Source: an optimization exercise on an open RTL-to-GDS flow (aim: small area, a short achievable clock period and few clock cycles). Production flows keep margins and buffers that such runs may drop. At most, simulation tests tie the RTL to the original design; equivalence was not proved. The series may have gaps, and a smaller design here may also do less where the tests do not look. Function not checked in run 4: the RTL went through the layout flow alone.

<file path="flow/design.v">
module systolic_4x4 (
    input logic go,
    input logic clk,
    input logic reset,
    output logic done,
    output logic [4:0] t0_addr0,
    input logic [31:0] t0_read_data,
    output logic [4:0] t1_addr0,
    input logic [31:0] t1_read_data,
    output logic [4:0] t2_addr0,
    input logic [31:0] t2_read_data,
    output logic [4:0] t3_addr0,
    input logic [31:0] t3_read_data,
    output logic [4:0] l0_addr0,
    input logic [31:0] l0_read_data,
    output logic [4:0] l1_addr0,
    input logic [31:0] l1_read_data,
    output logic [4:0] l2_addr0,
    input logic [31:0] l2_read_data,
    output logic [4:0] l3_addr0,
    input logic [31:0] l3_read_data,
    output logic [4:0] out_mem_addr0,
    output logic [4:0] out_mem_addr1,
    output logic [31:0] out_mem_write_data,
    output logic out_mem_write_en
);
  localparam int LAT = 2;
  localparam int D = 2;
  localparam int LAST = 67 + D + LAT;
  logic [6:0] cnt;
  logic [3:0] l_addr;
  logic [3:0] t_addr [4];
  logic [1:0] row;           
  logic [31:0] lr [4+D-1];
  logic [31:0] lr3 [1:4];    
  logic [9:0] t_s1 [4];
  logic [9:0] t_s2 [4];
  logic [9:0] t_s3 [4];
  logic [9:0] t_s4 [4];
  logic [9:0] t_neg [4];
  logic [1:0] t_e [4];
  logic [3:0] first;
  logic [31:0] acc_s [4];    
  logic [31:0] acc_c [4];
  logic [31:0] ns [4];
  logic [31:0] nc [4];
  logic [3:0] fin;           
  logic [1:0] wr_row;
  logic [1:0] wr_col;
  logic [31:0] wr_data;
  logic wr_en;
  logic done_r;
  always_ff @(posedge clk) begin
    if (reset) begin
      cnt <= '0;
      l_addr <= '0;
      row <= '0;
      for (int j = 0; j < 4; j++) t_addr[j] <= 4'(-(j + D - 1));
      first <= '0;
      fin <= '0;
      wr_en <= 1'b0;
      done_r <= 1'b0;
    end else if (go) begin
      if (cnt != LAST) cnt <= cnt + 7'd1;
      l_addr <= l_addr + 4'd1;
      if (l_addr == 4'd15) row <= row + 2'd1;
      for (int j = 0; j < 4; j++) t_addr[j] <= t_addr[j] + 4'd1;
      for (int j = 0; j < 4; j++)
        first[j] <= (t_addr[j] == 4'(LAT - 1)) && (cnt >= 7'(j + D + LAT - 2)) && (cnt <= 7'(j + D + LAT + 46));
      for (int j = 0; j < 4; j++)
        fin[j] <= (t_addr[j] == 4'(LAT - 1)) && (cnt >= 7'(j + D + LAT + 14)) && (cnt <= 7'(j + D + LAT + 62));
      wr_en <= |fin;
      done_r <= (cnt == 7'(LAST - 1));
    end
  end
  function automatic [9:0] booth_sel(input logic [31:0] b, input int k);
    logic [2:0] v;
    logic x3;
    for (int r = 0; r < 10; r++) begin
      v = 3'({1'b0, b[3*r+1], 1'b0}) + 3'(b[3*r]) + 3'((r > 0) ? b[3*r-1] : 1'b0);
      x3 = b[3*r+2];
      booth_sel[r] = x3 ? (3'(4 - k) == v) : (3'(k) == v);
    end
  endfunction
  function automatic [9:0] booth_neg(input logic [31:0] b);
    for (int r = 0; r < 10; r++) booth_neg[r] = b[3*r+2];
  endfunction
  logic [31:0] td [4];
  assign td[0] = t0_read_data;
  assign td[1] = t1_read_data;
  assign td[2] = t2_read_data;
  assign td[3] = t3_read_data;
  logic [31:0] ld;
  assign ld = (row == 2'd0) ? l0_read_data :
              (row == 2'd1) ? l1_read_data :
              (row == 2'd2) ? l2_read_data : l3_read_data;
  always_ff @(posedge clk) begin
    logic [1:0] sel;
    lr[0] <= ld;
    for (int j = 1; j < 5; j++) lr[j] <= lr[j-1];
    lr3[1] <= lr[0] + {lr[0][30:0], 1'b0};
    for (int j = 2; j < 5; j++) lr3[j] <= lr3[j-1];
    for (int j = 0; j < 4; j++) begin
      t_s1[j] <= booth_sel(td[j], 1);
      t_s2[j] <= booth_sel(td[j], 2);
      t_s3[j] <= booth_sel(td[j], 3);
      t_s4[j] <= booth_sel(td[j], 4);
      t_neg[j] <= booth_neg(td[j]);
      t_e[j] <= {td[j][31] ^ (td[j][30] & td[j][29]), td[j][30] ^ td[j][29]};
    end
    for (int j = 0; j < 4; j++) begin
      acc_s[j] <= ns[j];
      acc_c[j] <= nc[j];
    end
    sel = fin[1] ? 2'd1 : fin[2] ? 2'd2 : fin[3] ? 2'd3 : 2'd0;
    wr_data <= acc_s[sel] + acc_c[sel];
    wr_col <= sel;
    wr_row <= 2'((cnt - 7'(sel) - 7'(D + LAT)) >> 4);
  end
  for (genvar j = 0; j < 4; j++) begin : g_mac
    mac32 u_mac (
        .clk(clk),
        .a(lr[j+1]), .a3(lr3[j+1]), .bs1(t_s1[j]), .bs2(t_s2[j]), .bs3(t_s3[j]), .bs4(t_s4[j]),
        .bneg(t_neg[j]), .be(t_e[j]),
        .si(first[j] ? 32'd0 : acc_s[j]), .ci(first[j] ? 32'd0 : acc_c[j]),
        .so(ns[j]), .co(nc[j]));
  end
  assign done = done_r;
  assign out_mem_write_en = wr_en;
  assign out_mem_write_data = wr_data;
  assign out_mem_addr0 = {3'd0, wr_row};
  assign out_mem_addr1 = {3'd0, wr_col};
  assign l0_addr0 = {1'b0, l_addr};
  assign l1_addr0 = {1'b0, l_addr};
  assign l2_addr0 = {1'b0, l_addr};
  assign l3_addr0 = {1'b0, l_addr};
  assign t0_addr0 = {1'b0, t_addr[0]};
  assign t1_addr0 = {1'b0, t_addr[1]};
  assign t2_addr0 = {1'b0, t_addr[2]};
  assign t3_addr0 = {1'b0, t_addr[3]};
endmodule
module mac32 (
    input  wire        clk,
    input  wire [31:0] a,
    input  wire [31:0] a3,
    input  wire [9:0]  bs1,
    input  wire [9:0]  bs2,
    input  wire [9:0]  bs3,
    input  wire [9:0]  bs4,
    input  wire [9:0]  bneg,
    input  wire [1:0]  be,
    input  wire [31:0] si,
    input  wire [31:0] ci,
    output wire [31:0] so,
    output wire [31:0] co
);
  wire pp0_0;
  wire pp0_1;
  wire pp0_2;
  wire pp0_3;
  wire pp0_4;
  wire pp0_5;
  wire pp0_6;
  wire pp0_7;
  wire pp0_8;
  wire pp0_9;
  wire pp0_10;
  wire pp0_11;
  wire pp0_12;
  wire pp0_13;
  wire pp0_14;
  wire pp0_15;
  wire pp0_16;
  wire pp0_17;
  wire pp0_18;
  wire pp0_19;
  wire pp0_20;
  wire pp0_21;
  wire pp0_22;
  wire pp0_23;
  wire pp0_24;
  wire pp0_25;
  wire pp0_26;
  wire pp0_27;
  wire pp0_28;
  wire pp0_29;
  wire pp0_30;
  wire pp0_31;
  wire pp1_0;
  wire pp1_1;
  wire pp1_2;
  wire pp1_3;
  wire pp1_4;
  wire pp1_5;
  wire pp1_6;
  wire pp1_7;
  wire pp1_8;
  wire pp1_9;
  wire pp1_10;
  wire pp1_11;
  wire pp1_12;
  wire pp1_13;
  wire pp1_14;
  wire pp1_15;
  wire pp1_16;
  wire pp1_17;
  wire pp1_18;
  wire pp1_19;
  wire pp1_20;
  wire pp1_21;
  wire pp1_22;
  wire pp1_23;
  wire pp1_24;
  wire pp1_25;
  wire pp1_26;
  wire pp1_27;
  wire pp1_28;
  wire pp2_0;
  wire pp2_1;
  wire pp2_2;
  wire pp2_3;
  wire pp2_4;
  wire pp2_5;
  wire pp2_6;
  wire pp2_7;
  wire pp2_8;
  wire pp2_9;
  wire pp2_10;
  wire pp2_11;
  wire pp2_12;
  wire pp2_13;
  wire pp2_14;
  wire pp2_15;
  wire pp2_16;
  wire pp2_17;
  wire pp2_18;
  wire pp2_19;
  wire pp2_20;
  wire pp2_21;
  wire pp2_22;
  wire pp2_23;
  wire pp2_24;
  wire pp2_25;
  wire pp3_0;
  wire pp3_1;
  wire pp3_2;
  wire pp3_3;
  wire pp3_4;
  wire pp3_5;
  wire pp3_6;
  wire pp3_7;
  wire pp3_8;
  wire pp3_9;
  wire pp3_10;
  wire pp3_11;
  wire pp3_12;
  wire pp3_13;
  wire pp3_14;
  wire pp3_15;
  wire pp3_16;
  wire pp3_17;
  wire pp3_18;
  wire pp3_19;
  wire pp3_20;
  wire pp3_21;
  wire pp3_22;
  wire pp4_0;
  wire pp4_1;
  wire pp4_2;
  wire pp4_3;
  wire pp4_4;
  wire pp4_5;
  wire pp4_6;
  wire pp4_7;
  wire pp4_8;
  wire pp4_9;
  wire pp4_10;
  wire pp4_11;
  wire pp4_12;
  wire pp4_13;
  wire pp4_14;
  wire pp4_15;
  wire pp4_16;
  wire pp4_17;
  wire pp4_18;
  wire pp4_19;
  wire pp5_0;
  wire pp5_1;
  wire pp5_2;
  wire pp5_3;
  wire pp5_4;
  wire pp5_5;
  wire pp5_6;
  wire pp5_7;
  wire pp5_8;
  wire pp5_9;
  wire pp5_10;
  wire pp5_11;
  wire pp5_12;
  wire pp5_13;
  wire pp5_14;
  wire pp5_15;
  wire pp5_16;
  wire pp6_0;
  wire pp6_1;
  wire pp6_2;
  wire pp6_3;
  wire pp6_4;
  wire pp6_5;
  wire pp6_6;
  wire pp6_7;
  wire pp6_8;
  wire pp6_9;
  wire pp6_10;
  wire pp6_11;
  wire pp6_12;
  wire pp6_13;
  wire pp7_0;
  wire pp7_1;
  wire pp7_2;
  wire pp7_3;
  wire pp7_4;
  wire pp7_5;
  wire pp7_6;
  wire pp7_7;
  wire pp7_8;
  wire pp7_9;
  wire pp7_10;
  wire pp8_0;
  wire pp8_1;
  wire pp8_2;
  wire pp8_3;
  wire pp8_4;
  wire pp8_5;
  wire pp8_6;
  wire pp8_7;
  wire pp9_0;
  wire pp9_1;
  wire pp9_2;
  wire pp9_3;
  wire pp9_4;
  wire q30, q31a, q31b;
  wire s1, c2;
  wire s3, c4;
  wire s5, c6;
  wire s7, c8;
  wire s9, c10;
  wire s11, c12;
  wire s13, c14;
  wire s15, c16;
  wire s17, c18;
  wire s19, c20;
  wire s21, c22;
  wire s23, c24;
  wire s25, c26;
  wire s27, c28;
  wire s29, c30;
  wire s31, c32;
  wire s33, c34;
  wire s35, c36;
  wire s37, c38;
  wire s39, c40;
  wire s41, c42;
  wire s43, c44;
  wire s45, c46;
  wire s47, c48;
  wire s49, c50;
  wire s51, c52;
  wire s53, c54;
  wire s55, c56;
  wire s57, c58;
  wire s59, c60;
  wire s61, c62;
  wire s63, c64;
  wire s65, c66;
  wire s67, c68;
  wire s69, c70;
  wire s71, c72;
  wire s73, c74;
  wire s75, c76;
  wire s77, c78;
  wire s79, c80;
  wire s81, c82;
  wire s83, c84;
  wire s85, c86;
  wire s87, c88;
  wire s89, c90;
  wire s91, c92;
  wire s93, c94;
  wire s95, c96;
  wire s97, c98;
  wire s99, c100;
  wire s101, c102;
  wire s103, c104;
  wire s105, c106;
  wire s107, c108;
  wire s109, c110;
  wire s111, c112;
  wire s113, c114;
  wire s115, c116;
  wire s117, c118;
  wire s119, c120;
  wire s121, c122;
  wire s123, c124;
  wire s125, c126;
  wire s127, c128;
  wire s129, c130;
  wire s131, c132;
  wire s133, c134;
  wire s135, c136;
  wire s137, c138;
  wire s139, c140;
  wire s141, c142;
  wire s143, c144;
  wire s145, c146;
  wire s147, c148;
  wire s149, c150;
  wire s151, c152;
  wire s153, c154;
  wire s155, c156;
  wire s157, c158;
  wire s159, c160;
  wire s161, c162;
  wire s163, c164;
  wire s165, c166;
  wire s167, c168;
  wire s169, c170;
  wire s171, c172;
  wire s173, c174;
  wire s175, c176;
  wire s177, c178;
  wire s179, c180;
  wire s181, c182;
  wire x183;
  wire x184;
  wire x185;
  wire x186;
  wire x187;
  wire x188;
  wire x189;
  wire x190;
  wire x191;
  wire x192;
  wire x193;
  wire x194;
  wire x195;
  wire x196;
  wire x197;
  reg [112:0] p1;
  wire s198, c199;
  wire s200, c201;
  wire s202, c203;
  wire s204, c205;
  wire s206, c207;
  wire s208, c209;
  wire s210, c211;
  wire s212, c213;
  wire s214, c215;
  wire s216, c217;
  wire s218, c219;
  wire s220, c221;
  wire s222, c223;
  wire s224, c225;
  wire s226, c227;
  wire s228, c229;
  wire s230, c231;
  wire s232, c233;
  wire s234, c235;
  wire s236, c237;
  wire s238, c239;
  wire s240, c241;
  wire s242, c243;
  wire s244, c245;
  wire s246, c247;
  wire s248, c249;
  wire s250, c251;
  wire s252, c253;
  wire s254, c255;
  wire s256, c257;
  wire s258, c259;
  wire s260, c261;
  wire s262, c263;
  wire s264, c265;
  wire s266, c267;
  wire s268, c269;
  wire s270, c271;
  wire s272, c273;
  wire s274, c275;
  wire s276, c277;
  wire s278, c279;
  wire s280, c281;
  wire s282, c283;
  wire s284, c285;
  wire s286, c287;
  wire s288, c289;
  wire s290, c291;
  wire s292, c293;
  wire s294, c295;
  wire s296, c297;
  wire s298, c299;
  wire s300, c301;
  wire s302, c303;
  wire s304, c305;
  wire s306, c307;
  wire s308, c309;
  wire s310, c311;
  wire s312, c313;
  wire s314, c315;
  wire s316, c317;
  wire s318, c319;
  wire s320, c321;
  wire s322, c323;
  wire s324, c325;
  wire s326, c327;
  wire s328, c329;
  wire s330, c331;
  wire s332, c333;
  wire s334, c335;
  wire s336, c337;
  wire s338, c339;
  wire s340, c341;
  wire s342, c343;
  wire s344, c345;
  wire s346, c347;
  wire s348, c349;
  wire s350, c351;
  wire s352, c353;
  wire s354, c355;
  wire s356, c357;
  wire s358, c359;
  wire s360, c361;
  wire s362, c363;
  wire s364, c365;
  wire s366, c367;
  wire s368, c369;
  wire s370, c371;
  wire s372, c373;
  wire s374, c375;
  wire s376, c377;
  wire s378, c379;
  wire s380, c381;
  wire s382, c383;
  wire s384, c385;
  wire s386, c387;
  wire s388, c389;
  wire s390, c391;
  wire s392, c393;
  wire s394, c395;
  wire s396, c397;
  wire s398, c399;
  wire s400, c401;
  wire s402, c403;
  wire s404, c405;
  wire s406, c407;
  wire s408, c409;
  wire s410, c411;
  wire s412, c413;
  wire s414, c415;
  wire s416, c417;
  wire s418, c419;
  wire s420, c421;
  wire s422, c423;
  wire s424, c425;
  wire s426, c427;
  wire x428;
  wire x429;
  wire x430;
  wire x431;
  wire x432;
  wire x433;
  wire x434;
  wire x435;
  assign pp0_0 = ((bs1[0] & a[0]) | (bs3[0] & a3[0])) ^ bneg[0];
  assign pp0_1 = ((bs1[0] & a[1]) | (bs3[0] & a3[1]) | (bs2[0] & a[0])) ^ bneg[0];
  assign pp0_2 = ((bs1[0] & a[2]) | (bs3[0] & a3[2]) | (bs2[0] & a[1]) | (bs4[0] & a[0])) ^ bneg[0];
  assign pp0_3 = ((bs1[0] & a[3]) | (bs3[0] & a3[3]) | (bs2[0] & a[2]) | (bs4[0] & a[1])) ^ bneg[0];
  assign pp0_4 = ((bs1[0] & a[4]) | (bs3[0] & a3[4]) | (bs2[0] & a[3]) | (bs4[0] & a[2])) ^ bneg[0];
  assign pp0_5 = ((bs1[0] & a[5]) | (bs3[0] & a3[5]) | (bs2[0] & a[4]) | (bs4[0] & a[3])) ^ bneg[0];
  assign pp0_6 = ((bs1[0] & a[6]) | (bs3[0] & a3[6]) | (bs2[0] & a[5]) | (bs4[0] & a[4])) ^ bneg[0];
  assign pp0_7 = ((bs1[0] & a[7]) | (bs3[0] & a3[7]) | (bs2[0] & a[6]) | (bs4[0] & a[5])) ^ bneg[0];
  assign pp0_8 = ((bs1[0] & a[8]) | (bs3[0] & a3[8]) | (bs2[0] & a[7]) | (bs4[0] & a[6])) ^ bneg[0];
  assign pp0_9 = ((bs1[0] & a[9]) | (bs3[0] & a3[9]) | (bs2[0] & a[8]) | (bs4[0] & a[7])) ^ bneg[0];
  assign pp0_10 = ((bs1[0] & a[10]) | (bs3[0] & a3[10]) | (bs2[0] & a[9]) | (bs4[0] & a[8])) ^ bneg[0];
  assign pp0_11 = ((bs1[0] & a[11]) | (bs3[0] & a3[11]) | (bs2[0] & a[10]) | (bs4[0] & a[9])) ^ bneg[0];
  assign pp0_12 = ((bs1[0] & a[12]) | (bs3[0] & a3[12]) | (bs2[0] & a[11]) | (bs4[0] & a[10])) ^ bneg[0];
  assign pp0_13 = ((bs1[0] & a[13]) | (bs3[0] & a3[13]) | (bs2[0] & a[12]) | (bs4[0] & a[11])) ^ bneg[0];
  assign pp0_14 = ((bs1[0] & a[14]) | (bs3[0] & a3[14]) | (bs2[0] & a[13]) | (bs4[0] & a[12])) ^ bneg[0];
  assign pp0_15 = ((bs1[0] & a[15]) | (bs3[0] & a3[15]) | (bs2[0] & a[14]) | (bs4[0] & a[13])) ^ bneg[0];
  assign pp0_16 = ((bs1[0] & a[16]) | (bs3[0] & a3[16]) | (bs2[0] & a[15]) | (bs4[0] & a[14])) ^ bneg[0];
  assign pp0_17 = ((bs1[0] & a[17]) | (bs3[0] & a3[17]) | (bs2[0] & a[16]) | (bs4[0] & a[15])) ^ bneg[0];
  assign pp0_18 = ((bs1[0] & a[18]) | (bs3[0] & a3[18]) | (bs2[0] & a[17]) | (bs4[0] & a[16])) ^ bneg[0];
  assign pp0_19 = ((bs1[0] & a[19]) | (bs3[0] & a3[19]) | (bs2[0] & a[18]) | (bs4[0] & a[17])) ^ bneg[0];
  assign pp0_20 = ((bs1[0] & a[20]) | (bs3[0] & a3[20]) | (bs2[0] & a[19]) | (bs4[0] & a[18])) ^ bneg[0];
  assign pp0_21 = ((bs1[0] & a[21]) | (bs3[0] & a3[21]) | (bs2[0] & a[20]) | (bs4[0] & a[19])) ^ bneg[0];
  assign pp0_22 = ((bs1[0] & a[22]) | (bs3[0] & a3[22]) | (bs2[0] & a[21]) | (bs4[0] & a[20])) ^ bneg[0];
  assign pp0_23 = ((bs1[0] & a[23]) | (bs3[0] & a3[23]) | (bs2[0] & a[22]) | (bs4[0] & a[21])) ^ bneg[0];
  assign pp0_24 = ((bs1[0] & a[24]) | (bs3[0] & a3[24]) | (bs2[0] & a[23]) | (bs4[0] & a[22])) ^ bneg[0];
  assign pp0_25 = ((bs1[0] & a[25]) | (bs3[0] & a3[25]) | (bs2[0] & a[24]) | (bs4[0] & a[23])) ^ bneg[0];
  assign pp0_26 = ((bs1[0] & a[26]) | (bs3[0] & a3[26]) | (bs2[0] & a[25]) | (bs4[0] & a[24])) ^ bneg[0];
  assign pp0_27 = ((bs1[0] & a[27]) | (bs3[0] & a3[27]) | (bs2[0] & a[26]) | (bs4[0] & a[25])) ^ bneg[0];
  assign pp0_28 = ((bs1[0] & a[28]) | (bs3[0] & a3[28]) | (bs2[0] & a[27]) | (bs4[0] & a[26])) ^ bneg[0];
  assign pp0_29 = ((bs1[0] & a[29]) | (bs3[0] & a3[29]) | (bs2[0] & a[28]) | (bs4[0] & a[27])) ^ bneg[0];
  assign pp0_30 = ((bs1[0] & a[30]) | (bs3[0] & a3[30]) | (bs2[0] & a[29]) | (bs4[0] & a[28])) ^ bneg[0];
  assign pp0_31 = ((bs1[0] & a[31]) | (bs3[0] & a3[31]) | (bs2[0] & a[30]) | (bs4[0] & a[29])) ^ bneg[0];
  assign pp1_0 = ((bs1[1] & a[0]) | (bs3[1] & a3[0])) ^ bneg[1];
  assign pp1_1 = ((bs1[1] & a[1]) | (bs3[1] & a3[1]) | (bs2[1] & a[0])) ^ bneg[1];
  assign pp1_2 = ((bs1[1] & a[2]) | (bs3[1] & a3[2]) | (bs2[1] & a[1]) | (bs4[1] & a[0])) ^ bneg[1];
  assign pp1_3 = ((bs1[1] & a[3]) | (bs3[1] & a3[3]) | (bs2[1] & a[2]) | (bs4[1] & a[1])) ^ bneg[1];
  assign pp1_4 = ((bs1[1] & a[4]) | (bs3[1] & a3[4]) | (bs2[1] & a[3]) | (bs4[1] & a[2])) ^ bneg[1];
  assign pp1_5 = ((bs1[1] & a[5]) | (bs3[1] & a3[5]) | (bs2[1] & a[4]) | (bs4[1] & a[3])) ^ bneg[1];
  assign pp1_6 = ((bs1[1] & a[6]) | (bs3[1] & a3[6]) | (bs2[1] & a[5]) | (bs4[1] & a[4])) ^ bneg[1];
  assign pp1_7 = ((bs1[1] & a[7]) | (bs3[1] & a3[7]) | (bs2[1] & a[6]) | (bs4[1] & a[5])) ^ bneg[1];
  assign pp1_8 = ((bs1[1] & a[8]) | (bs3[1] & a3[8]) | (bs2[1] & a[7]) | (bs4[1] & a[6])) ^ bneg[1];
  assign pp1_9 = ((bs1[1] & a[9]) | (bs3[1] & a3[9]) | (bs2[1] & a[8]) | (bs4[1] & a[7])) ^ bneg[1];
  assign pp1_10 = ((bs1[1] & a[10]) | (bs3[1] & a3[10]) | (bs2[1] & a[9]) | (bs4[1] & a[8])) ^ bneg[1];
  assign pp1_11 = ((bs1[1] & a[11]) | (bs3[1] & a3[11]) | (bs2[1] & a[10]) | (bs4[1] & a[9])) ^ bneg[1];
  assign pp1_12 = ((bs1[1] & a[12]) | (bs3[1] & a3[12]) | (bs2[1] & a[11]) | (bs4[1] & a[10])) ^ bneg[1];
  assign pp1_13 = ((bs1[1] & a[13]) | (bs3[1] & a3[13]) | (bs2[1] & a[12]) | (bs4[1] & a[11])) ^ bneg[1];
  assign pp1_14 = ((bs1[1] & a[14]) | (bs3[1] & a3[14]) | (bs2[1] & a[13]) | (bs4[1] & a[12])) ^ bneg[1];
  assign pp1_15 = ((bs1[1] & a[15]) | (bs3[1] & a3[15]) | (bs2[1] & a[14]) | (bs4[1] & a[13])) ^ bneg[1];
  assign pp1_16 = ((bs1[1] & a[16]) | (bs3[1] & a3[16]) | (bs2[1] & a[15]) | (bs4[1] & a[14])) ^ bneg[1];
  assign pp1_17 = ((bs1[1] & a[17]) | (bs3[1] & a3[17]) | (bs2[1] & a[16]) | (bs4[1] & a[15])) ^ bneg[1];
  assign pp1_18 = ((bs1[1] & a[18]) | (bs3[1] & a3[18]) | (bs2[1] & a[17]) | (bs4[1] & a[16])) ^ bneg[1];
  assign pp1_19 = ((bs1[1] & a[19]) | (bs3[1] & a3[19]) | (bs2[1] & a[18]) | (bs4[1] & a[17])) ^ bneg[1];
  assign pp1_20 = ((bs1[1] & a[20]) | (bs3[1] & a3[20]) | (bs2[1] & a[19]) | (bs4[1] & a[18])) ^ bneg[1];
  assign pp1_21 = ((bs1[1] & a[21]) | (bs3[1] & a3[21]) | (bs2[1] & a[20]) | (bs4[1] & a[19])) ^ bneg[1];
  assign pp1_22 = ((bs1[1] & a[22]) | (bs3[1] & a3[22]) | (bs2[1] & a[21]) | (bs4[1] & a[20])) ^ bneg[1];
  assign pp1_23 = ((bs1[1] & a[23]) | (bs3[1] & a3[23]) | (bs2[1] & a[22]) | (bs4[1] & a[21])) ^ bneg[1];
  assign pp1_24 = ((bs1[1] & a[24]) | (bs3[1] & a3[24]) | (bs2[1] & a[23]) | (bs4[1] & a[22])) ^ bneg[1];
  assign pp1_25 = ((bs1[1] & a[25]) | (bs3[1] & a3[25]) | (bs2[1] & a[24]) | (bs4[1] & a[23])) ^ bneg[1];
  assign pp1_26 = ((bs1[1] & a[26]) | (bs3[1] & a3[26]) | (bs2[1] & a[25]) | (bs4[1] & a[24])) ^ bneg[1];
  assign pp1_27 = ((bs1[1] & a[27]) | (bs3[1] & a3[27]) | (bs2[1] & a[26]) | (bs4[1] & a[25])) ^ bneg[1];
  assign pp1_28 = ((bs1[1] & a[28]) | (bs3[1] & a3[28]) | (bs2[1] & a[27]) | (bs4[1] & a[26])) ^ bneg[1];
  assign pp2_0 = ((bs1[2] & a[0]) | (bs3[2] & a3[0])) ^ bneg[2];
  assign pp2_1 = ((bs1[2] & a[1]) | (bs3[2] & a3[1]) | (bs2[2] & a[0])) ^ bneg[2];
  assign pp2_2 = ((bs1[2] & a[2]) | (bs3[2] & a3[2]) | (bs2[2] & a[1]) | (bs4[2] & a[0])) ^ bneg[2];
  assign pp2_3 = ((bs1[2] & a[3]) | (bs3[2] & a3[3]) | (bs2[2] & a[2]) | (bs4[2] & a[1])) ^ bneg[2];
  assign pp2_4 = ((bs1[2] & a[4]) | (bs3[2] & a3[4]) | (bs2[2] & a[3]) | (bs4[2] & a[2])) ^ bneg[2];
  assign pp2_5 = ((bs1[2] & a[5]) | (bs3[2] & a3[5]) | (bs2[2] & a[4]) | (bs4[2] & a[3])) ^ bneg[2];
  assign pp2_6 = ((bs1[2] & a[6]) | (bs3[2] & a3[6]) | (bs2[2] & a[5]) | (bs4[2] & a[4])) ^ bneg[2];
  assign pp2_7 = ((bs1[2] & a[7]) | (bs3[2] & a3[7]) | (bs2[2] & a[6]) | (bs4[2] & a[5])) ^ bneg[2];
  assign pp2_8 = ((bs1[2] & a[8]) | (bs3[2] & a3[8]) | (bs2[2] & a[7]) | (bs4[2] & a[6])) ^ bneg[2];
  assign pp2_9 = ((bs1[2] & a[9]) | (bs3[2] & a3[9]) | (bs2[2] & a[8]) | (bs4[2] & a[7])) ^ bneg[2];
  assign pp2_10 = ((bs1[2] & a[10]) | (bs3[2] & a3[10]) | (bs2[2] & a[9]) | (bs4[2] & a[8])) ^ bneg[2];
  assign pp2_11 = ((bs1[2] & a[11]) | (bs3[2] & a3[11]) | (bs2[2] & a[10]) | (bs4[2] & a[9])) ^ bneg[2];
  assign pp2_12 = ((bs1[2] & a[12]) | (bs3[2] & a3[12]) | (bs2[2] & a[11]) | (bs4[2] & a[10])) ^ bneg[2];
  assign pp2_13 = ((bs1[2] & a[13]) | (bs3[2] & a3[13]) | (bs2[2] & a[12]) | (bs4[2] & a[11])) ^ bneg[2];
  assign pp2_14 = ((bs1[2] & a[14]) | (bs3[2] & a3[14]) | (bs2[2] & a[13]) | (bs4[2] & a[12])) ^ bneg[2];
  assign pp2_15 = ((bs1[2] & a[15]) | (bs3[2] & a3[15]) | (bs2[2] & a[14]) | (bs4[2] & a[13])) ^ bneg[2];
  assign pp2_16 = ((bs1[2] & a[16]) | (bs3[2] & a3[16]) | (bs2[2] & a[15]) | (bs4[2] & a[14])) ^ bneg[2];
  assign pp2_17 = ((bs1[2] & a[17]) | (bs3[2] & a3[17]) | (bs2[2] & a[16]) | (bs4[2] & a[15])) ^ bneg[2];
  assign pp2_18 = ((bs1[2] & a[18]) | (bs3[2] & a3[18]) | (bs2[2] & a[17]) | (bs4[2] & a[16])) ^ bneg[2];
  assign pp2_19 = ((bs1[2] & a[19]) | (bs3[2] & a3[19]) | (bs2[2] & a[18]) | (bs4[2] & a[17])) ^ bneg[2];
  assign pp2_20 = ((bs1[2] & a[20]) | (bs3[2] & a3[20]) | (bs2[2] & a[19]) | (bs4[2] & a[18])) ^ bneg[2];
  assign pp2_21 = ((bs1[2] & a[21]) | (bs3[2] & a3[21]) | (bs2[2] & a[20]) | (bs4[2] & a[19])) ^ bneg[2];
  assign pp2_22 = ((bs1[2] & a[22]) | (bs3[2] & a3[22]) | (bs2[2] & a[21]) | (bs4[2] & a[20])) ^ bneg[2];
  assign pp2_23 = ((bs1[2] & a[23]) | (bs3[2] & a3[23]) | (bs2[2] & a[22]) | (bs4[2] & a[21])) ^ bneg[2];
  assign pp2_24 = ((bs1[2] & a[24]) | (bs3[2] & a3[24]) | (bs2[2] & a[23]) | (bs4[2] & a[22])) ^ bneg[2];
  assign pp2_25 = ((bs1[2] & a[25]) | (bs3[2] & a3[25]) | (bs2[2] & a[24]) | (bs4[2] & a[23])) ^ bneg[2];
  assign pp3_0 = ((bs1[3] & a[0]) | (bs3[3] & a3[0])) ^ bneg[3];
  assign pp3_1 = ((bs1[3] & a[1]) | (bs3[3] & a3[1]) | (bs2[3] & a[0])) ^ bneg[3];
  assign pp3_2 = ((bs1[3] & a[2]) | (bs3[3] & a3[2]) | (bs2[3] & a[1]) | (bs4[3] & a[0])) ^ bneg[3];
  assign pp3_3 = ((bs1[3] & a[3]) | (bs3[3] & a3[3]) | (bs2[3] & a[2]) | (bs4[3] & a[1])) ^ bneg[3];
  assign pp3_4 = ((bs1[3] & a[4]) | (bs3[3] & a3[4]) | (bs2[3] & a[3]) | (bs4[3] & a[2])) ^ bneg[3];
  assign pp3_5 = ((bs1[3] & a[5]) | (bs3[3] & a3[5]) | (bs2[3] & a[4]) | (bs4[3] & a[3])) ^ bneg[3];
  assign pp3_6 = ((bs1[3] & a[6]) | (bs3[3] & a3[6]) | (bs2[3] & a[5]) | (bs4[3] & a[4])) ^ bneg[3];
  assign pp3_7 = ((bs1[3] & a[7]) | (bs3[3] & a3[7]) | (bs2[3] & a[6]) | (bs4[3] & a[5])) ^ bneg[3];
  assign pp3_8 = ((bs1[3] & a[8]) | (bs3[3] & a3[8]) | (bs2[3] & a[7]) | (bs4[3] & a[6])) ^ bneg[3];
  assign pp3_9 = ((bs1[3] & a[9]) | (bs3[3] & a3[9]) | (bs2[3] & a[8]) | (bs4[3] & a[7])) ^ bneg[3];
  assign pp3_10 = ((bs1[3] & a[10]) | (bs3[3] & a3[10]) | (bs2[3] & a[9]) | (bs4[3] & a[8])) ^ bneg[3];
  assign pp3_11 = ((bs1[3] & a[11]) | (bs3[3] & a3[11]) | (bs2[3] & a[10]) | (bs4[3] & a[9])) ^ bneg[3];
  assign pp3_12 = ((bs1[3] & a[12]) | (bs3[3] & a3[12]) | (bs2[3] & a[11]) | (bs4[3] & a[10])) ^ bneg[3];
  assign pp3_13 = ((bs1[3] & a[13]) | (bs3[3] & a3[13]) | (bs2[3] & a[12]) | (bs4[3] & a[11])) ^ bneg[3];
  assign pp3_14 = ((bs1[3] & a[14]) | (bs3[3] & a3[14]) | (bs2[3] & a[13]) | (bs4[3] & a[12])) ^ bneg[3];
  assign pp3_15 = ((bs1[3] & a[15]) | (bs3[3] & a3[15]) | (bs2[3] & a[14]) | (bs4[3] & a[13])) ^ bneg[3];
  assign pp3_16 = ((bs1[3] & a[16]) | (bs3[3] & a3[16]) | (bs2[3] & a[15]) | (bs4[3] & a[14])) ^ bneg[3];
  assign pp3_17 = ((bs1[3] & a[17]) | (bs3[3] & a3[17]) | (bs2[3] & a[16]) | (bs4[3] & a[15])) ^ bneg[3];
  assign pp3_18 = ((bs1[3] & a[18]) | (bs3[3] & a3[18]) | (bs2[3] & a[17]) | (bs4[3] & a[16])) ^ bneg[3];
  assign pp3_19 = ((bs1[3] & a[19]) | (bs3[3] & a3[19]) | (bs2[3] & a[18]) | (bs4[3] & a[17])) ^ bneg[3];
  assign pp3_20 = ((bs1[3] & a[20]) | (bs3[3] & a3[20]) | (bs2[3] & a[19]) | (bs4[3] & a[18])) ^ bneg[3];
  assign pp3_21 = ((bs1[3] & a[21]) | (bs3[3] & a3[21]) | (bs2[3] & a[20]) | (bs4[3] & a[19])) ^ bneg[3];
  assign pp3_22 = ((bs1[3] & a[22]) | (bs3[3] & a3[22]) | (bs2[3] & a[21]) | (bs4[3] & a[20])) ^ bneg[3];
  assign pp4_0 = ((bs1[4] & a[0]) | (bs3[4] & a3[0])) ^ bneg[4];
  assign pp4_1 = ((bs1[4] & a[1]) | (bs3[4] & a3[1]) | (bs2[4] & a[0])) ^ bneg[4];
  assign pp4_2 = ((bs1[4] & a[2]) | (bs3[4] & a3[2]) | (bs2[4] & a[1]) | (bs4[4] & a[0])) ^ bneg[4];
  assign pp4_3 = ((bs1[4] & a[3]) | (bs3[4] & a3[3]) | (bs2[4] & a[2]) | (bs4[4] & a[1])) ^ bneg[4];
  assign pp4_4 = ((bs1[4] & a[4]) | (bs3[4] & a3[4]) | (bs2[4] & a[3]) | (bs4[4] & a[2])) ^ bneg[4];
  assign pp4_5 = ((bs1[4] & a[5]) | (bs3[4] & a3[5]) | (bs2[4] & a[4]) | (bs4[4] & a[3])) ^ bneg[4];
  assign pp4_6 = ((bs1[4] & a[6]) | (bs3[4] & a3[6]) | (bs2[4] & a[5]) | (bs4[4] & a[4])) ^ bneg[4];
  assign pp4_7 = ((bs1[4] & a[7]) | (bs3[4] & a3[7]) | (bs2[4] & a[6]) | (bs4[4] & a[5])) ^ bneg[4];
  assign pp4_8 = ((bs1[4] & a[8]) | (bs3[4] & a3[8]) | (bs2[4] & a[7]) | (bs4[4] & a[6])) ^ bneg[4];
  assign pp4_9 = ((bs1[4] & a[9]) | (bs3[4] & a3[9]) | (bs2[4] & a[8]) | (bs4[4] & a[7])) ^ bneg[4];
  assign pp4_10 = ((bs1[4] & a[10]) | (bs3[4] & a3[10]) | (bs2[4] & a[9]) | (bs4[4] & a[8])) ^ bneg[4];
  assign pp4_11 = ((bs1[4] & a[11]) | (bs3[4] & a3[11]) | (bs2[4] & a[10]) | (bs4[4] & a[9])) ^ bneg[4];
  assign pp4_12 = ((bs1[4] & a[12]) | (bs3[4] & a3[12]) | (bs2[4] & a[11]) | (bs4[4] & a[10])) ^ bneg[4];
  assign pp4_13 = ((bs1[4] & a[13]) | (bs3[4] & a3[13]) | (bs2[4] & a[12]) | (bs4[4] & a[11])) ^ bneg[4];
  assign pp4_14 = ((bs1[4] & a[14]) | (bs3[4] & a3[14]) | (bs2[4] & a[13]) | (bs4[4] & a[12])) ^ bneg[4];
  assign pp4_15 = ((bs1[4] & a[15]) | (bs3[4] & a3[15]) | (bs2[4] & a[14]) | (bs4[4] & a[13])) ^ bneg[4];
  assign pp4_16 = ((bs1[4] & a[16]) | (bs3[4] & a3[16]) | (bs2[4] & a[15]) | (bs4[4] & a[14])) ^ bneg[4];
  assign pp4_17 = ((bs1[4] & a[17]) | (bs3[4] & a3[17]) | (bs2[4] & a[16]) | (bs4[4] & a[15])) ^ bneg[4];
  assign pp4_18 = ((bs1[4] & a[18]) | (bs3[4] & a3[18]) | (bs2[4] & a[17]) | (bs4[4] & a[16])) ^ bneg[4];
  assign pp4_19 = ((bs1[4] & a[19]) | (bs3[4] & a3[19]) | (bs2[4] & a[18]) | (bs4[4] & a[17])) ^ bneg[4];
  assign pp5_0 = ((bs1[5] & a[0]) | (bs3[5] & a3[0])) ^ bneg[5];
  assign pp5_1 = ((bs1[5] & a[1]) | (bs3[5] & a3[1]) | (bs2[5] & a[0])) ^ bneg[5];
  assign pp5_2 = ((bs1[5] & a[2]) | (bs3[5] & a3[2]) | (bs2[5] & a[1]) | (bs4[5] & a[0])) ^ bneg[5];
  assign pp5_3 = ((bs1[5] & a[3]) | (bs3[5] & a3[3]) | (bs2[5] & a[2]) | (bs4[5] & a[1])) ^ bneg[5];
  assign pp5_4 = ((bs1[5] & a[4]) | (bs3[5] & a3[4]) | (bs2[5] & a[3]) | (bs4[5] & a[2])) ^ bneg[5];
  assign pp5_5 = ((bs1[5] & a[5]) | (bs3[5] & a3[5]) | (bs2[5] & a[4]) | (bs4[5] & a[3])) ^ bneg[5];
  assign pp5_6 = ((bs1[5] & a[6]) | (bs3[5] & a3[6]) | (bs2[5] & a[5]) | (bs4[5] & a[4])) ^ bneg[5];
  assign pp5_7 = ((bs1[5] & a[7]) | (bs3[5] & a3[7]) | (bs2[5] & a[6]) | (bs4[5] & a[5])) ^ bneg[5];
  assign pp5_8 = ((bs1[5] & a[8]) | (bs3[5] & a3[8]) | (bs2[5] & a[7]) | (bs4[5] & a[6])) ^ bneg[5];
  assign pp5_9 = ((bs1[5] & a[9]) | (bs3[5] & a3[9]) | (bs2[5] & a[8]) | (bs4[5] & a[7])) ^ bneg[5];
  assign pp5_10 = ((bs1[5] & a[10]) | (bs3[5] & a3[10]) | (bs2[5] & a[9]) | (bs4[5] & a[8])) ^ bneg[5];
  assign pp5_11 = ((bs1[5] & a[11]) | (bs3[5] & a3[11]) | (bs2[5] & a[10]) | (bs4[5] & a[9])) ^ bneg[5];
  assign pp5_12 = ((bs1[5] & a[12]) | (bs3[5] & a3[12]) | (bs2[5] & a[11]) | (bs4[5] & a[10])) ^ bneg[5];
  assign pp5_13 = ((bs1[5] & a[13]) | (bs3[5] & a3[13]) | (bs2[5] & a[12]) | (bs4[5] & a[11])) ^ bneg[5];
  assign pp5_14 = ((bs1[5] & a[14]) | (bs3[5] & a3[14]) | (bs2[5] & a[13]) | (bs4[5] & a[12])) ^ bneg[5];
  assign pp5_15 = ((bs1[5] & a[15]) | (bs3[5] & a3[15]) | (bs2[5] & a[14]) | (bs4[5] & a[13])) ^ bneg[5];
  assign pp5_16 = ((bs1[5] & a[16]) | (bs3[5] & a3[16]) | (bs2[5] & a[15]) | (bs4[5] & a[14])) ^ bneg[5];
  assign pp6_0 = ((bs1[6] & a[0]) | (bs3[6] & a3[0])) ^ bneg[6];
  assign pp6_1 = ((bs1[6] & a[1]) | (bs3[6] & a3[1]) | (bs2[6] & a[0])) ^ bneg[6];
  assign pp6_2 = ((bs1[6] & a[2]) | (bs3[6] & a3[2]) | (bs2[6] & a[1]) | (bs4[6] & a[0])) ^ bneg[6];
  assign pp6_3 = ((bs1[6] & a[3]) | (bs3[6] & a3[3]) | (bs2[6] & a[2]) | (bs4[6] & a[1])) ^ bneg[6];
  assign pp6_4 = ((bs1[6] & a[4]) | (bs3[6] & a3[4]) | (bs2[6] & a[3]) | (bs4[6] & a[2])) ^ bneg[6];
  assign pp6_5 = ((bs1[6] & a[5]) | (bs3[6] & a3[5]) | (bs2[6] & a[4]) | (bs4[6] & a[3])) ^ bneg[6];
  assign pp6_6 = ((bs1[6] & a[6]) | (bs3[6] & a3[6]) | (bs2[6] & a[5]) | (bs4[6] & a[4])) ^ bneg[6];
  assign pp6_7 = ((bs1[6] & a[7]) | (bs3[6] & a3[7]) | (bs2[6] & a[6]) | (bs4[6] & a[5])) ^ bneg[6];
  assign pp6_8 = ((bs1[6] & a[8]) | (bs3[6] & a3[8]) | (bs2[6] & a[7]) | (bs4[6] & a[6])) ^ bneg[6];
  assign pp6_9 = ((bs1[6] & a[9]) | (bs3[6] & a3[9]) | (bs2[6] & a[8]) | (bs4[6] & a[7])) ^ bneg[6];
  assign pp6_10 = ((bs1[6] & a[10]) | (bs3[6] & a3[10]) | (bs2[6] & a[9]) | (bs4[6] & a[8])) ^ bneg[6];
  assign pp6_11 = ((bs1[6] & a[11]) | (bs3[6] & a3[11]) | (bs2[6] & a[10]) | (bs4[6] & a[9])) ^ bneg[6];
  assign pp6_12 = ((bs1[6] & a[12]) | (bs3[6] & a3[12]) | (bs2[6] & a[11]) | (bs4[6] & a[10])) ^ bneg[6];
  assign pp6_13 = ((bs1[6] & a[13]) | (bs3[6] & a3[13]) | (bs2[6] & a[12]) | (bs4[6] & a[11])) ^ bneg[6];
  assign pp7_0 = ((bs1[7] & a[0]) | (bs3[7] & a3[0])) ^ bneg[7];
  assign pp7_1 = ((bs1[7] & a[1]) | (bs3[7] & a3[1]) | (bs2[7] & a[0])) ^ bneg[7];
  assign pp7_2 = ((bs1[7] & a[2]) | (bs3[7] & a3[2]) | (bs2[7] & a[1]) | (bs4[7] & a[0])) ^ bneg[7];
  assign pp7_3 = ((bs1[7] & a[3]) | (bs3[7] & a3[3]) | (bs2[7] & a[2]) | (bs4[7] & a[1])) ^ bneg[7];
  assign pp7_4 = ((bs1[7] & a[4]) | (bs3[7] & a3[4]) | (bs2[7] & a[3]) | (bs4[7] & a[2])) ^ bneg[7];
  assign pp7_5 = ((bs1[7] & a[5]) | (bs3[7] & a3[5]) | (bs2[7] & a[4]) | (bs4[7] & a[3])) ^ bneg[7];
  assign pp7_6 = ((bs1[7] & a[6]) | (bs3[7] & a3[6]) | (bs2[7] & a[5]) | (bs4[7] & a[4])) ^ bneg[7];
  assign pp7_7 = ((bs1[7] & a[7]) | (bs3[7] & a3[7]) | (bs2[7] & a[6]) | (bs4[7] & a[5])) ^ bneg[7];
  assign pp7_8 = ((bs1[7] & a[8]) | (bs3[7] & a3[8]) | (bs2[7] & a[7]) | (bs4[7] & a[6])) ^ bneg[7];
  assign pp7_9 = ((bs1[7] & a[9]) | (bs3[7] & a3[9]) | (bs2[7] & a[8]) | (bs4[7] & a[7])) ^ bneg[7];
  assign pp7_10 = ((bs1[7] & a[10]) | (bs3[7] & a3[10]) | (bs2[7] & a[9]) | (bs4[7] & a[8])) ^ bneg[7];
  assign pp8_0 = ((bs1[8] & a[0]) | (bs3[8] & a3[0])) ^ bneg[8];
  assign pp8_1 = ((bs1[8] & a[1]) | (bs3[8] & a3[1]) | (bs2[8] & a[0])) ^ bneg[8];
  assign pp8_2 = ((bs1[8] & a[2]) | (bs3[8] & a3[2]) | (bs2[8] & a[1]) | (bs4[8] & a[0])) ^ bneg[8];
  assign pp8_3 = ((bs1[8] & a[3]) | (bs3[8] & a3[3]) | (bs2[8] & a[2]) | (bs4[8] & a[1])) ^ bneg[8];
  assign pp8_4 = ((bs1[8] & a[4]) | (bs3[8] & a3[4]) | (bs2[8] & a[3]) | (bs4[8] & a[2])) ^ bneg[8];
  assign pp8_5 = ((bs1[8] & a[5]) | (bs3[8] & a3[5]) | (bs2[8] & a[4]) | (bs4[8] & a[3])) ^ bneg[8];
  assign pp8_6 = ((bs1[8] & a[6]) | (bs3[8] & a3[6]) | (bs2[8] & a[5]) | (bs4[8] & a[4])) ^ bneg[8];
  assign pp8_7 = ((bs1[8] & a[7]) | (bs3[8] & a3[7]) | (bs2[8] & a[6]) | (bs4[8] & a[5])) ^ bneg[8];
  assign pp9_0 = ((bs1[9] & a[0]) | (bs3[9] & a3[0])) ^ bneg[9];
  assign pp9_1 = ((bs1[9] & a[1]) | (bs3[9] & a3[1]) | (bs2[9] & a[0])) ^ bneg[9];
  assign pp9_2 = ((bs1[9] & a[2]) | (bs3[9] & a3[2]) | (bs2[9] & a[1]) | (bs4[9] & a[0])) ^ bneg[9];
  assign pp9_3 = ((bs1[9] & a[3]) | (bs3[9] & a3[3]) | (bs2[9] & a[2]) | (bs4[9] & a[1])) ^ bneg[9];
  assign pp9_4 = ((bs1[9] & a[4]) | (bs3[9] & a3[4]) | (bs2[9] & a[3]) | (bs4[9] & a[2])) ^ bneg[9];
  assign q30 = be[0] & a[0];
  assign q31a = be[1] & a[0];
  assign q31b = be[0] & a[1];
  assign s1 = bneg[8] ^ pp0_24;
  assign c2 = bneg[8] & pp0_24;
  assign s3 = pp0_25 ^ pp1_22;
  assign c4 = pp0_25 & pp1_22;
  assign s5 = pp0_26 ^ pp1_23;
  assign c6 = pp0_26 & pp1_23;
  assign s7 = bneg[9] ^ pp0_27 ^ pp1_24;
  assign c8 = (bneg[9] & pp0_27) | (pp1_24 & (bneg[9] ^ pp0_27));
  assign s9 = pp2_21 ^ pp3_18;
  assign c10 = pp2_21 & pp3_18;
  assign s11 = pp0_28 ^ pp1_25 ^ pp2_22;
  assign c12 = (pp0_28 & pp1_25) | (pp2_22 & (pp0_28 ^ pp1_25));
  assign s13 = pp3_19 ^ pp4_16;
  assign c14 = pp3_19 & pp4_16;
  assign s15 = pp0_29 ^ pp1_26 ^ pp2_23;
  assign c16 = (pp0_29 & pp1_26) | (pp2_23 & (pp0_29 ^ pp1_26));
  assign s17 = pp3_20 ^ pp4_17;
  assign c18 = pp3_20 & pp4_17;
  assign s19 = q30 ^ pp0_30 ^ pp1_27;
  assign c20 = (q30 & pp0_30) | (pp1_27 & (q30 ^ pp0_30));
  assign s21 = pp2_24 ^ pp3_21 ^ pp4_18;
  assign c22 = (pp2_24 & pp3_21) | (pp4_18 & (pp2_24 ^ pp3_21));
  assign s23 = bneg[5] ^ pp0_15;
  assign c24 = bneg[5] & pp0_15;
  assign s25 = pp0_16 ^ pp1_13;
  assign c26 = pp0_16 & pp1_13;
  assign s27 = pp0_17 ^ pp1_14;
  assign c28 = pp0_17 & pp1_14;
  assign s29 = bneg[6] ^ pp0_18 ^ pp1_15;
  assign c30 = (bneg[6] & pp0_18) | (pp1_15 & (bneg[6] ^ pp0_18));
  assign s31 = pp2_12 ^ pp3_9;
  assign c32 = pp2_12 & pp3_9;
  assign s33 = pp0_19 ^ pp1_16 ^ pp2_13;
  assign c34 = (pp0_19 & pp1_16) | (pp2_13 & (pp0_19 ^ pp1_16));
  assign s35 = pp3_10 ^ pp4_7;
  assign c36 = pp3_10 & pp4_7;
  assign s37 = pp0_20 ^ pp1_17 ^ pp2_14;
  assign c38 = (pp0_20 & pp1_17) | (pp2_14 & (pp0_20 ^ pp1_17));
  assign s39 = pp3_11 ^ pp4_8;
  assign c40 = pp3_11 & pp4_8;
  assign s41 = bneg[7] ^ pp0_21 ^ pp1_18;
  assign c42 = (bneg[7] & pp0_21) | (pp1_18 & (bneg[7] ^ pp0_21));
  assign s43 = pp2_15 ^ pp3_12 ^ pp4_9;
  assign c44 = (pp2_15 & pp3_12) | (pp4_9 & (pp2_15 ^ pp3_12));
  assign s45 = pp5_6 ^ pp6_3;
  assign c46 = pp5_6 & pp6_3;
  assign s47 = pp0_22 ^ pp1_19 ^ pp2_16;
  assign c48 = (pp0_22 & pp1_19) | (pp2_16 & (pp0_22 ^ pp1_19));
  assign s49 = pp3_13 ^ pp4_10 ^ pp5_7;
  assign c50 = (pp3_13 & pp4_10) | (pp5_7 & (pp3_13 ^ pp4_10));
  assign s51 = pp6_4 ^ pp7_1;
  assign c52 = pp6_4 & pp7_1;
  assign s53 = pp0_23 ^ pp1_20 ^ pp2_17;
  assign c54 = (pp0_23 & pp1_20) | (pp2_17 & (pp0_23 ^ pp1_20));
  assign s55 = pp3_14 ^ pp4_11 ^ pp5_8;
  assign c56 = (pp3_14 & pp4_11) | (pp5_8 & (pp3_14 ^ pp4_11));
  assign s57 = pp6_5 ^ pp7_2;
  assign c58 = pp6_5 & pp7_2;
  assign s59 = pp1_21 ^ pp2_18 ^ pp3_15;
  assign c60 = (pp1_21 & pp2_18) | (pp3_15 & (pp1_21 ^ pp2_18));
  assign s61 = pp4_12 ^ pp5_9 ^ pp6_6;
  assign c62 = (pp4_12 & pp5_9) | (pp6_6 & (pp4_12 ^ pp5_9));
  assign s63 = pp7_3 ^ pp8_0 ^ s1;
  assign c64 = (pp7_3 & pp8_0) | (s1 & (pp7_3 ^ pp8_0));
  assign s65 = pp2_19 ^ pp3_16 ^ pp4_13;
  assign c66 = (pp2_19 & pp3_16) | (pp4_13 & (pp2_19 ^ pp3_16));
  assign s67 = pp5_10 ^ pp6_7 ^ pp7_4;
  assign c68 = (pp5_10 & pp6_7) | (pp7_4 & (pp5_10 ^ pp6_7));
  assign s69 = pp8_1 ^ c2 ^ s3;
  assign c70 = (pp8_1 & c2) | (s3 & (pp8_1 ^ c2));
  assign s71 = pp2_20 ^ pp3_17 ^ pp4_14;
  assign c72 = (pp2_20 & pp3_17) | (pp4_14 & (pp2_20 ^ pp3_17));
  assign s73 = pp5_11 ^ pp6_8 ^ pp7_5;
  assign c74 = (pp5_11 & pp6_8) | (pp7_5 & (pp5_11 ^ pp6_8));
  assign s75 = pp8_2 ^ c4 ^ s5;
  assign c76 = (pp8_2 & c4) | (s5 & (pp8_2 ^ c4));
  assign s77 = pp4_15 ^ pp5_12 ^ pp6_9;
  assign c78 = (pp4_15 & pp5_12) | (pp6_9 & (pp4_15 ^ pp5_12));
  assign s79 = pp7_6 ^ pp8_3 ^ pp9_0;
  assign c80 = (pp7_6 & pp8_3) | (pp9_0 & (pp7_6 ^ pp8_3));
  assign s81 = c6 ^ s9 ^ s7;
  assign c82 = (c6 & s9) | (s7 & (c6 ^ s9));
  assign s83 = pp5_13 ^ pp6_10 ^ pp7_7;
  assign c84 = (pp5_13 & pp6_10) | (pp7_7 & (pp5_13 ^ pp6_10));
  assign s85 = pp8_4 ^ pp9_1 ^ c10;
  assign c86 = (pp8_4 & pp9_1) | (c10 & (pp8_4 ^ pp9_1));
  assign s87 = s13 ^ c8 ^ s11;
  assign c88 = (s13 & c8) | (s11 & (s13 ^ c8));
  assign s89 = pp5_14 ^ pp6_11 ^ pp7_8;
  assign c90 = (pp5_14 & pp6_11) | (pp7_8 & (pp5_14 ^ pp6_11));
  assign s91 = pp8_5 ^ pp9_2 ^ c14;
  assign c92 = (pp8_5 & pp9_2) | (c14 & (pp8_5 ^ pp9_2));
  assign s93 = s17 ^ c12 ^ s15;
  assign c94 = (s17 & c12) | (s15 & (s17 ^ c12));
  assign s95 = pp5_15 ^ pp6_12 ^ pp7_9;
  assign c96 = (pp5_15 & pp6_12) | (pp7_9 & (pp5_15 ^ pp6_12));
  assign s97 = pp8_6 ^ pp9_3 ^ c18;
  assign c98 = (pp8_6 & pp9_3) | (c18 & (pp8_6 ^ pp9_3));
  assign s99 = c16 ^ s19 ^ s21;
  assign c100 = (c16 & s19) | (s21 & (c16 ^ s19));
  assign s101 = bneg[3] ^ pp0_9;
  assign c102 = bneg[3] & pp0_9;
  assign s103 = pp0_10 ^ pp1_7;
  assign c104 = pp0_10 & pp1_7;
  assign s105 = pp0_11 ^ pp1_8;
  assign c106 = pp0_11 & pp1_8;
  assign s107 = bneg[4] ^ pp0_12 ^ pp1_9;
  assign c108 = (bneg[4] & pp0_12) | (pp1_9 & (bneg[4] ^ pp0_12));
  assign s109 = pp2_6 ^ pp3_3;
  assign c110 = pp2_6 & pp3_3;
  assign s111 = pp0_13 ^ pp1_10 ^ pp2_7;
  assign c112 = (pp0_13 & pp1_10) | (pp2_7 & (pp0_13 ^ pp1_10));
  assign s113 = pp3_4 ^ pp4_1;
  assign c114 = pp3_4 & pp4_1;
  assign s115 = pp0_14 ^ pp1_11 ^ pp2_8;
  assign c116 = (pp0_14 & pp1_11) | (pp2_8 & (pp0_14 ^ pp1_11));
  assign s117 = pp3_5 ^ pp4_2;
  assign c118 = pp3_5 & pp4_2;
  assign s119 = pp1_12 ^ pp2_9 ^ pp3_6;
  assign c120 = (pp1_12 & pp2_9) | (pp3_6 & (pp1_12 ^ pp2_9));
  assign s121 = pp4_3 ^ pp5_0 ^ s23;
  assign c122 = (pp4_3 & pp5_0) | (s23 & (pp4_3 ^ pp5_0));
  assign s123 = pp2_10 ^ pp3_7 ^ pp4_4;
  assign c124 = (pp2_10 & pp3_7) | (pp4_4 & (pp2_10 ^ pp3_7));
  assign s125 = pp5_1 ^ c24 ^ s25;
  assign c126 = (pp5_1 & c24) | (s25 & (pp5_1 ^ c24));
  assign s127 = pp2_11 ^ pp3_8 ^ pp4_5;
  assign c128 = (pp2_11 & pp3_8) | (pp4_5 & (pp2_11 ^ pp3_8));
  assign s129 = pp5_2 ^ c26 ^ s27;
  assign c130 = (pp5_2 & c26) | (s27 & (pp5_2 ^ c26));
  assign s131 = pp4_6 ^ pp5_3 ^ pp6_0;
  assign c132 = (pp4_6 & pp5_3) | (pp6_0 & (pp4_6 ^ pp5_3));
  assign s133 = c28 ^ s31 ^ s29;
  assign c134 = (c28 & s31) | (s29 & (c28 ^ s31));
  assign s135 = pp5_4 ^ pp6_1 ^ c32;
  assign c136 = (pp5_4 & pp6_1) | (c32 & (pp5_4 ^ pp6_1));
  assign s137 = s35 ^ c30 ^ s33;
  assign c138 = (s35 & c30) | (s33 & (s35 ^ c30));
  assign s139 = pp5_5 ^ pp6_2 ^ c36;
  assign c140 = (pp5_5 & pp6_2) | (c36 & (pp5_5 ^ pp6_2));
  assign s141 = s39 ^ c34 ^ s37;
  assign c142 = (s39 & c34) | (s37 & (s39 ^ c34));
  assign s143 = pp7_0 ^ c40 ^ s45;
  assign c144 = (pp7_0 & c40) | (s45 & (pp7_0 ^ c40));
  assign s145 = c38 ^ s41 ^ s43;
  assign c146 = (c38 & s41) | (s43 & (c38 ^ s41));
  assign s147 = c46 ^ s51 ^ c42;
  assign c148 = (c46 & s51) | (c42 & (c46 ^ s51));
  assign s149 = c44 ^ s47 ^ s49;
  assign c150 = (c44 & s47) | (s49 & (c44 ^ s47));
  assign s151 = c52 ^ s57 ^ c48;
  assign c152 = (c52 & s57) | (c48 & (c52 ^ s57));
  assign s153 = c50 ^ s53 ^ s55;
  assign c154 = (c50 & s53) | (s55 & (c50 ^ s53));
  assign s155 = c58 ^ c54 ^ c56;
  assign c156 = (c58 & c54) | (c56 & (c58 ^ c54));
  assign s157 = s59 ^ s61 ^ s63;
  assign c158 = (s59 & s61) | (s63 & (s59 ^ s61));
  assign s159 = c60 ^ c62 ^ s65;
  assign c160 = (c60 & c62) | (s65 & (c60 ^ c62));
  assign s161 = s67 ^ c64 ^ s69;
  assign c162 = (s67 & c64) | (s69 & (s67 ^ c64));
  assign s163 = c66 ^ c68 ^ s71;
  assign c164 = (c66 & c68) | (s71 & (c66 ^ c68));
  assign s165 = s73 ^ c70 ^ s75;
  assign c166 = (s73 & c70) | (s75 & (s73 ^ c70));
  assign s167 = c72 ^ c74 ^ s77;
  assign c168 = (c72 & c74) | (s77 & (c72 ^ c74));
  assign s169 = s79 ^ c76 ^ s81;
  assign c170 = (s79 & c76) | (s81 & (s79 ^ c76));
  assign s171 = c78 ^ c80 ^ s83;
  assign c172 = (c78 & c80) | (s83 & (c78 ^ c80));
  assign s173 = s85 ^ c82 ^ s87;
  assign c174 = (s85 & c82) | (s87 & (s85 ^ c82));
  assign s175 = c84 ^ s89 ^ c86;
  assign c176 = (c84 & s89) | (c86 & (c84 ^ s89));
  assign s177 = s91 ^ c88 ^ s93;
  assign c178 = (s91 & c88) | (s93 & (s91 ^ c88));
  assign s179 = c90 ^ s95 ^ c92;
  assign c180 = (c90 & s95) | (c92 & (c90 ^ s95));
  assign s181 = s97 ^ c94 ^ s99;
  assign c182 = (s97 & c94) | (s99 & (s97 ^ c94));
  assign x183 = q31a ^ q31b;
  assign x184 = x183 ^ pp0_31;
  assign x185 = pp1_28 ^ pp2_25;
  assign x186 = pp3_22 ^ pp4_19;
  assign x187 = pp5_16 ^ pp6_13;
  assign x188 = pp7_10 ^ pp8_7;
  assign x189 = pp9_4 ^ x184;
  assign x190 = x185 ^ x186;
  assign x191 = x187 ^ x188;
  assign x192 = c20 ^ c22;
  assign x193 = c96 ^ x189;
  assign x194 = x190 ^ x191;
  assign x195 = c98 ^ x192;
  assign x196 = x193 ^ x194;
  assign x197 = c100 ^ x195;
  assign s198 = ci[3] ^ p1[4];
  assign c199 = ci[3] & p1[4];
  assign s200 = ci[4] ^ p1[7];
  assign c201 = ci[4] & p1[7];
  assign s202 = ci[5] ^ p1[10];
  assign c203 = ci[5] & p1[10];
  assign s204 = ci[6] ^ p1[11] ^ p1[12];
  assign c205 = (ci[6] & p1[11]) | (p1[12] & (ci[6] ^ p1[11]));
  assign s206 = p1[13] ^ p1[14];
  assign c207 = p1[13] & p1[14];
  assign s208 = ci[7] ^ p1[15] ^ p1[16];
  assign c209 = (ci[7] & p1[15]) | (p1[16] & (ci[7] ^ p1[15]));
  assign s210 = p1[17] ^ si[7];
  assign c211 = p1[17] & si[7];
  assign s212 = ci[8] ^ p1[18] ^ p1[19];
  assign c213 = (ci[8] & p1[18]) | (p1[19] & (ci[8] ^ p1[18]));
  assign s214 = p1[20] ^ si[8];
  assign c215 = p1[20] & si[8];
  assign s216 = ci[9] ^ p1[21] ^ p1[22];
  assign c217 = (ci[9] & p1[21]) | (p1[22] & (ci[9] ^ p1[21]));
  assign s218 = p1[23] ^ p1[24] ^ si[9];
  assign c219 = (p1[23] & p1[24]) | (si[9] & (p1[23] ^ p1[24]));
  assign s220 = ci[10] ^ p1[25] ^ p1[26];
  assign c221 = (ci[10] & p1[25]) | (p1[26] & (ci[10] ^ p1[25]));
  assign s222 = p1[27] ^ p1[28] ^ si[10];
  assign c223 = (p1[27] & p1[28]) | (si[10] & (p1[27] ^ p1[28]));
  assign s224 = ci[11] ^ p1[29] ^ p1[30];
  assign c225 = (ci[11] & p1[29]) | (p1[30] & (ci[11] ^ p1[29]));
  assign s226 = p1[31] ^ p1[32] ^ si[11];
  assign c227 = (p1[31] & p1[32]) | (si[11] & (p1[31] ^ p1[32]));
  assign s228 = ci[12] ^ p1[33] ^ p1[34];
  assign c229 = (ci[12] & p1[33]) | (p1[34] & (ci[12] ^ p1[33]));
  assign s230 = p1[35] ^ p1[36] ^ si[12];
  assign c231 = (p1[35] & p1[36]) | (si[12] & (p1[35] ^ p1[36]));
  assign s232 = ci[13] ^ p1[37] ^ p1[38];
  assign c233 = (ci[13] & p1[37]) | (p1[38] & (ci[13] ^ p1[37]));
  assign s234 = p1[39] ^ p1[40] ^ si[13];
  assign c235 = (p1[39] & p1[40]) | (si[13] & (p1[39] ^ p1[40]));
  assign s236 = ci[14] ^ p1[41] ^ p1[42];
  assign c237 = (ci[14] & p1[41]) | (p1[42] & (ci[14] ^ p1[41]));
  assign s238 = p1[43] ^ p1[44] ^ si[14];
  assign c239 = (p1[43] & p1[44]) | (si[14] & (p1[43] ^ p1[44]));
  assign s240 = ci[15] ^ p1[45] ^ p1[46];
  assign c241 = (ci[15] & p1[45]) | (p1[46] & (ci[15] ^ p1[45]));
  assign s242 = p1[47] ^ p1[48] ^ si[15];
  assign c243 = (p1[47] & p1[48]) | (si[15] & (p1[47] ^ p1[48]));
  assign s244 = ci[16] ^ p1[49] ^ p1[50];
  assign c245 = (ci[16] & p1[49]) | (p1[50] & (ci[16] ^ p1[49]));
  assign s246 = p1[51] ^ p1[52] ^ si[16];
  assign c247 = (p1[51] & p1[52]) | (si[16] & (p1[51] ^ p1[52]));
  assign s248 = ci[17] ^ p1[53] ^ p1[54];
  assign c249 = (ci[17] & p1[53]) | (p1[54] & (ci[17] ^ p1[53]));
  assign s250 = p1[55] ^ p1[56] ^ si[17];
  assign c251 = (p1[55] & p1[56]) | (si[17] & (p1[55] ^ p1[56]));
  assign s252 = ci[18] ^ p1[57] ^ p1[58];
  assign c253 = (ci[18] & p1[57]) | (p1[58] & (ci[18] ^ p1[57]));
  assign s254 = p1[59] ^ p1[60] ^ si[18];
  assign c255 = (p1[59] & p1[60]) | (si[18] & (p1[59] ^ p1[60]));
  assign s256 = ci[19] ^ p1[61] ^ p1[62];
  assign c257 = (ci[19] & p1[61]) | (p1[62] & (ci[19] ^ p1[61]));
  assign s258 = p1[63] ^ p1[64] ^ si[19];
  assign c259 = (p1[63] & p1[64]) | (si[19] & (p1[63] ^ p1[64]));
  assign s260 = ci[20] ^ p1[65] ^ p1[66];
  assign c261 = (ci[20] & p1[65]) | (p1[66] & (ci[20] ^ p1[65]));
  assign s262 = p1[67] ^ p1[68] ^ si[20];
  assign c263 = (p1[67] & p1[68]) | (si[20] & (p1[67] ^ p1[68]));
  assign s264 = ci[21] ^ p1[69] ^ p1[70];
  assign c265 = (ci[21] & p1[69]) | (p1[70] & (ci[21] ^ p1[69]));
  assign s266 = p1[71] ^ p1[72] ^ si[21];
  assign c267 = (p1[71] & p1[72]) | (si[21] & (p1[71] ^ p1[72]));
  assign s268 = ci[22] ^ p1[73] ^ p1[74];
  assign c269 = (ci[22] & p1[73]) | (p1[74] & (ci[22] ^ p1[73]));
  assign s270 = p1[75] ^ p1[76] ^ si[22];
  assign c271 = (p1[75] & p1[76]) | (si[22] & (p1[75] ^ p1[76]));
  assign s272 = ci[23] ^ p1[77] ^ p1[78];
  assign c273 = (ci[23] & p1[77]) | (p1[78] & (ci[23] ^ p1[77]));
  assign s274 = p1[79] ^ p1[80] ^ si[23];
  assign c275 = (p1[79] & p1[80]) | (si[23] & (p1[79] ^ p1[80]));
  assign s276 = ci[24] ^ p1[81] ^ p1[82];
  assign c277 = (ci[24] & p1[81]) | (p1[82] & (ci[24] ^ p1[81]));
  assign s278 = p1[83] ^ p1[84] ^ si[24];
  assign c279 = (p1[83] & p1[84]) | (si[24] & (p1[83] ^ p1[84]));
  assign s280 = ci[25] ^ p1[85] ^ p1[86];
  assign c281 = (ci[25] & p1[85]) | (p1[86] & (ci[25] ^ p1[85]));
  assign s282 = p1[87] ^ p1[88] ^ si[25];
  assign c283 = (p1[87] & p1[88]) | (si[25] & (p1[87] ^ p1[88]));
  assign s284 = ci[26] ^ p1[89] ^ p1[90];
  assign c285 = (ci[26] & p1[89]) | (p1[90] & (ci[26] ^ p1[89]));
  assign s286 = p1[91] ^ p1[92] ^ si[26];
  assign c287 = (p1[91] & p1[92]) | (si[26] & (p1[91] ^ p1[92]));
  assign s288 = ci[27] ^ p1[93] ^ p1[94];
  assign c289 = (ci[27] & p1[93]) | (p1[94] & (ci[27] ^ p1[93]));
  assign s290 = p1[95] ^ p1[96] ^ si[27];
  assign c291 = (p1[95] & p1[96]) | (si[27] & (p1[95] ^ p1[96]));
  assign s292 = ci[28] ^ p1[100] ^ p1[97];
  assign c293 = (ci[28] & p1[100]) | (p1[97] & (ci[28] ^ p1[100]));
  assign s294 = p1[98] ^ p1[99] ^ si[28];
  assign c295 = (p1[98] & p1[99]) | (si[28] & (p1[98] ^ p1[99]));
  assign s296 = ci[29] ^ p1[101] ^ p1[102];
  assign c297 = (ci[29] & p1[101]) | (p1[102] & (ci[29] ^ p1[101]));
  assign s298 = p1[103] ^ p1[104] ^ si[29];
  assign c299 = (p1[103] & p1[104]) | (si[29] & (p1[103] ^ p1[104]));
  assign s300 = ci[30] ^ p1[105] ^ p1[106];
  assign c301 = (ci[30] & p1[105]) | (p1[106] & (ci[30] ^ p1[105]));
  assign s302 = p1[107] ^ p1[108] ^ si[30];
  assign c303 = (p1[107] & p1[108]) | (si[30] & (p1[107] ^ p1[108]));
  assign s304 = ci[0] ^ p1[0];
  assign c305 = ci[0] & p1[0];
  assign s306 = ci[1] ^ p1[2];
  assign c307 = ci[1] & p1[2];
  assign s308 = ci[2] ^ p1[3];
  assign c309 = ci[2] & p1[3];
  assign s310 = p1[5] ^ p1[6] ^ si[3];
  assign c311 = (p1[5] & p1[6]) | (si[3] & (p1[5] ^ p1[6]));
  assign s312 = p1[8] ^ si[4] ^ c199;
  assign c313 = (p1[8] & si[4]) | (c199 & (p1[8] ^ si[4]));
  assign s314 = p1[9] ^ si[5] ^ c201;
  assign c315 = (p1[9] & si[5]) | (c201 & (p1[9] ^ si[5]));
  assign s316 = si[6] ^ c203 ^ s206;
  assign c317 = (si[6] & c203) | (s206 & (si[6] ^ c203));
  assign s318 = c207 ^ s210 ^ c205;
  assign c319 = (c207 & s210) | (c205 & (c207 ^ s210));
  assign s320 = c211 ^ s214 ^ c209;
  assign c321 = (c211 & s214) | (c209 & (c211 ^ s214));
  assign s322 = c215 ^ c213 ^ s216;
  assign c323 = (c215 & c213) | (s216 & (c215 ^ c213));
  assign s324 = c217 ^ c219 ^ s220;
  assign c325 = (c217 & c219) | (s220 & (c217 ^ c219));
  assign s326 = c221 ^ c223 ^ s224;
  assign c327 = (c221 & c223) | (s224 & (c221 ^ c223));
  assign s328 = c225 ^ c227 ^ s228;
  assign c329 = (c225 & c227) | (s228 & (c225 ^ c227));
  assign s330 = c229 ^ c231 ^ s232;
  assign c331 = (c229 & c231) | (s232 & (c229 ^ c231));
  assign s332 = c233 ^ c235 ^ s236;
  assign c333 = (c233 & c235) | (s236 & (c233 ^ c235));
  assign s334 = c237 ^ c239 ^ s240;
  assign c335 = (c237 & c239) | (s240 & (c237 ^ c239));
  assign s336 = c241 ^ c243 ^ s244;
  assign c337 = (c241 & c243) | (s244 & (c241 ^ c243));
  assign s338 = c245 ^ c247 ^ s248;
  assign c339 = (c245 & c247) | (s248 & (c245 ^ c247));
  assign s340 = c249 ^ c251 ^ s252;
  assign c341 = (c249 & c251) | (s252 & (c249 ^ c251));
  assign s342 = c253 ^ c255 ^ s256;
  assign c343 = (c253 & c255) | (s256 & (c253 ^ c255));
  assign s344 = c257 ^ c259 ^ s260;
  assign c345 = (c257 & c259) | (s260 & (c257 ^ c259));
  assign s346 = c261 ^ c263 ^ s264;
  assign c347 = (c261 & c263) | (s264 & (c261 ^ c263));
  assign s348 = c265 ^ c267 ^ s268;
  assign c349 = (c265 & c267) | (s268 & (c265 ^ c267));
  assign s350 = c269 ^ c271 ^ s272;
  assign c351 = (c269 & c271) | (s272 & (c269 ^ c271));
  assign s352 = c273 ^ c275 ^ s276;
  assign c353 = (c273 & c275) | (s276 & (c273 ^ c275));
  assign s354 = c277 ^ c279 ^ s280;
  assign c355 = (c277 & c279) | (s280 & (c277 ^ c279));
  assign s356 = c281 ^ c283 ^ s284;
  assign c357 = (c281 & c283) | (s284 & (c281 ^ c283));
  assign s358 = c285 ^ c287 ^ s288;
  assign c359 = (c285 & c287) | (s288 & (c285 ^ c287));
  assign s360 = c289 ^ c291 ^ s292;
  assign c361 = (c289 & c291) | (s292 & (c289 ^ c291));
  assign s362 = c293 ^ c295 ^ s296;
  assign c363 = (c293 & c295) | (s296 & (c293 ^ c295));
  assign s364 = c297 ^ c299 ^ s300;
  assign c365 = (c297 & c299) | (s300 & (c297 ^ c299));
  assign s366 = p1[1] ^ si[0];
  assign c367 = p1[1] & si[0];
  assign s368 = si[1] ^ c305 ^ s306;
  assign c369 = (si[1] & c305) | (s306 & (si[1] ^ c305));
  assign s370 = si[2] ^ c307 ^ s308;
  assign c371 = (si[2] & c307) | (s308 & (si[2] ^ c307));
  assign s372 = c309 ^ s198 ^ s310;
  assign c373 = (c309 & s198) | (s310 & (c309 ^ s198));
  assign s374 = s200 ^ c311 ^ s312;
  assign c375 = (s200 & c311) | (s312 & (s200 ^ c311));
  assign s376 = s202 ^ c313 ^ s314;
  assign c377 = (s202 & c313) | (s314 & (s202 ^ c313));
  assign s378 = s204 ^ c315 ^ s316;
  assign c379 = (s204 & c315) | (s316 & (s204 ^ c315));
  assign s380 = s208 ^ c317 ^ s318;
  assign c381 = (s208 & c317) | (s318 & (s208 ^ c317));
  assign s382 = s212 ^ c319 ^ s320;
  assign c383 = (s212 & c319) | (s320 & (s212 ^ c319));
  assign s384 = s218 ^ c321 ^ s322;
  assign c385 = (s218 & c321) | (s322 & (s218 ^ c321));
  assign s386 = s222 ^ c323 ^ s324;
  assign c387 = (s222 & c323) | (s324 & (s222 ^ c323));
  assign s388 = s226 ^ c325 ^ s326;
  assign c389 = (s226 & c325) | (s326 & (s226 ^ c325));
  assign s390 = s230 ^ c327 ^ s328;
  assign c391 = (s230 & c327) | (s328 & (s230 ^ c327));
  assign s392 = s234 ^ c329 ^ s330;
  assign c393 = (s234 & c329) | (s330 & (s234 ^ c329));
  assign s394 = s238 ^ c331 ^ s332;
  assign c395 = (s238 & c331) | (s332 & (s238 ^ c331));
  assign s396 = s242 ^ c333 ^ s334;
  assign c397 = (s242 & c333) | (s334 & (s242 ^ c333));
  assign s398 = s246 ^ c335 ^ s336;
  assign c399 = (s246 & c335) | (s336 & (s246 ^ c335));
  assign s400 = s250 ^ c337 ^ s338;
  assign c401 = (s250 & c337) | (s338 & (s250 ^ c337));
  assign s402 = s254 ^ c339 ^ s340;
  assign c403 = (s254 & c339) | (s340 & (s254 ^ c339));
  assign s404 = s258 ^ c341 ^ s342;
  assign c405 = (s258 & c341) | (s342 & (s258 ^ c341));
  assign s406 = s262 ^ c343 ^ s344;
  assign c407 = (s262 & c343) | (s344 & (s262 ^ c343));
  assign s408 = s266 ^ c345 ^ s346;
  assign c409 = (s266 & c345) | (s346 & (s266 ^ c345));
  assign s410 = s270 ^ c347 ^ s348;
  assign c411 = (s270 & c347) | (s348 & (s270 ^ c347));
  assign s412 = s274 ^ c349 ^ s350;
  assign c413 = (s274 & c349) | (s350 & (s274 ^ c349));
  assign s414 = s278 ^ c351 ^ s352;
  assign c415 = (s278 & c351) | (s352 & (s278 ^ c351));
  assign s416 = s282 ^ c353 ^ s354;
  assign c417 = (s282 & c353) | (s354 & (s282 ^ c353));
  assign s418 = s286 ^ c355 ^ s356;
  assign c419 = (s286 & c355) | (s356 & (s286 ^ c355));
  assign s420 = s290 ^ c357 ^ s358;
  assign c421 = (s290 & c357) | (s358 & (s290 ^ c357));
  assign s422 = s294 ^ c359 ^ s360;
  assign c423 = (s294 & c359) | (s360 & (s294 ^ c359));
  assign s424 = s298 ^ c361 ^ s362;
  assign c425 = (s298 & c361) | (s362 & (s298 ^ c361));
  assign s426 = s302 ^ c363 ^ s364;
  assign c427 = (s302 & c363) | (s364 & (s302 ^ c363));
  assign x428 = ci[31] ^ p1[109];
  assign x429 = p1[110] ^ p1[111];
  assign x430 = p1[112] ^ si[31];
  assign x431 = x428 ^ x429;
  assign x432 = x430 ^ c301;
  assign x433 = c303 ^ x431;
  assign x434 = x432 ^ x433;
  assign x435 = c365 ^ x434;
  always @(posedge clk) p1 <= {c182, x197, c180, x196, c178, c176, s181, s179, c174, c172, s177, s175, c170, c168, s173, s171, c166, c164, s169, s167, c162, c160, s165, s163, c158, c156, s161, s159, c154, c152, s157, s155, c150, c148, s153, s151, c146, c144, s149, s147, c142, c140, s145, s143, c138, c136, s141, s139, c134, c132, s137, s135, c130, c128, s133, s131, c126, c124, s129, s127, c122, c120, s125, s123, c118, c116, s121, s119, c114, c112, s117, s115, c110, c108, s113, s111, c106, pp4_0, s109, s107, c104, pp3_2, pp2_5, s105, c102, pp3_1, pp2_4, s103, pp3_0, pp2_3, pp1_6, s101, pp2_2, pp1_5, pp0_8, pp2_1, pp1_4, pp0_7, pp2_0, pp1_3, pp0_6, bneg[2], pp1_2, pp0_5, pp1_1, pp0_4, pp1_0, pp0_3, bneg[1], pp0_2, pp0_1, pp0_0, bneg[0]};
  assign so[0] = s366;
  assign co[0] = s304;
  assign so[1] = s368;
  assign co[1] = c367;
  assign so[2] = s370;
  assign co[2] = c369;
  assign so[3] = s372;
  assign co[3] = c371;
  assign so[4] = s374;
  assign co[4] = c373;
  assign so[5] = s376;
  assign co[5] = c375;
  assign so[6] = s378;
  assign co[6] = c377;
  assign so[7] = s380;
  assign co[7] = c379;
  assign so[8] = s382;
  assign co[8] = c381;
  assign so[9] = s384;
  assign co[9] = c383;
  assign so[10] = s386;
  assign co[10] = c385;
  assign so[11] = s388;
  assign co[11] = c387;
  assign so[12] = s390;
  assign co[12] = c389;
  assign so[13] = s392;
  assign co[13] = c391;
  assign so[14] = s394;
  assign co[14] = c393;
  assign so[15] = s396;
  assign co[15] = c395;
  assign so[16] = s398;
  assign co[16] = c397;
  assign so[17] = s400;
  assign co[17] = c399;
  assign so[18] = s402;
  assign co[18] = c401;
  assign so[19] = s404;
  assign co[19] = c403;
  assign so[20] = s406;
  assign co[20] = c405;
  assign so[21] = s408;
  assign co[21] = c407;
  assign so[22] = s410;
  assign co[22] = c409;
  assign so[23] = s412;
  assign co[23] = c411;
  assign so[24] = s414;
  assign co[24] = c413;
  assign so[25] = s416;
  assign co[25] = c415;
  assign so[26] = s418;
  assign co[26] = c417;
  assign so[27] = s420;
  assign co[27] = c419;
  assign so[28] = s422;
  assign co[28] = c421;
  assign so[29] = s424;
  assign co[29] = c423;
  assign so[30] = s426;
  assign co[30] = c425;
  assign so[31] = c427;
  assign co[31] = x435;
endmodule
</file>
<file path="flow/flow/run.sh">
#!/bin/bash
# The standard layout, with timing repair aiming for a setup slack of
# MARGIN ns at the design's clock period (so the repair works on paths the
# 10 ns constraint alone would leave untouched), and the port buffers made
# with buf_2 cells.
set -euo pipefail
MARGIN=6.75
bash standard.sh SETUP_SLACK_MARGIN=$MARGIN \
  "BUFFER_PORTS_ARGS=-buffer_cell sky130_fd_sc_hd__buf_2" finish > standard_finish.log 2>&1
</file>
<file path="flow/standard.sh">
#!/bin/bash
# synth_recipe.tcl (not shown) runs the flow's synth.tcl, then flattens the netlist and writes it again
# the make line also repeats each setting of config.mk as NAME=value (left out here)
make -C /OpenROAD-flow-scripts/flow DESIGN_CONFIG=/design/flow/config.mk WORK_HOME=/design/flow/orfs CLKGATE_MAP_FILE= SYNTH_SCRIPT=/design/flow/synth_recipe.tcl "${@:-finish}"
</file>
<file path="flow/config.mk">
export PLATFORM = sky130hd
export DESIGN_NAME = systolic_4x4
export DESIGN_NICKNAME = systolic_4x4
export VERILOG_FILES = /design/flow/design.v
export SDC_FILE = /design/flow/constraint.sdc
export NUM_CORES = 4
export LEC_CHECK = 0
export ABC_AREA = 1
export CAP_MARGIN = 20
export CORE_MARGIN = 2
export CORE_UTILIZATION = 50
export CTS_CLUSTER_DIAMETER = 100
export CTS_CLUSTER_SIZE = 20
export PLACE_DENSITY = 0.6
export SLEW_MARGIN = 20
</file>
<file path="flow/constraint.sdc">
create_clock -name core_clock -period 10.0 [get_ports {clk}]
set_input_delay 2.0000 -clock core_clock [delete_from_list [all_inputs] [get_ports {clk}]]
set_output_delay 2.0000 -clock core_clock [all_outputs]
set_load 0.01 [all_outputs]
</file>
==> summary.md, run 1 <==
| Metric | Value |
|---|---|
| Crit path launch | `wr_data[24]` |
| Sequential portion of the cell area | `30.0%` |
| Clock sink count | `1275` |
| Status | `timing/DRC/antenna clean` |
| Yosys cell types | `52` |
| Final hold slack | `roughly 360 ps` |
| Buffers, non-clock | `521` |
| Layout Cells excl Fill | `10937` |
| Ys flop type | `dfxtp_1` |
| Fillcell total | `~15000` |
| Die height | `approximately 400 um` |
| Top cell category | `multi-input combinational cells` |
| RSZ-0062 raised after global routing | `true` |
| Min cycle time layout | `about 3300 ps` |
| DIE AREA | `161000 um^2` |
| Hold Fails Final Rpt | `0` |
| Total number of vias | `roughly 67000` |
| Fin area | `85500 um^2` |
| Final setup violation count | `0` |
| Worst Setup End Kind | `output port` |
| Top cells by area, synth | `dfxtp_1 (32%), fa_1 (18%), xor2_1 (8.6%)` |
| Gr ovfl total | `0` |
| Row count | `145` |
| Synth area leader | `dfxtp_1` |
| Crit Path Class | `register to output port` |
| Hold Crit Class | `register to register` |
| Seq_cells | `1275` |
| Fmax achieved | `0.299 GHz` |
| PnR worst setup slack | `roughly 6700 ps` |
| Largest net degree at the start of global routing | `65` |
| Critical Path RT | `8000 ps` |
| Final RePlAce weighted congestion | `1.09` |
| Later-pin clock latency in the skew report | `740 ps` |
| CP Launch Type | `register` |
| Final net count | `10087` |
| Seq cells post-synth | `1275` |
| IO Pins | `about 340` |
| Routed WL | `approximately 320000 um` |
| Yosys warns | `28` |
| Fin crit share | `between 30% and 40%` |
| Drc violations | `0` |
| Slew Limit Fails | `0` |
| Buf/Inv on CP | `1` |
| Remaining antenna violation count | `0` |
| Drt first pass iters | `10` |
| Worst slack at placement | `5930 ps` |
| Crit path cell chain | `buf_6` |
| Slowest cell on crit path | `dfxtp_4` |
| Worst EP arrival | `~1300 ps` |
| Post-Synthesis Cells | `8761` |
| Initial antenna violation count | `24` |
| HP Start | `lr3[3][11]` |
| TAP cells | `2058` |
| Critical R2R Launch | `lr3[1][4]` |
| CTS max path bufs | `3` |
| PostCTS Resize Cnt | `166` |
| Commonest non-fill, non-tap cell in the layout | `inv_1` |
| # diodes | `10` |
| Multi-input logic area | `45200 um^2` |
| Die width | `401 um` |
| Worst Tran Pin Value | `1110 ps` |
| Max reg flops | `452` |
| Number of global-route vias before repair | `~65000` |
| Max incr delay on CP | `470 ps` |
| Clock buf/inv share | `2.71%` |
| Port bufs | `between 300 and 400` |
| Clock skew | `31.6 ps` |
| Root Driver | `clkbuf_16` |
| Top Registers | `g_mac.u_mac.p1: 452 flops, lr: 156 flops` |
| Syn avg cell area | `9.00 um^2` |
| Placeable Area | `156000 um^2` |
| Post-CTS Setup Inserts | `20` |
| Setup TNS | `0 ps` |
| Multi-In Gates | `5378` |
| Cts hold-fix bufs | `0` |
| Multi-input gate share of total cell area | `between 50% and 60%` |
| Detailed Place HPWL | `249000 um` |
| Initial core utilization | `50.4%` |
| Top post-synthesis cells by count | `inv_1 (1476), dfxtp_1 (1275), nand2_1 (902)` |
| Most frequent cells in the layout | `inv_1 (1445), dfxtp_1 (1209), nand2_1 (898)` |
| Invs w/o clock | `between 1500 and 2000` |
| Routed length per instance | `29.4 um` |
| Number of CTS-inserted buffers | `79` |
| Placed cell count | `roughly 11000` |
| H-tree level count | `3` |
| Relative slew margins | `26.1%` |
| Non-clk buf share | `4.11%` |
| Clock buffer cells | `82` |
| EDFF count, synth | `0` |
| First-iteration detailed-routing DRC count | `between 9000 and 10000` |
| Global-route wire length before repair | `459000 um` |
| CTS tree | `done` |
| Share of cells above drive strength 1 | `9.83%` |
| Yosys top cell area share | `around a third` |
| Reg clk slew, reported paths | `90 ps` |
Testbench counts for the RTL of run 1, summed over its fixed seeds: cycles 3,456.
run 1: per-layer routing:
metal  track usage, %  share of wire, %  vias up
met1             53.1                40    32592
met4             20.0               6.3       22
li1                 -                 -    29063
met2             54.8                40     4564
met3             13.0                13      975
met5            0.535             0.085        -
run 1: worst paths after layout:
check                                end  slack (ps)  depth (start not counted)
hold / removal                lr3[4][11]         360                          0
hold reg to reg               lr3[4][11]         360                          0
setup reg to reg   g_mac[0].u_mac.p1[98]        6740                          7
setup / recovery  out_mem_write_data[24]        6660                          1
run 1: logic make-up after synthesis:
logic type                 Yosys count  synth area share [%]
buffers and inverters             2123                  10.7
AOI/OAI and AO/OA                 1852                  16.2
and+or+nand+nor                   1625                  8.41
DFF                               1275                  32.4
adders and majority gates          980                  22.2
xor gates and xnor gates           873                  9.70
muxes                               32                 0.406
other                                1               0.00475
run 1: worst reg2reg max path, cell delays in order (launching register included):
cell and delay [ps]:
dfxtp_1 570, clkinv_1 670, o22ai_1 320, a221oi_1 110
xor2_1 490, fa_1 510, inv_1 80, fa_1 400
### Signal wires by layer, run 1

Only two layers are drawn.
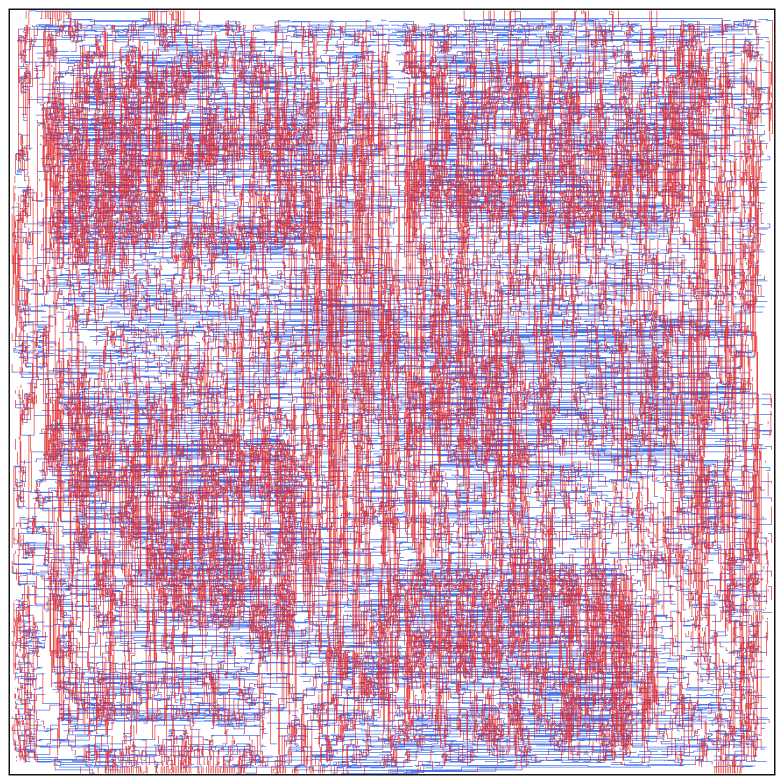
- blue: met1 (wire length 130 mm)
- red: met2 (wire length 130 mm)

### Sequential cells coloured by netlist name, run 1

Other sequential cells in the stronger grey, the rest of the logic in the fainter grey.
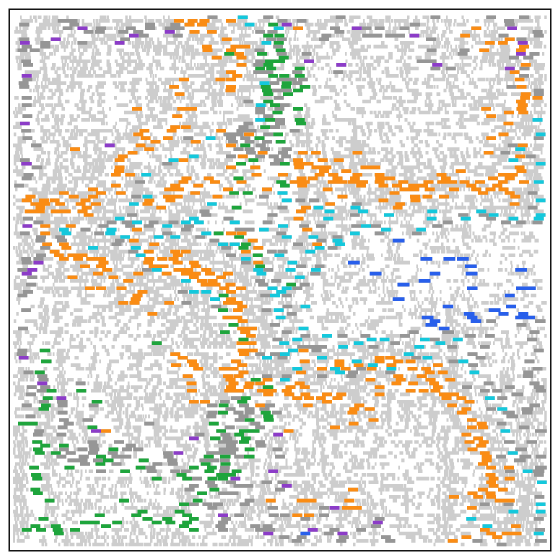
- cyan: acc_s (flops 128)
- purple: t_s3 (flops 40; where spread over the die)
- orange: g_mac.u_mac.p1 (flops 452)
- green: lr (flops 156)
- blue: wr_data (flops 32; where east)
- not coloured: 467

### Routing congestion, run 1

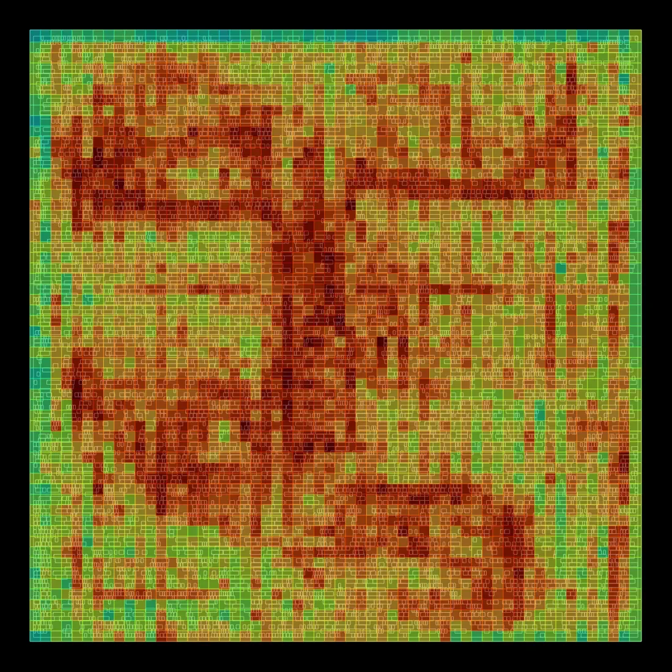
GR Util met3: 13.0%
gr usage total: 39.0%
met1 Usage GRT: 53.1%

## Run 2: what changed since run 1
--- a/flow/flow/run.sh
+++ b/flow/flow/run.sh
@@ -6,3 +6,3 @@
 set -euo pipefail
-MARGIN=6.75
+MARGIN=6.9
 bash standard.sh SETUP_SLACK_MARGIN=$MARGIN \
### Clock wires, drivers and flops, run 2

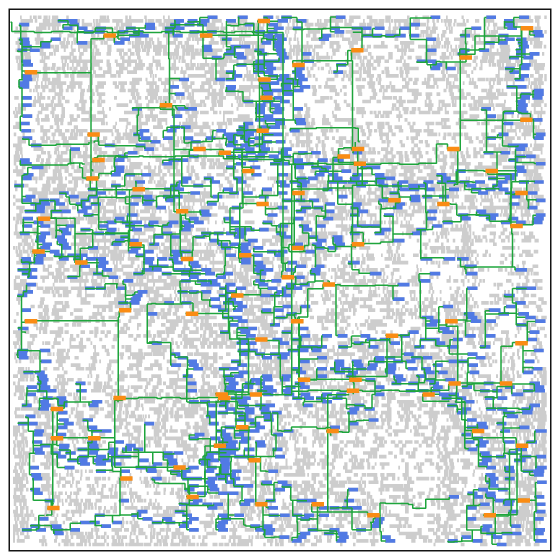
- orange: cells driving clock nets (count 79)
- green: clock wires (length 15400 um)
- blue: flip-flops (count 1275)
- flops lie: spread over the die

### Routing congestion, run 2

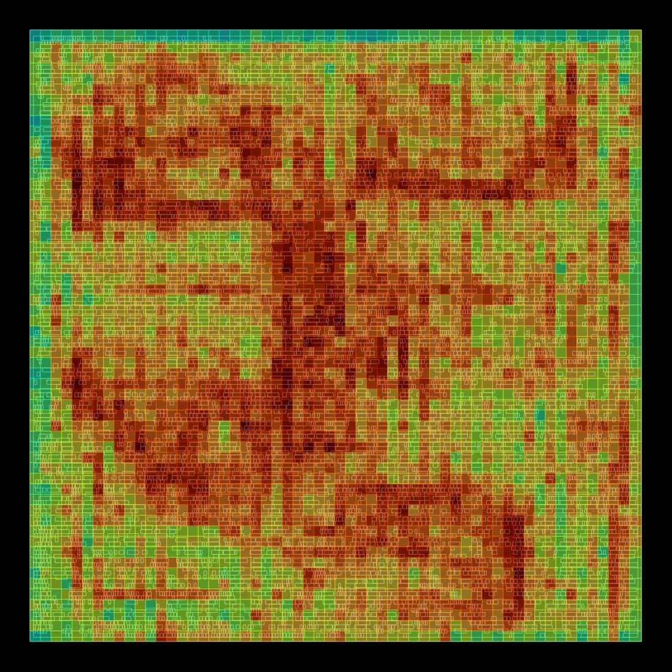
routed length per instance: 29.5 um
Core Util, Final: 55.4%

==> run 2 against run 1 <==
Net effect:
- first-iteration DRC count up 1.7%
- sequential share of layout area down 0.35 points
- global-route usage up 0.19 points
- die area unchanged
- flip-flop and latch count unchanged
- clock-buffer cell count unchanged
- register-to-register slack better by 60 ps
- cell count up 0.53%
- critical endpoint is now out_mem_write_data[17]
==> summary.md, run 2 <==
| Metric | Value |
|---|---|
| CTS tree | `done` |
| Ys flop type | `dfxtp_1` |
| IO Pins | `343` |
| Met3 routed WL | `41600 um` |
| RSZ-0062 raised after global routing | `true` |
| Top cells by area, synth | `dfxtp_1 (32%), fa_1 (18%), xor2_1 (8.6%)` |
| Hold Crit Class | `register to register` |
| Hold EP | `lr3[2][24]` |
| Placeable Area | `156000 um^2` |
| Routed WL | `324000 um` |
| Fin area | `86700 um^2` |
| Final net count | `10145` |
| Worst Setup End Kind | `output port` |
| Post-synthesis mux area share | `less than 1%` |
| Synth area leader | `dfxtp_1` |
| R2r worst-path depth | `7` |
| Critical Path End | `out_mem_write_data[17]` |
| Number of CTS-inserted buffers | `79` |
| Hold Fails Final Rpt | `0` |
| Yosys cell types | `52` |
| Gr usage total | `39.2%` |
| Gr busiest metal | `met2` |
| Synth Area in Compound Gates | `16.2%` |
| Drt first pass iters | `10` |
| DIE AREA | `161000 um^2` |
| Port bufs | `328` |
| Critical R2R Launch | `lr3[1][5]` |
| Die height | `approximately 400 um` |
| Max reg flops | `452` |
| Critical Path RT | `~8000 ps` |
| Final RePlAce weighted congestion | `approximately 1.1` |
| Yosys top cell area share | `32.4%` |
| GR Util met3 | `13.2%` |
| Slowest cell on crit path | `dfxtp_4` |
| Layout Cells excl Fill | `10995` |
| Buf/Inv on CP | `1` |
| Fin crit share | `33.5%` |
| Initial core utilization | `50.4%` |
| Slew Limit Fails | `0` |
| Min cycle time layout | `roughly 3300 ps` |
| Syn avg cell area | `9.00 um^2` |
| Seq cells post-synth | `around 1300` |
| Remaining antenna violation count | `0` |
| Worst slack at placement | `5930 ps` |
| Total number of vias | `67593` |
| Top post-synthesis cells by count | `inv_1 (1476), dfxtp_1 (1275), nand2_1 (902)` |
| Worst Tran Pin Value | `945 ps` |
| Detailed Place HPWL | `249000 um` |
| Later-pin clock latency in the skew report | `740 ps` |
| XOR/XNOR share of the synthesized area | `~9.7%` |
| Largest net degree at the start of global routing | `65` |
| Crit Path Class | `register to output port` |
| Critical Path Stages | `1` |
| Share of cells above drive strength 1 | `about an eighth` |
| Global routing usage on met2 | `between 50% and 60%` |
| First-iteration detailed-routing DRC count | `10105` |
| H-tree level count | `3` |
| EDFF count, synth | `0` |
| HP Start | `lr3[1][24]` |
| CTS max path bufs | `3` |
| Max incr delay on CP | `470 ps` |
| Relative slew margins | `36.9%` |
| Die width | `401 um` |
| Crit path launch | `wr_data[17]` |
| Post-Synthesis Cells | `8761` |
| Main combinational cell family by area after synthesis | `adder cells` |
| Drc violations | `0` |
| Gr ovfl total | `0` |
| Status | `timing/DRC/antenna clean` |
| Fillcell total | `14499` |
| Hold path cells | `0` |
| Final hold slack | `361 ps` |
| Yosys warns | `28` |
| Synth Area in Simple Gates | `around 8.4%` |
| PnR worst setup slack | `6650 ps` |
| R2R setup slack | `approximately 6800 ps` |
| Root Driver | `clkbuf_16` |
| Fmax achieved | `0.299 GHz` |
| Number of global-route vias before repair | `65269` |
| Crit path cell chain | `buf_6` |
| Reg clk slew, reported paths | `90 ps` |
| Clock skew | `32.9 ps` |
| Top Registers | `g_mac.u_mac.p1: 452 flops, lr: 156 flops` |
| Commonest non-fill, non-tap cell in the layout | `inv_1` |
| Met1 Usage GRT | `between 50% and 60%` |
| Placed cell count | `around 11000` |
| Final setup violation count | `0` |
| Initial antenna violation count | `25` |
| Row count | `145` |
| Worst r2r dst | `g_mac[0].u_mac.p1[102]` |
### The routed nets, run 2

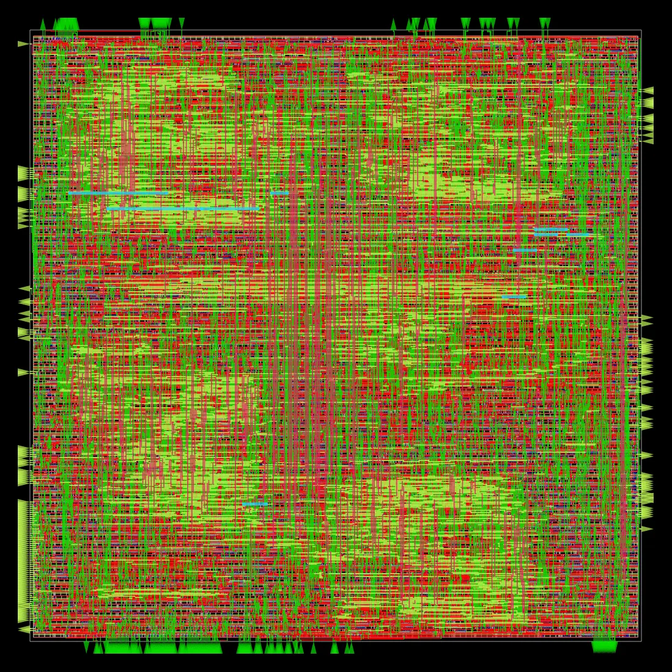
met1 WL: 130000 um
Met2 Wirelength: 131000 um

### Sequential cells coloured by netlist name, run 2

Other sequential cells in the stronger grey, the rest of the logic in the fainter grey.
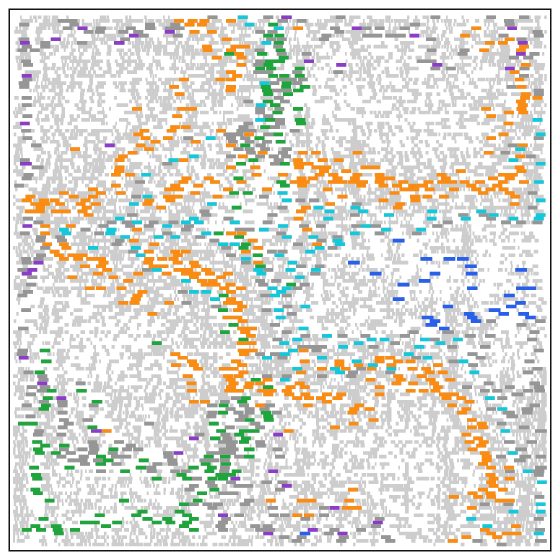
- green: lr (flops 156)
- orange: g_mac.u_mac.p1 (flops 452)
- cyan: acc_s (flops 128)
- blue: wr_data (flops 32; where east)
- purple: t_s3 (flops 40; where spread over the die)
- not coloured: 467

-- run 2: repair_timing --
item | CTS | global route
setup endpoints to repair | 249 | 146
pin swaps | 3 | 41
hold buffers | 0 | 0
gates cloned | 18 | 10
resized for setup | 252 | 201
setup buffers | 46 | 66
-- run 2: area by class of cell --
cell class | instances | area (um^2) | share of cell area [%]
inverter | 1581 | 6210 | 7.16
timing repair inverter | 18 | 92.6 | 0.107
clock buffer | 82 | 2010 | 2.32
sequential | 1275 | 25700 | 29.7
antenna | 10 | 25.0 | 0.0289
timing repair buffer | 573 | 4260 | 4.92
clock inverter | 20 | 307 | 0.354
tap | 2058 | 2570 | 2.97
multi-input combinational | 5378 | 45400 | 52.4
-- run 2: kinds of logic (layout without fill, tap and decap cells) --
kind of cell,Yosys count,in the layout
flip-flops,1275,1275
buffers and inverters,2123,2274
multiplexers,32,32
AO/OA/AOI/OAI,1852,1852
adder cells (fa/ha/maj),980,980
XOR/XNOR,873,873
AND/OR/NAND/NOR,1625,1627
other,1,24
## Run 3: what changed since run 2
--- a/flow/config.mk
+++ b/flow/config.mk
@@ -10,6 +10,6 @@
 export CORE_MARGIN = 2
-export CORE_UTILIZATION = 50
+export CORE_UTILIZATION = 45
 export CTS_CLUSTER_DIAMETER = 100
 export CTS_CLUSTER_SIZE = 20
-export PLACE_DENSITY = 0.6
+export PLACE_DENSITY = 0.5
 export SLEW_MARGIN = 20
### Signal wires by layer, run 3

Only two layers are drawn.
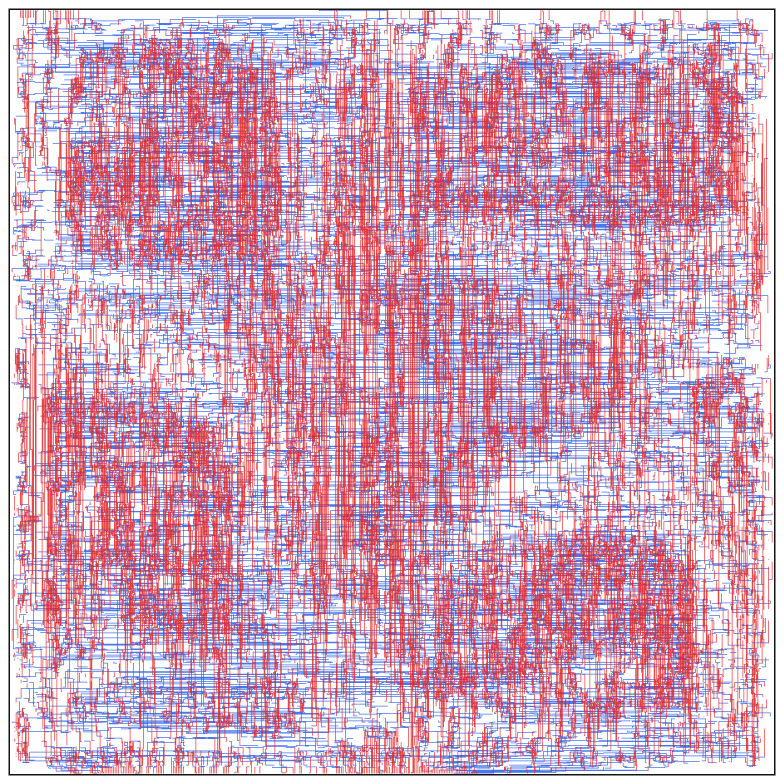
- red: met2 (wire length 145 mm)
- blue: met1 (wire length 140 mm)

### Routing congestion, run 3

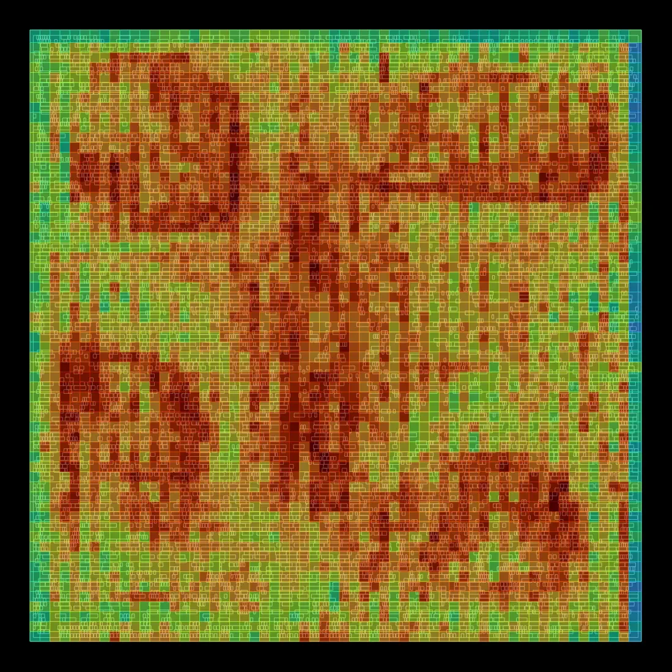
routed length per instance: 30.3 um
Core Util, Final: 50.8%
global routing usage on met2: 54.3%
gr usage total: 37.3%

==> run 3 against run 2 <==
Net effect:
- highest routed layer unchanged
- synthesized cell count unchanged
- area after synthesis unchanged
- setup slack improved by 19 ps
- first-iteration DRC count decreased by 16%
- still clean
- via count decreased by 0.70%
- critical path depth unchanged
- clock-buffer cell count decreased by 1
==> summary.md, run 3 <==
| Metric | Value |
|---|---|
| Crit path cell chain | `buf_6` |
| Max reg flops | `452` |
| Met1 WL | `around 140000 um` |
| Multi-In Gates | `~5400` |
| Die height | `423 um` |
| Max incr delay on CP | `420 ps` |
| Initial antenna violation count | `34` |
| CP Launch Type | `register` |
| Hold Fails Final Rpt | `0` |
| Worst Setup End Kind | `output port` |
| Yosys top cell area share | `about a third` |
| Synth area leader | `dfxtp_1` |
| Clock buffer cells | `81` |
| Critical Path Stages | `1` |
| Top cells by area, synth | `dfxtp_1 (32%), fa_1 (18%), xor2_1 (8.6%)` |
| Commonest non-fill, non-tap cell in the layout | `inv_1` |
| Largest net degree at the start of global routing | `65` |
| Ys flop type | `dfxtp_1` |
| Placed cell count | `roughly 11000` |
| Drc violations | `0` |
| Met3 routed WL | `about 37000 um` |
| Drt first pass iters | `8` |
| Placeable Area | `174000 um^2` |
| Clock buf/inv share | `around 2.5%` |
| Multi-input gate share of total cell area | `52.1%` |
| Initial core utilization | `45.3%` |
| Post-Synthesis Cells | `8761` |
| Top post-synthesis cells by count | `inv_1 (1476), dfxtp_1 (1275), nand2_1 (902)` |
| XOR/XNOR share of the synthesized area | `9.70%` |
| Met2 Wirelength | `roughly 140000 um` |
| Top cell category | `multi-input combinational cells` |
| Yosys warns | `28` |
| Relative slew margins | `29.1%` |
| Global-route wire length before repair | `480000 um` |
| Remaining antenna violation count | `0` |
| Routed WL | `344000 um` |
| Final RePlAce weighted congestion | `1.00` |
| Row count | `153` |
| Invs w/o clock | `approximately 1600` |
| Storage cell area | `25800 um^2` |
| Fin crit share | `33.3%` |
| Clock skew | `roughly 30 ps` |
| Main combinational cell family by area after synthesis | `adder cells` |
| R2r worst-path depth | `6` |
| Met1 Usage GRT | `48.9%` |
| Root Driver | `clkbuf_16` |
| CTS max path bufs | `3` |
| Yosys cell types | `52` |
| Top Registers | `g_mac.u_mac.p1: 452 flops, lr: 156 flops` |
| GR Util met3 | `between 10% and 20%` |
| Number of CTS-inserted buffers | `around 80` |
| Adder-cell share of the synthesized area | `22.2%` |
| Gr ovfl total | `0` |
| Clock sink count | `1275` |
| Gr busiest metal | `met2` |
| Hold Crit Class | `register to register` |
| Worst EP arrival | `1330 ps` |
| Multi-input logic area | `46100 um^2` |
| Most frequent cells in the layout | `inv_1 (1432), dfxtp_1 (1166), nand2_1 (885)` |
| # diodes | `49` |
| Crit Path Class | `register to output port` |
| DIE AREA | `179000 um^2` |
| Layout Cells excl Fill | `11346` |
| Buf/Inv on CP | `1` |
| Status | `timing/DRC/antenna clean` |
| Seq_cells | `about 1300` |
| Post-synthesis mux area share | `less than 1%` |
| Fin area | `around 88000 um^2` |
| Critical Path RT | `8000 ps` |
| Reg clk slew, reported paths | `roughly 90 ps` |
| Share of cells above drive strength 1 | `13.1%` |
| Hold path cells | `0` |
| EDFF count, synth | `0` |
| Final setup violation count | `0` |
| Port bufs | `328` |
| Min cycle time layout | `3330 ps` |
| Number of global-route vias before repair | `65349` |
| TAP cells | `around 2300` |
| CTS tree | `done` |
| Detailed Place HPWL | `260000 um` |
| First-iteration detailed-routing DRC count | `between 8000 and 9000` |
| H-tree level count | `3` |
| Slowest cell on crit path | `dfxtp_4` |
| Syn avg cell area | `9.00 um^2` |
| Slew Limit Fails | `0` |
| Sequential portion of the cell area | `29.2%` |
| Die width | `423 um` |
| Final net count | `10194` |
### The routed nets, run 3

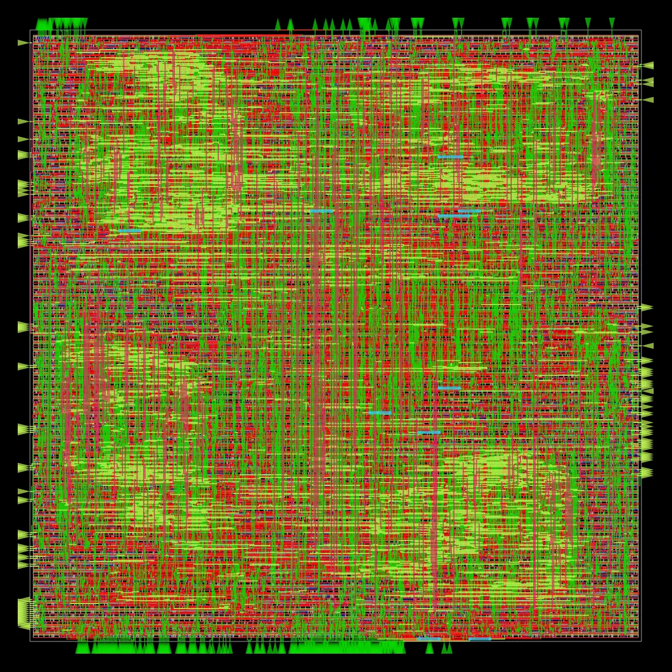
total number of vias: 67117
Top Layer Used: met5

### Clock wires, drivers and flops, run 3

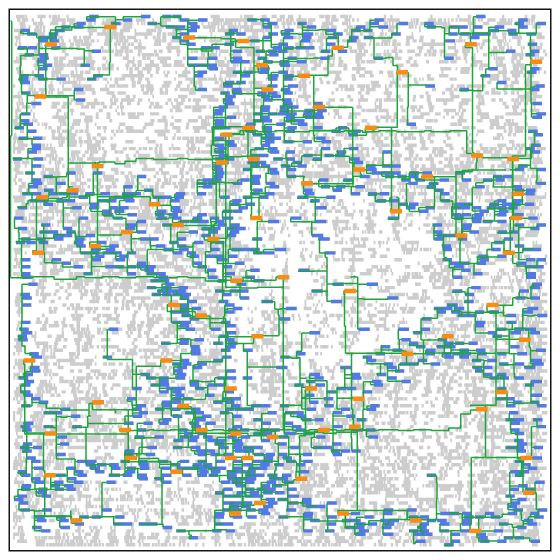
- blue: flip-flops (count 1275)
- orange: cells driving clock nets (count 78)
- green: clock wires (length 16100 um)
- routed clock nets: 79
- flops lie: spread over the die

==> run 3: changes by cell type in the layout (fill, tap and decap cells not counted), moves of 10 or more <==
cell / before / now
diode_2: 10 / 49
buf_4: 207 / 240
a221oi_1: 648 / 625
a221oi_2: 13 / 33
dfxtp_2: 81 / 65
dfxtp_4: 29 / 44
a21oi_1: 259 / 248
buf_12: 9 / 20
clkinvlp_4: 52 / 41
a21oi_4: 7 / 17
==> run 3: metrics by stage <==
stage          hold WS, ps  setup WS [ps]
2_1_floorplan          326           7060
3_3_place_gp           346           5730
3_5_place_dp           349           5610
4_1_cts                362           6640
5_1_grt                379           6660
6_report               359           6670
==> run 3: path summary, 6_finish.rpt <==
kind / startpoint / slack, ps / end
setup / recovery: wr_data[19] / 6670 / out_mem_write_data[19]
setup reg to reg: lr3[2][3] / 6870 / g_mac[1].u_mac.p1[94]
hold reg to reg: lr[0][0] / 360 / lr3[1][0]
hold / removal: lr[0][0] / 360 / lr3[1][0]
## Run 4: what changed since run 3
--- a/flow/design.v
+++ b/flow/design.v
@@ -27,3 +27,3 @@
   localparam int LAT = 2;
-  localparam int D = 2;
+  localparam int D = 1;
   localparam int LAST = 67 + D + LAT;
@@ -34,3 +34,3 @@
   logic [31:0] lr [4+D-1];
-  logic [31:0] lr3 [1:4];    
+  logic [31:0] lr3 [4];      
   logic [9:0] t_s1 [4];
@@ -99,5 +99,7 @@
     lr[0] <= ld;
-    for (int j = 1; j < 5; j++) lr[j] <= lr[j-1];
-    lr3[1] <= lr[0] + {lr[0][30:0], 1'b0};
-    for (int j = 2; j < 5; j++) lr3[j] <= lr3[j-1];
+    lr3[0] <= ld + {ld[30:0], 1'b0};
+    for (int j = 1; j < 4; j++) begin
+      lr[j] <= lr[j-1];
+      lr3[j] <= lr3[j-1];
+    end
     for (int j = 0; j < 4; j++) begin
@@ -122,3 +124,3 @@
         .clk(clk),
-        .a(lr[j+1]), .a3(lr3[j+1]), .bs1(t_s1[j]), .bs2(t_s2[j]), .bs3(t_s3[j]), .bs4(t_s4[j]),
+        .a(lr[j]), .a3(lr3[j]), .bs1(t_s1[j]), .bs2(t_s2[j]), .bs3(t_s3[j]), .bs4(t_s4[j]),
         .bneg(t_neg[j]), .be(t_e[j]),
--- a/flow/config.mk
+++ b/flow/config.mk
@@ -10,6 +10,6 @@
 export CORE_MARGIN = 2
-export CORE_UTILIZATION = 45
+export CORE_UTILIZATION = 50
 export CTS_CLUSTER_DIAMETER = 100
 export CTS_CLUSTER_SIZE = 20
-export PLACE_DENSITY = 0.5
+export PLACE_DENSITY = 0.6
 export SLEW_MARGIN = 20
### Metal 1, run 4

Scale bar: 100 um. Cells faint in the background.
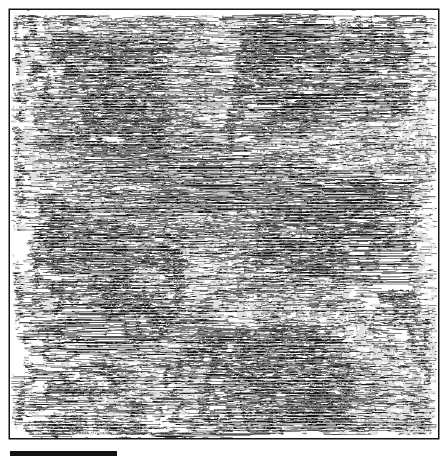
- wire length on this layer: 135 mm
- nets with wire on the layer: 9703

### Sequential cells coloured by netlist name, run 4

Other sequential cells in the stronger grey, the rest of the logic in the fainter grey.
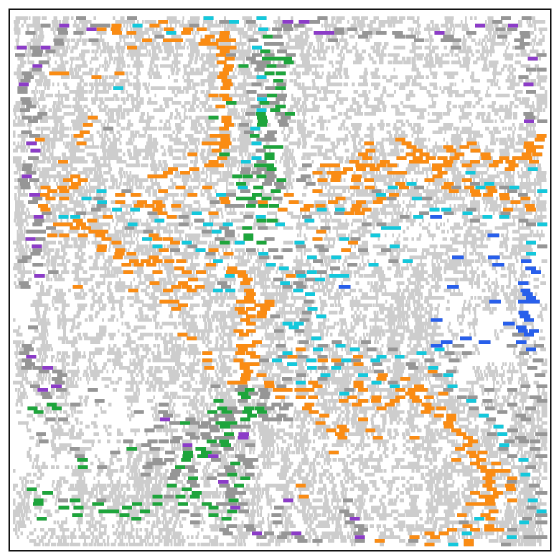
- green: lr (flops 124)
- blue: wr_data (flops 32; where east)
- orange: g_mac.u_mac.p1 (flops 452; where spread over the die)
- cyan: acc_s (flops 128)
- purple: t_s3 (flops 40; where spread over the die)

==> run 4 against run 3 <==
Net effect:
- still clean
- synthesized cell count is 0.35% lower
- clock-buffer cell count rose by 2
- worst hold slack worse by 18 ps
- cell area is 0.34% higher
==> summary.md, run 4 <==
| Metric | Value |
|---|---|
| Status | `timing/DRC/antenna clean` |
| Fmax achieved | `approximately 0.30 GHz` |
| H-tree level count | `3` |
| Final net count | `between 10000 and 15000` |
| IO Pins | `about 340` |
| Met2 Wirelength | `135000 um` |
| Later-pin clock latency in the skew report | `730 ps` |
| Total number of vias | `69005` |
| Setup TNS | `0 ps` |
| PostCTS Resize Cnt | `roughly 450` |
| CP Launch Type | `register` |
| Post-CTS Setup Inserts | `approximately 100` |
| Clock sink count | `roughly 1200` |
| Yosys cell types | `between 50 and 60` |
| Placed cell count | `10691` |
| Worst slack at placement | `5530 ps` |
| Gr busiest metal | `met2` |
| GR Util met3 | `15.3%` |
| Detailed Place HPWL | `252000 um` |
| Fin area | `~89000 um^2` |
| Largest net degree at the start of global routing | `slightly below 60` |
| Die width | `399 um` |
| Routed WL | `339000 um` |
| Layout Cells excl Fill | `11061` |
| Port bufs | `328` |
| Max incr delay on CP | `approximately 520 ps` |
| CTS tree | `done` |
| Hold Crit Class | `register to register` |
| Gr ovfl total | `0` |
| Seq cells post-synth | `~1200` |
| Remaining antenna violation count | `0` |
| Critical Path RT | `~8000 ps` |
| Max reg flops | `roughly 450` |
| Placeable Area | `155000 um^2` |
| R2R setup slack | `approximately 6800 ps` |
| Met3 routed WL | `between 40000 and 50000 um` |
| Top cells by area, synth | `dfxtp_1 (32%), fa_1 (18%), xor2_1 (8.8%)` |
| Root Driver | `clkbuf_16` |
| Commonest non-fill, non-tap cell in the layout | `inv_1` |
| DIE AREA | `159000 um^2` |
| Routed length per instance | `30.6 um` |
| Most frequent cells in the layout | `inv_1 (1391), dfxtp_1 (1119), nand2_1 (908)` |
| Initial antenna violation count | `42` |
| Ys flop type | `dfxtp_1` |
| Initial core utilization | `50.5%` |
| Worst Setup End Kind | `output port` |
| Hold Fails Final Rpt | `0` |
| Global-route wire length before repair | `approximately 470000 um` |
| R2r worst-path depth | `15` |
| Critical R2R Launch | `row[0]` |
| Top post-synthesis cells by count | `inv_1 (1437), dfxtp_1 (1243), nand2_1 (942)` |
| Cts hold-fix bufs | `0` |
| First-iteration detailed-routing DRC count | `around 11000` |
| Clock skew | `39.1 ps` |
| Crit path launch | `wr_data[26]` |
| Fin crit share | `about a third` |
| Worst Tran Pin Value | `1060 ps` |
| Drc violations | `0` |
| Number of global-route vias before repair | `66139` |
| Buf/Inv on CP | `1` |
| Slowest cell on crit path | `dfxtp_4` |
| Crit Path Class | `register to output port` |
| Met1 Usage GRT | `55.9%` |
| Gr usage total | `41.5%` |
| Min cycle time layout | `~3400 ps` |
| CTS max path bufs | `3` |
| Top Layer Used | `met5` |
| Final hold slack | `around 340 ps` |
| Worst EP arrival | `1380 ps` |
| Drt first pass iters | `10` |
| Crit path cell chain | `buf_6` |
### Signal wires by layer, run 4

Only two layers are drawn.
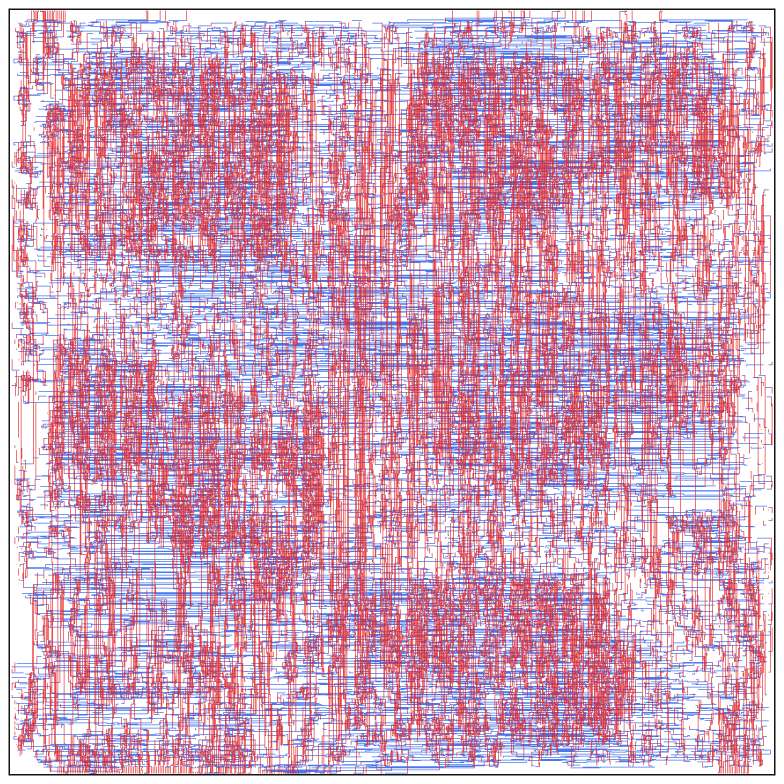
- red: met2 (wire length 135 mm)
- blue: met1 (wire length 135 mm)

### Clock wires, drivers and flops, run 4

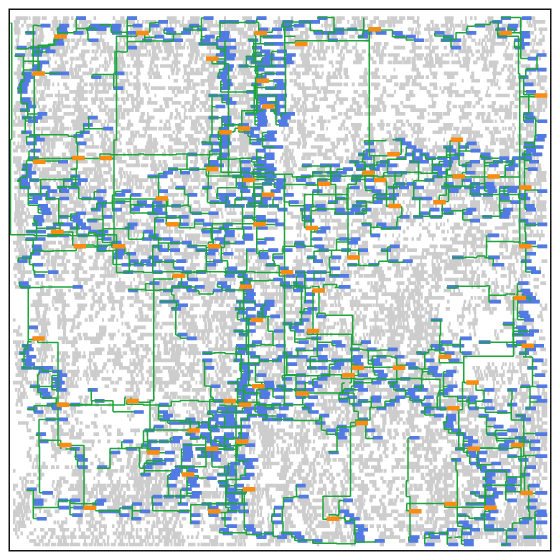
- green: clock wires (length 14800 um)
- orange: cells driving clock nets (count 77)
- blue: flip-flops (count 1243)
- flops lie: spread over the die
- routed clock nets: 78

-- run 4: kinds of logic (layout without fill, tap and decap cells) --
kind of cell / after synthesis / in the layout / share of synthesized area (%)
xor gates and xnor gates: 880 / 880 / 9.89
adders and majority gates: 980 / 980 / 22.5
buffers and inverters: 2112 / 2367 / 10.7
other: 1 / 33 / 0.00480
AOI/OAI and AO/OA: 1865 / 1865 / 16.5
and+or+nand+nor: 1649 / 1649 / 8.56
DFF: 1243 / 1243 / 31.9
-- run 4: worst min-delay path by stage --
stage	slack, ps	start	cells after the start	endpoint
floorplan	330	t_neg[0][0]	0	g_mac[0].u_mac.p1[0]
global placement	340	lr3[1][26]	0	lr3[2][26]
detailed placement	340	lr3[1][3]	0	lr3[2][3]
CTS	350	lr3[1][3]	0	lr3[2][3]
global route	350	lr3[1][3]	0	lr3[2][3]
finish	340	lr3[1][3]	0	lr3[2][3]
-- run 4: area by class of cell --
type,instances,area [um^2]
Antenna cell,19,47.5
Clock buffer,83,2000
Clock inverter,17,198
Fill cell,13966,66000
Inverter,1572,6320
Multi-Input combinational cell,5388,47100
Sequential cell,1243,25100
Tap cell,2044,2560
Timing Repair Buffer,670,5180
Timing Repair inverter,25,149
--- run 5: outline of the changes from run 4 ---
flow/design.v: 1263 -> 1240 lines; modules unchanged: 0
  systolic_4x4: edited, 143 -> 141 lines
  mac32: edited, 1120 -> 1099 lines
### The routed nets, run 5

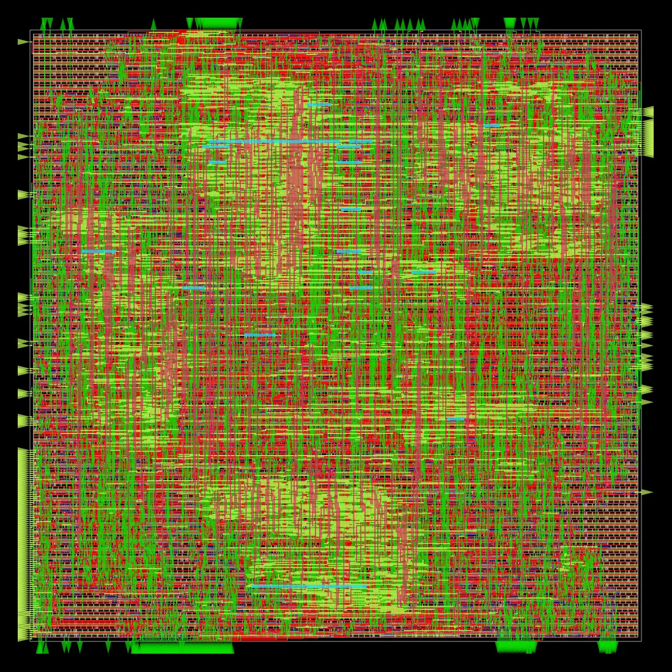
met1 WL: 120000 um
Routed WL: 317000 um
total number of vias: 66066

### Signal wires by layer, run 5

Only two layers are drawn.
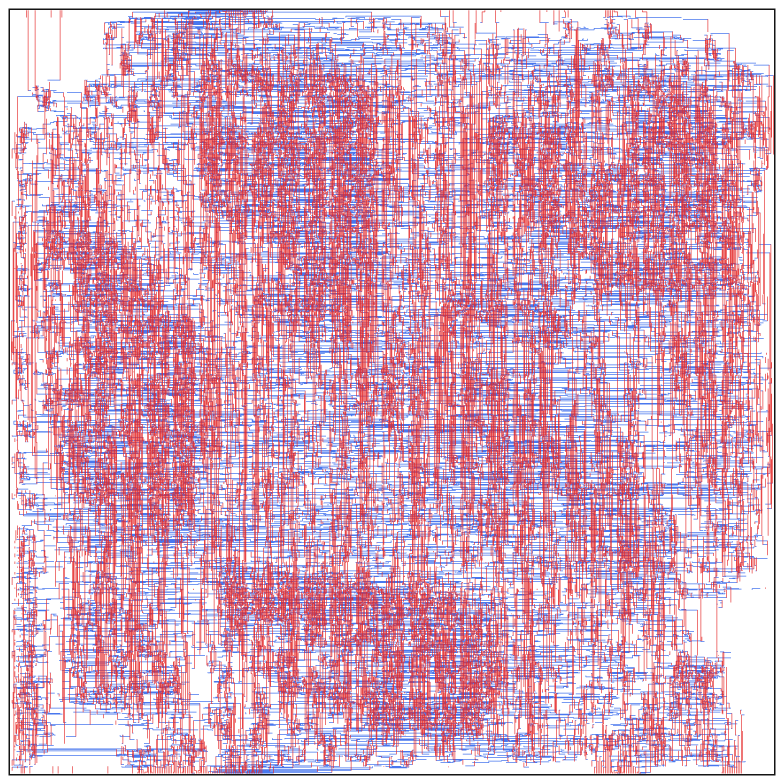
- red: met2 (wire length 134 mm)
- blue: met1 (wire length 120 mm)

==> run 5 against run 4 <==
Net effect:
- still clean on timing, DRC and antenna
- global-route usage shrank 2.4 points
- worst hold slack gained 2.1 ps
- area after synthesis shrank 1.0%
- setup slack gained 88 ps
- via count shrank 4.3%
- sequential share of layout area grew 1.2 points
- critical path depth is the same
- die area shrank 1.0%
==> summary.md, run 5 <==
| Metric | Value |
|---|---|
| Status | `timing/DRC/antenna clean` |
| Setup TNS | `0 ps` |
| XOR/XNOR share of the synthesized area | `10.1%` |
| Multi-input gate share of total cell area | `a little over half` |
| Die width | `around 400 um` |
| EDFF count, synth | `0` |
| RSZ-0062 raised after global routing | `true` |
| Detailed Place HPWL | `~240000 um` |
| CTS tree | `done` |
| Worst Setup End Kind | `output port` |
| Buffers, non-clock | `538` |
| Synth Area in Compound Gates | `16.8%` |
| Later-pin clock latency in the skew report | `approximately 730 ps` |
| Die height | `about 400 um` |
| Post-CTS Setup Inserts | `40` |
| Top Registers | `g_mac.u_mac.p1: 436 flops, lr: 156 flops, lr3: 128 flops` |
| Final hold slack | `343 ps` |
| Fin crit share | `32.9%` |
| Clock sink count | `between 1000 and 1500` |
| IO Pins | `343` |
| Max incr delay on CP | `around 450 ps` |
| Post-synthesis mux area share | `less than 1%` |
| Invs w/o clock | `roughly 1600` |
| Port bufs | `328` |
| Storage cell area | `25300 um^2` |
| Seq cells post-synth | `1251` |
| Hold Crit Class | `register to register` |
| Top Layer Used | `met5` |
| Adder-cell share of the synthesized area | `22.2%` |
| Yosys cell types | `52` |
| DIE AREA | `158000 um^2` |
| Multi-input logic area | `~45000 um^2` |
| Initial antenna violation count | `35` |
| Drt first pass iters | `12` |
| Relative slew margins | `between 10% and 20%` |
| Syn avg cell area | `9.06 um^2` |
| Min cycle time layout | `~3300 ps` |
| Placed cell count | `10490` |
| Post-Synthesis Cells | `8528` |
| Global-route wire length before repair | `449000 um` |
| Row count | `between 100 and 150` |
| Met1 Usage GRT | `49.2%` |
| Crit Path Class | `register to output port` |
| Number of CTS-inserted buffers | `77` |
| Fin area | `85800 um^2` |
| Gr ovfl total | `0` |
| Met3 routed WL | `~38000 um` |
| Critical Path RT | `8000 ps` |
| Synth Area in Simple Gates | `approximately 7.3%` |
| PnR worst setup slack | `6710 ps` |
Testbench counts for the RTL of run 5, summed over its fixed seeds: cycles 3,456.
### Metal 1, run 5

Scale bar: 100 um. Cells faint in the background.
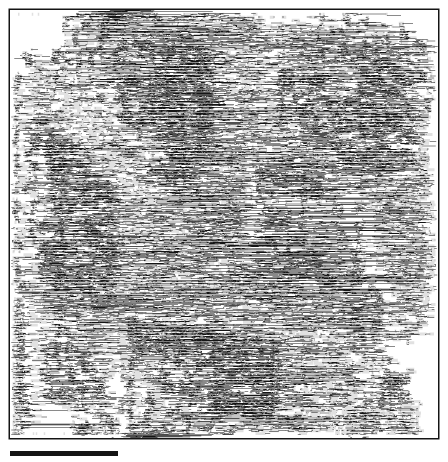
- wire length on this layer: 120 mm
- main direction: horizontal
- nets with wire on the layer: 9298
- share of all routed wire: 38%

### Routing congestion, run 5

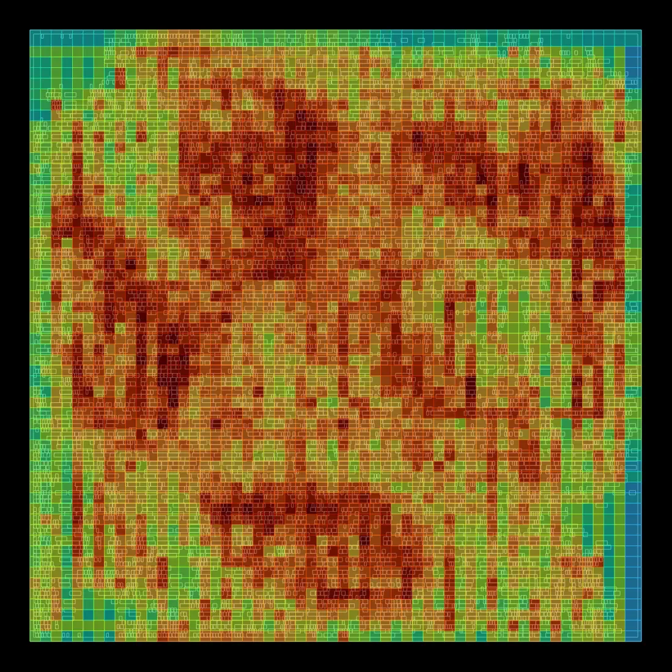
Core Util, Final: 55.8%
gr busiest metal: met2
routed length per instance: 29.5 um
global routing usage on met2: 58.6%
GR Util met3: 12.6%

==> run 5: worst paths after layout <==
| check | slack, ps | cells past startpoint | endpoint |
|---|---|---|---|
| setup / recovery | 6710 | 1 | out_mem_write_data[16] |
| hold reg to reg | 340 | 0 | lr3[3][20] |
| setup reg to reg | 6860 | 16 | wr_data[16] |
| hold / removal | 340 | 0 | lr3[3][20] |
==> run 5: cells by family (layout without fill, tap and decap cells) <==
logic type,Yosys count,count (layout)
AO/OA/AOI/OAI,1865,1865
buffers and inverters,2152,2283
adder cells (fa/ha/maj),950,950
XOR/XNOR,895,895
other,1,37
flip-flops,1251,1251
multiplexers,32,32
AND/OR/NAND/NOR,1382,1382

==> gallery <==
Metal 1.
Scale bar: 100 um. Cells faint in the background.
picture 1
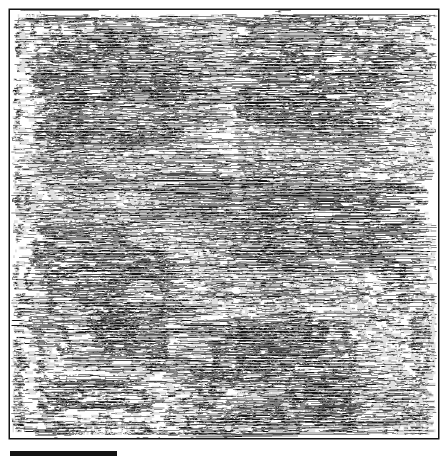
picture 2
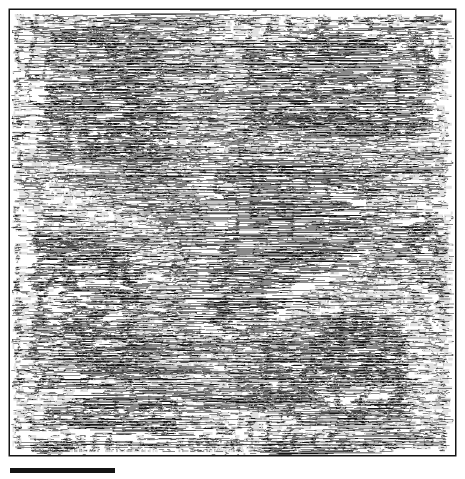
| from | picture |
|---|---|
| run 3 | picture 2 |
| run 2 | picture 1 |

Key to picture 1:
- longest straight run: 162 um
- share of all routed wire: 40%
- nets with wire on the layer: 9574
- wire length on this layer: 130 mm

[what the ideal ports hide]
The flow's constraints put no driver on any port. The routed layouts listed below were extracted and timed again, unchanged, in two steps.
Step 1: set_driving_cell puts a clkbuf_16 on clk and a buf_2 on each other input, an assumption about the parent block.
Step 2 moves the port delays by t, midway between the first and last clock arrival at a register: inputs arrive t later, outputs are due t later. That takes back most of the time a late clock gives input paths.
a / b / c = ideal ports / drivers / drivers and shift; a / b = the first two.
run | t, ns | setup slack, ns | clock arrival spread, ns | worst register clock-pin slew, ns
run 1 | 0.810 | 6.659 / 6.571 / 6.106 | 0.035 / 0.035 | 0.10 / 0.10
run 2 | 0.813 | 6.653 / 6.566 / 6.317 | 0.036 / 0.036 | 0.10 / 0.10
run 3 | 0.846 | 6.672 / 6.585 / 6.371 | 0.032 / 0.032 | 0.09 / 0.09
run 4 | 0.793 | 6.622 / 6.540 / 5.886 | 0.044 / 0.044 | 0.09 / 0.09
run 5 | 0.811 | 6.710 / 6.617 / 6.365 | 0.041 / 0.040 | 0.09 / 0.09
After both steps setup and hold are still met in every run listed. The setup slack of run 4, which loses most, moves by -0.082 ns with the drivers and by -0.736 ns with both steps.
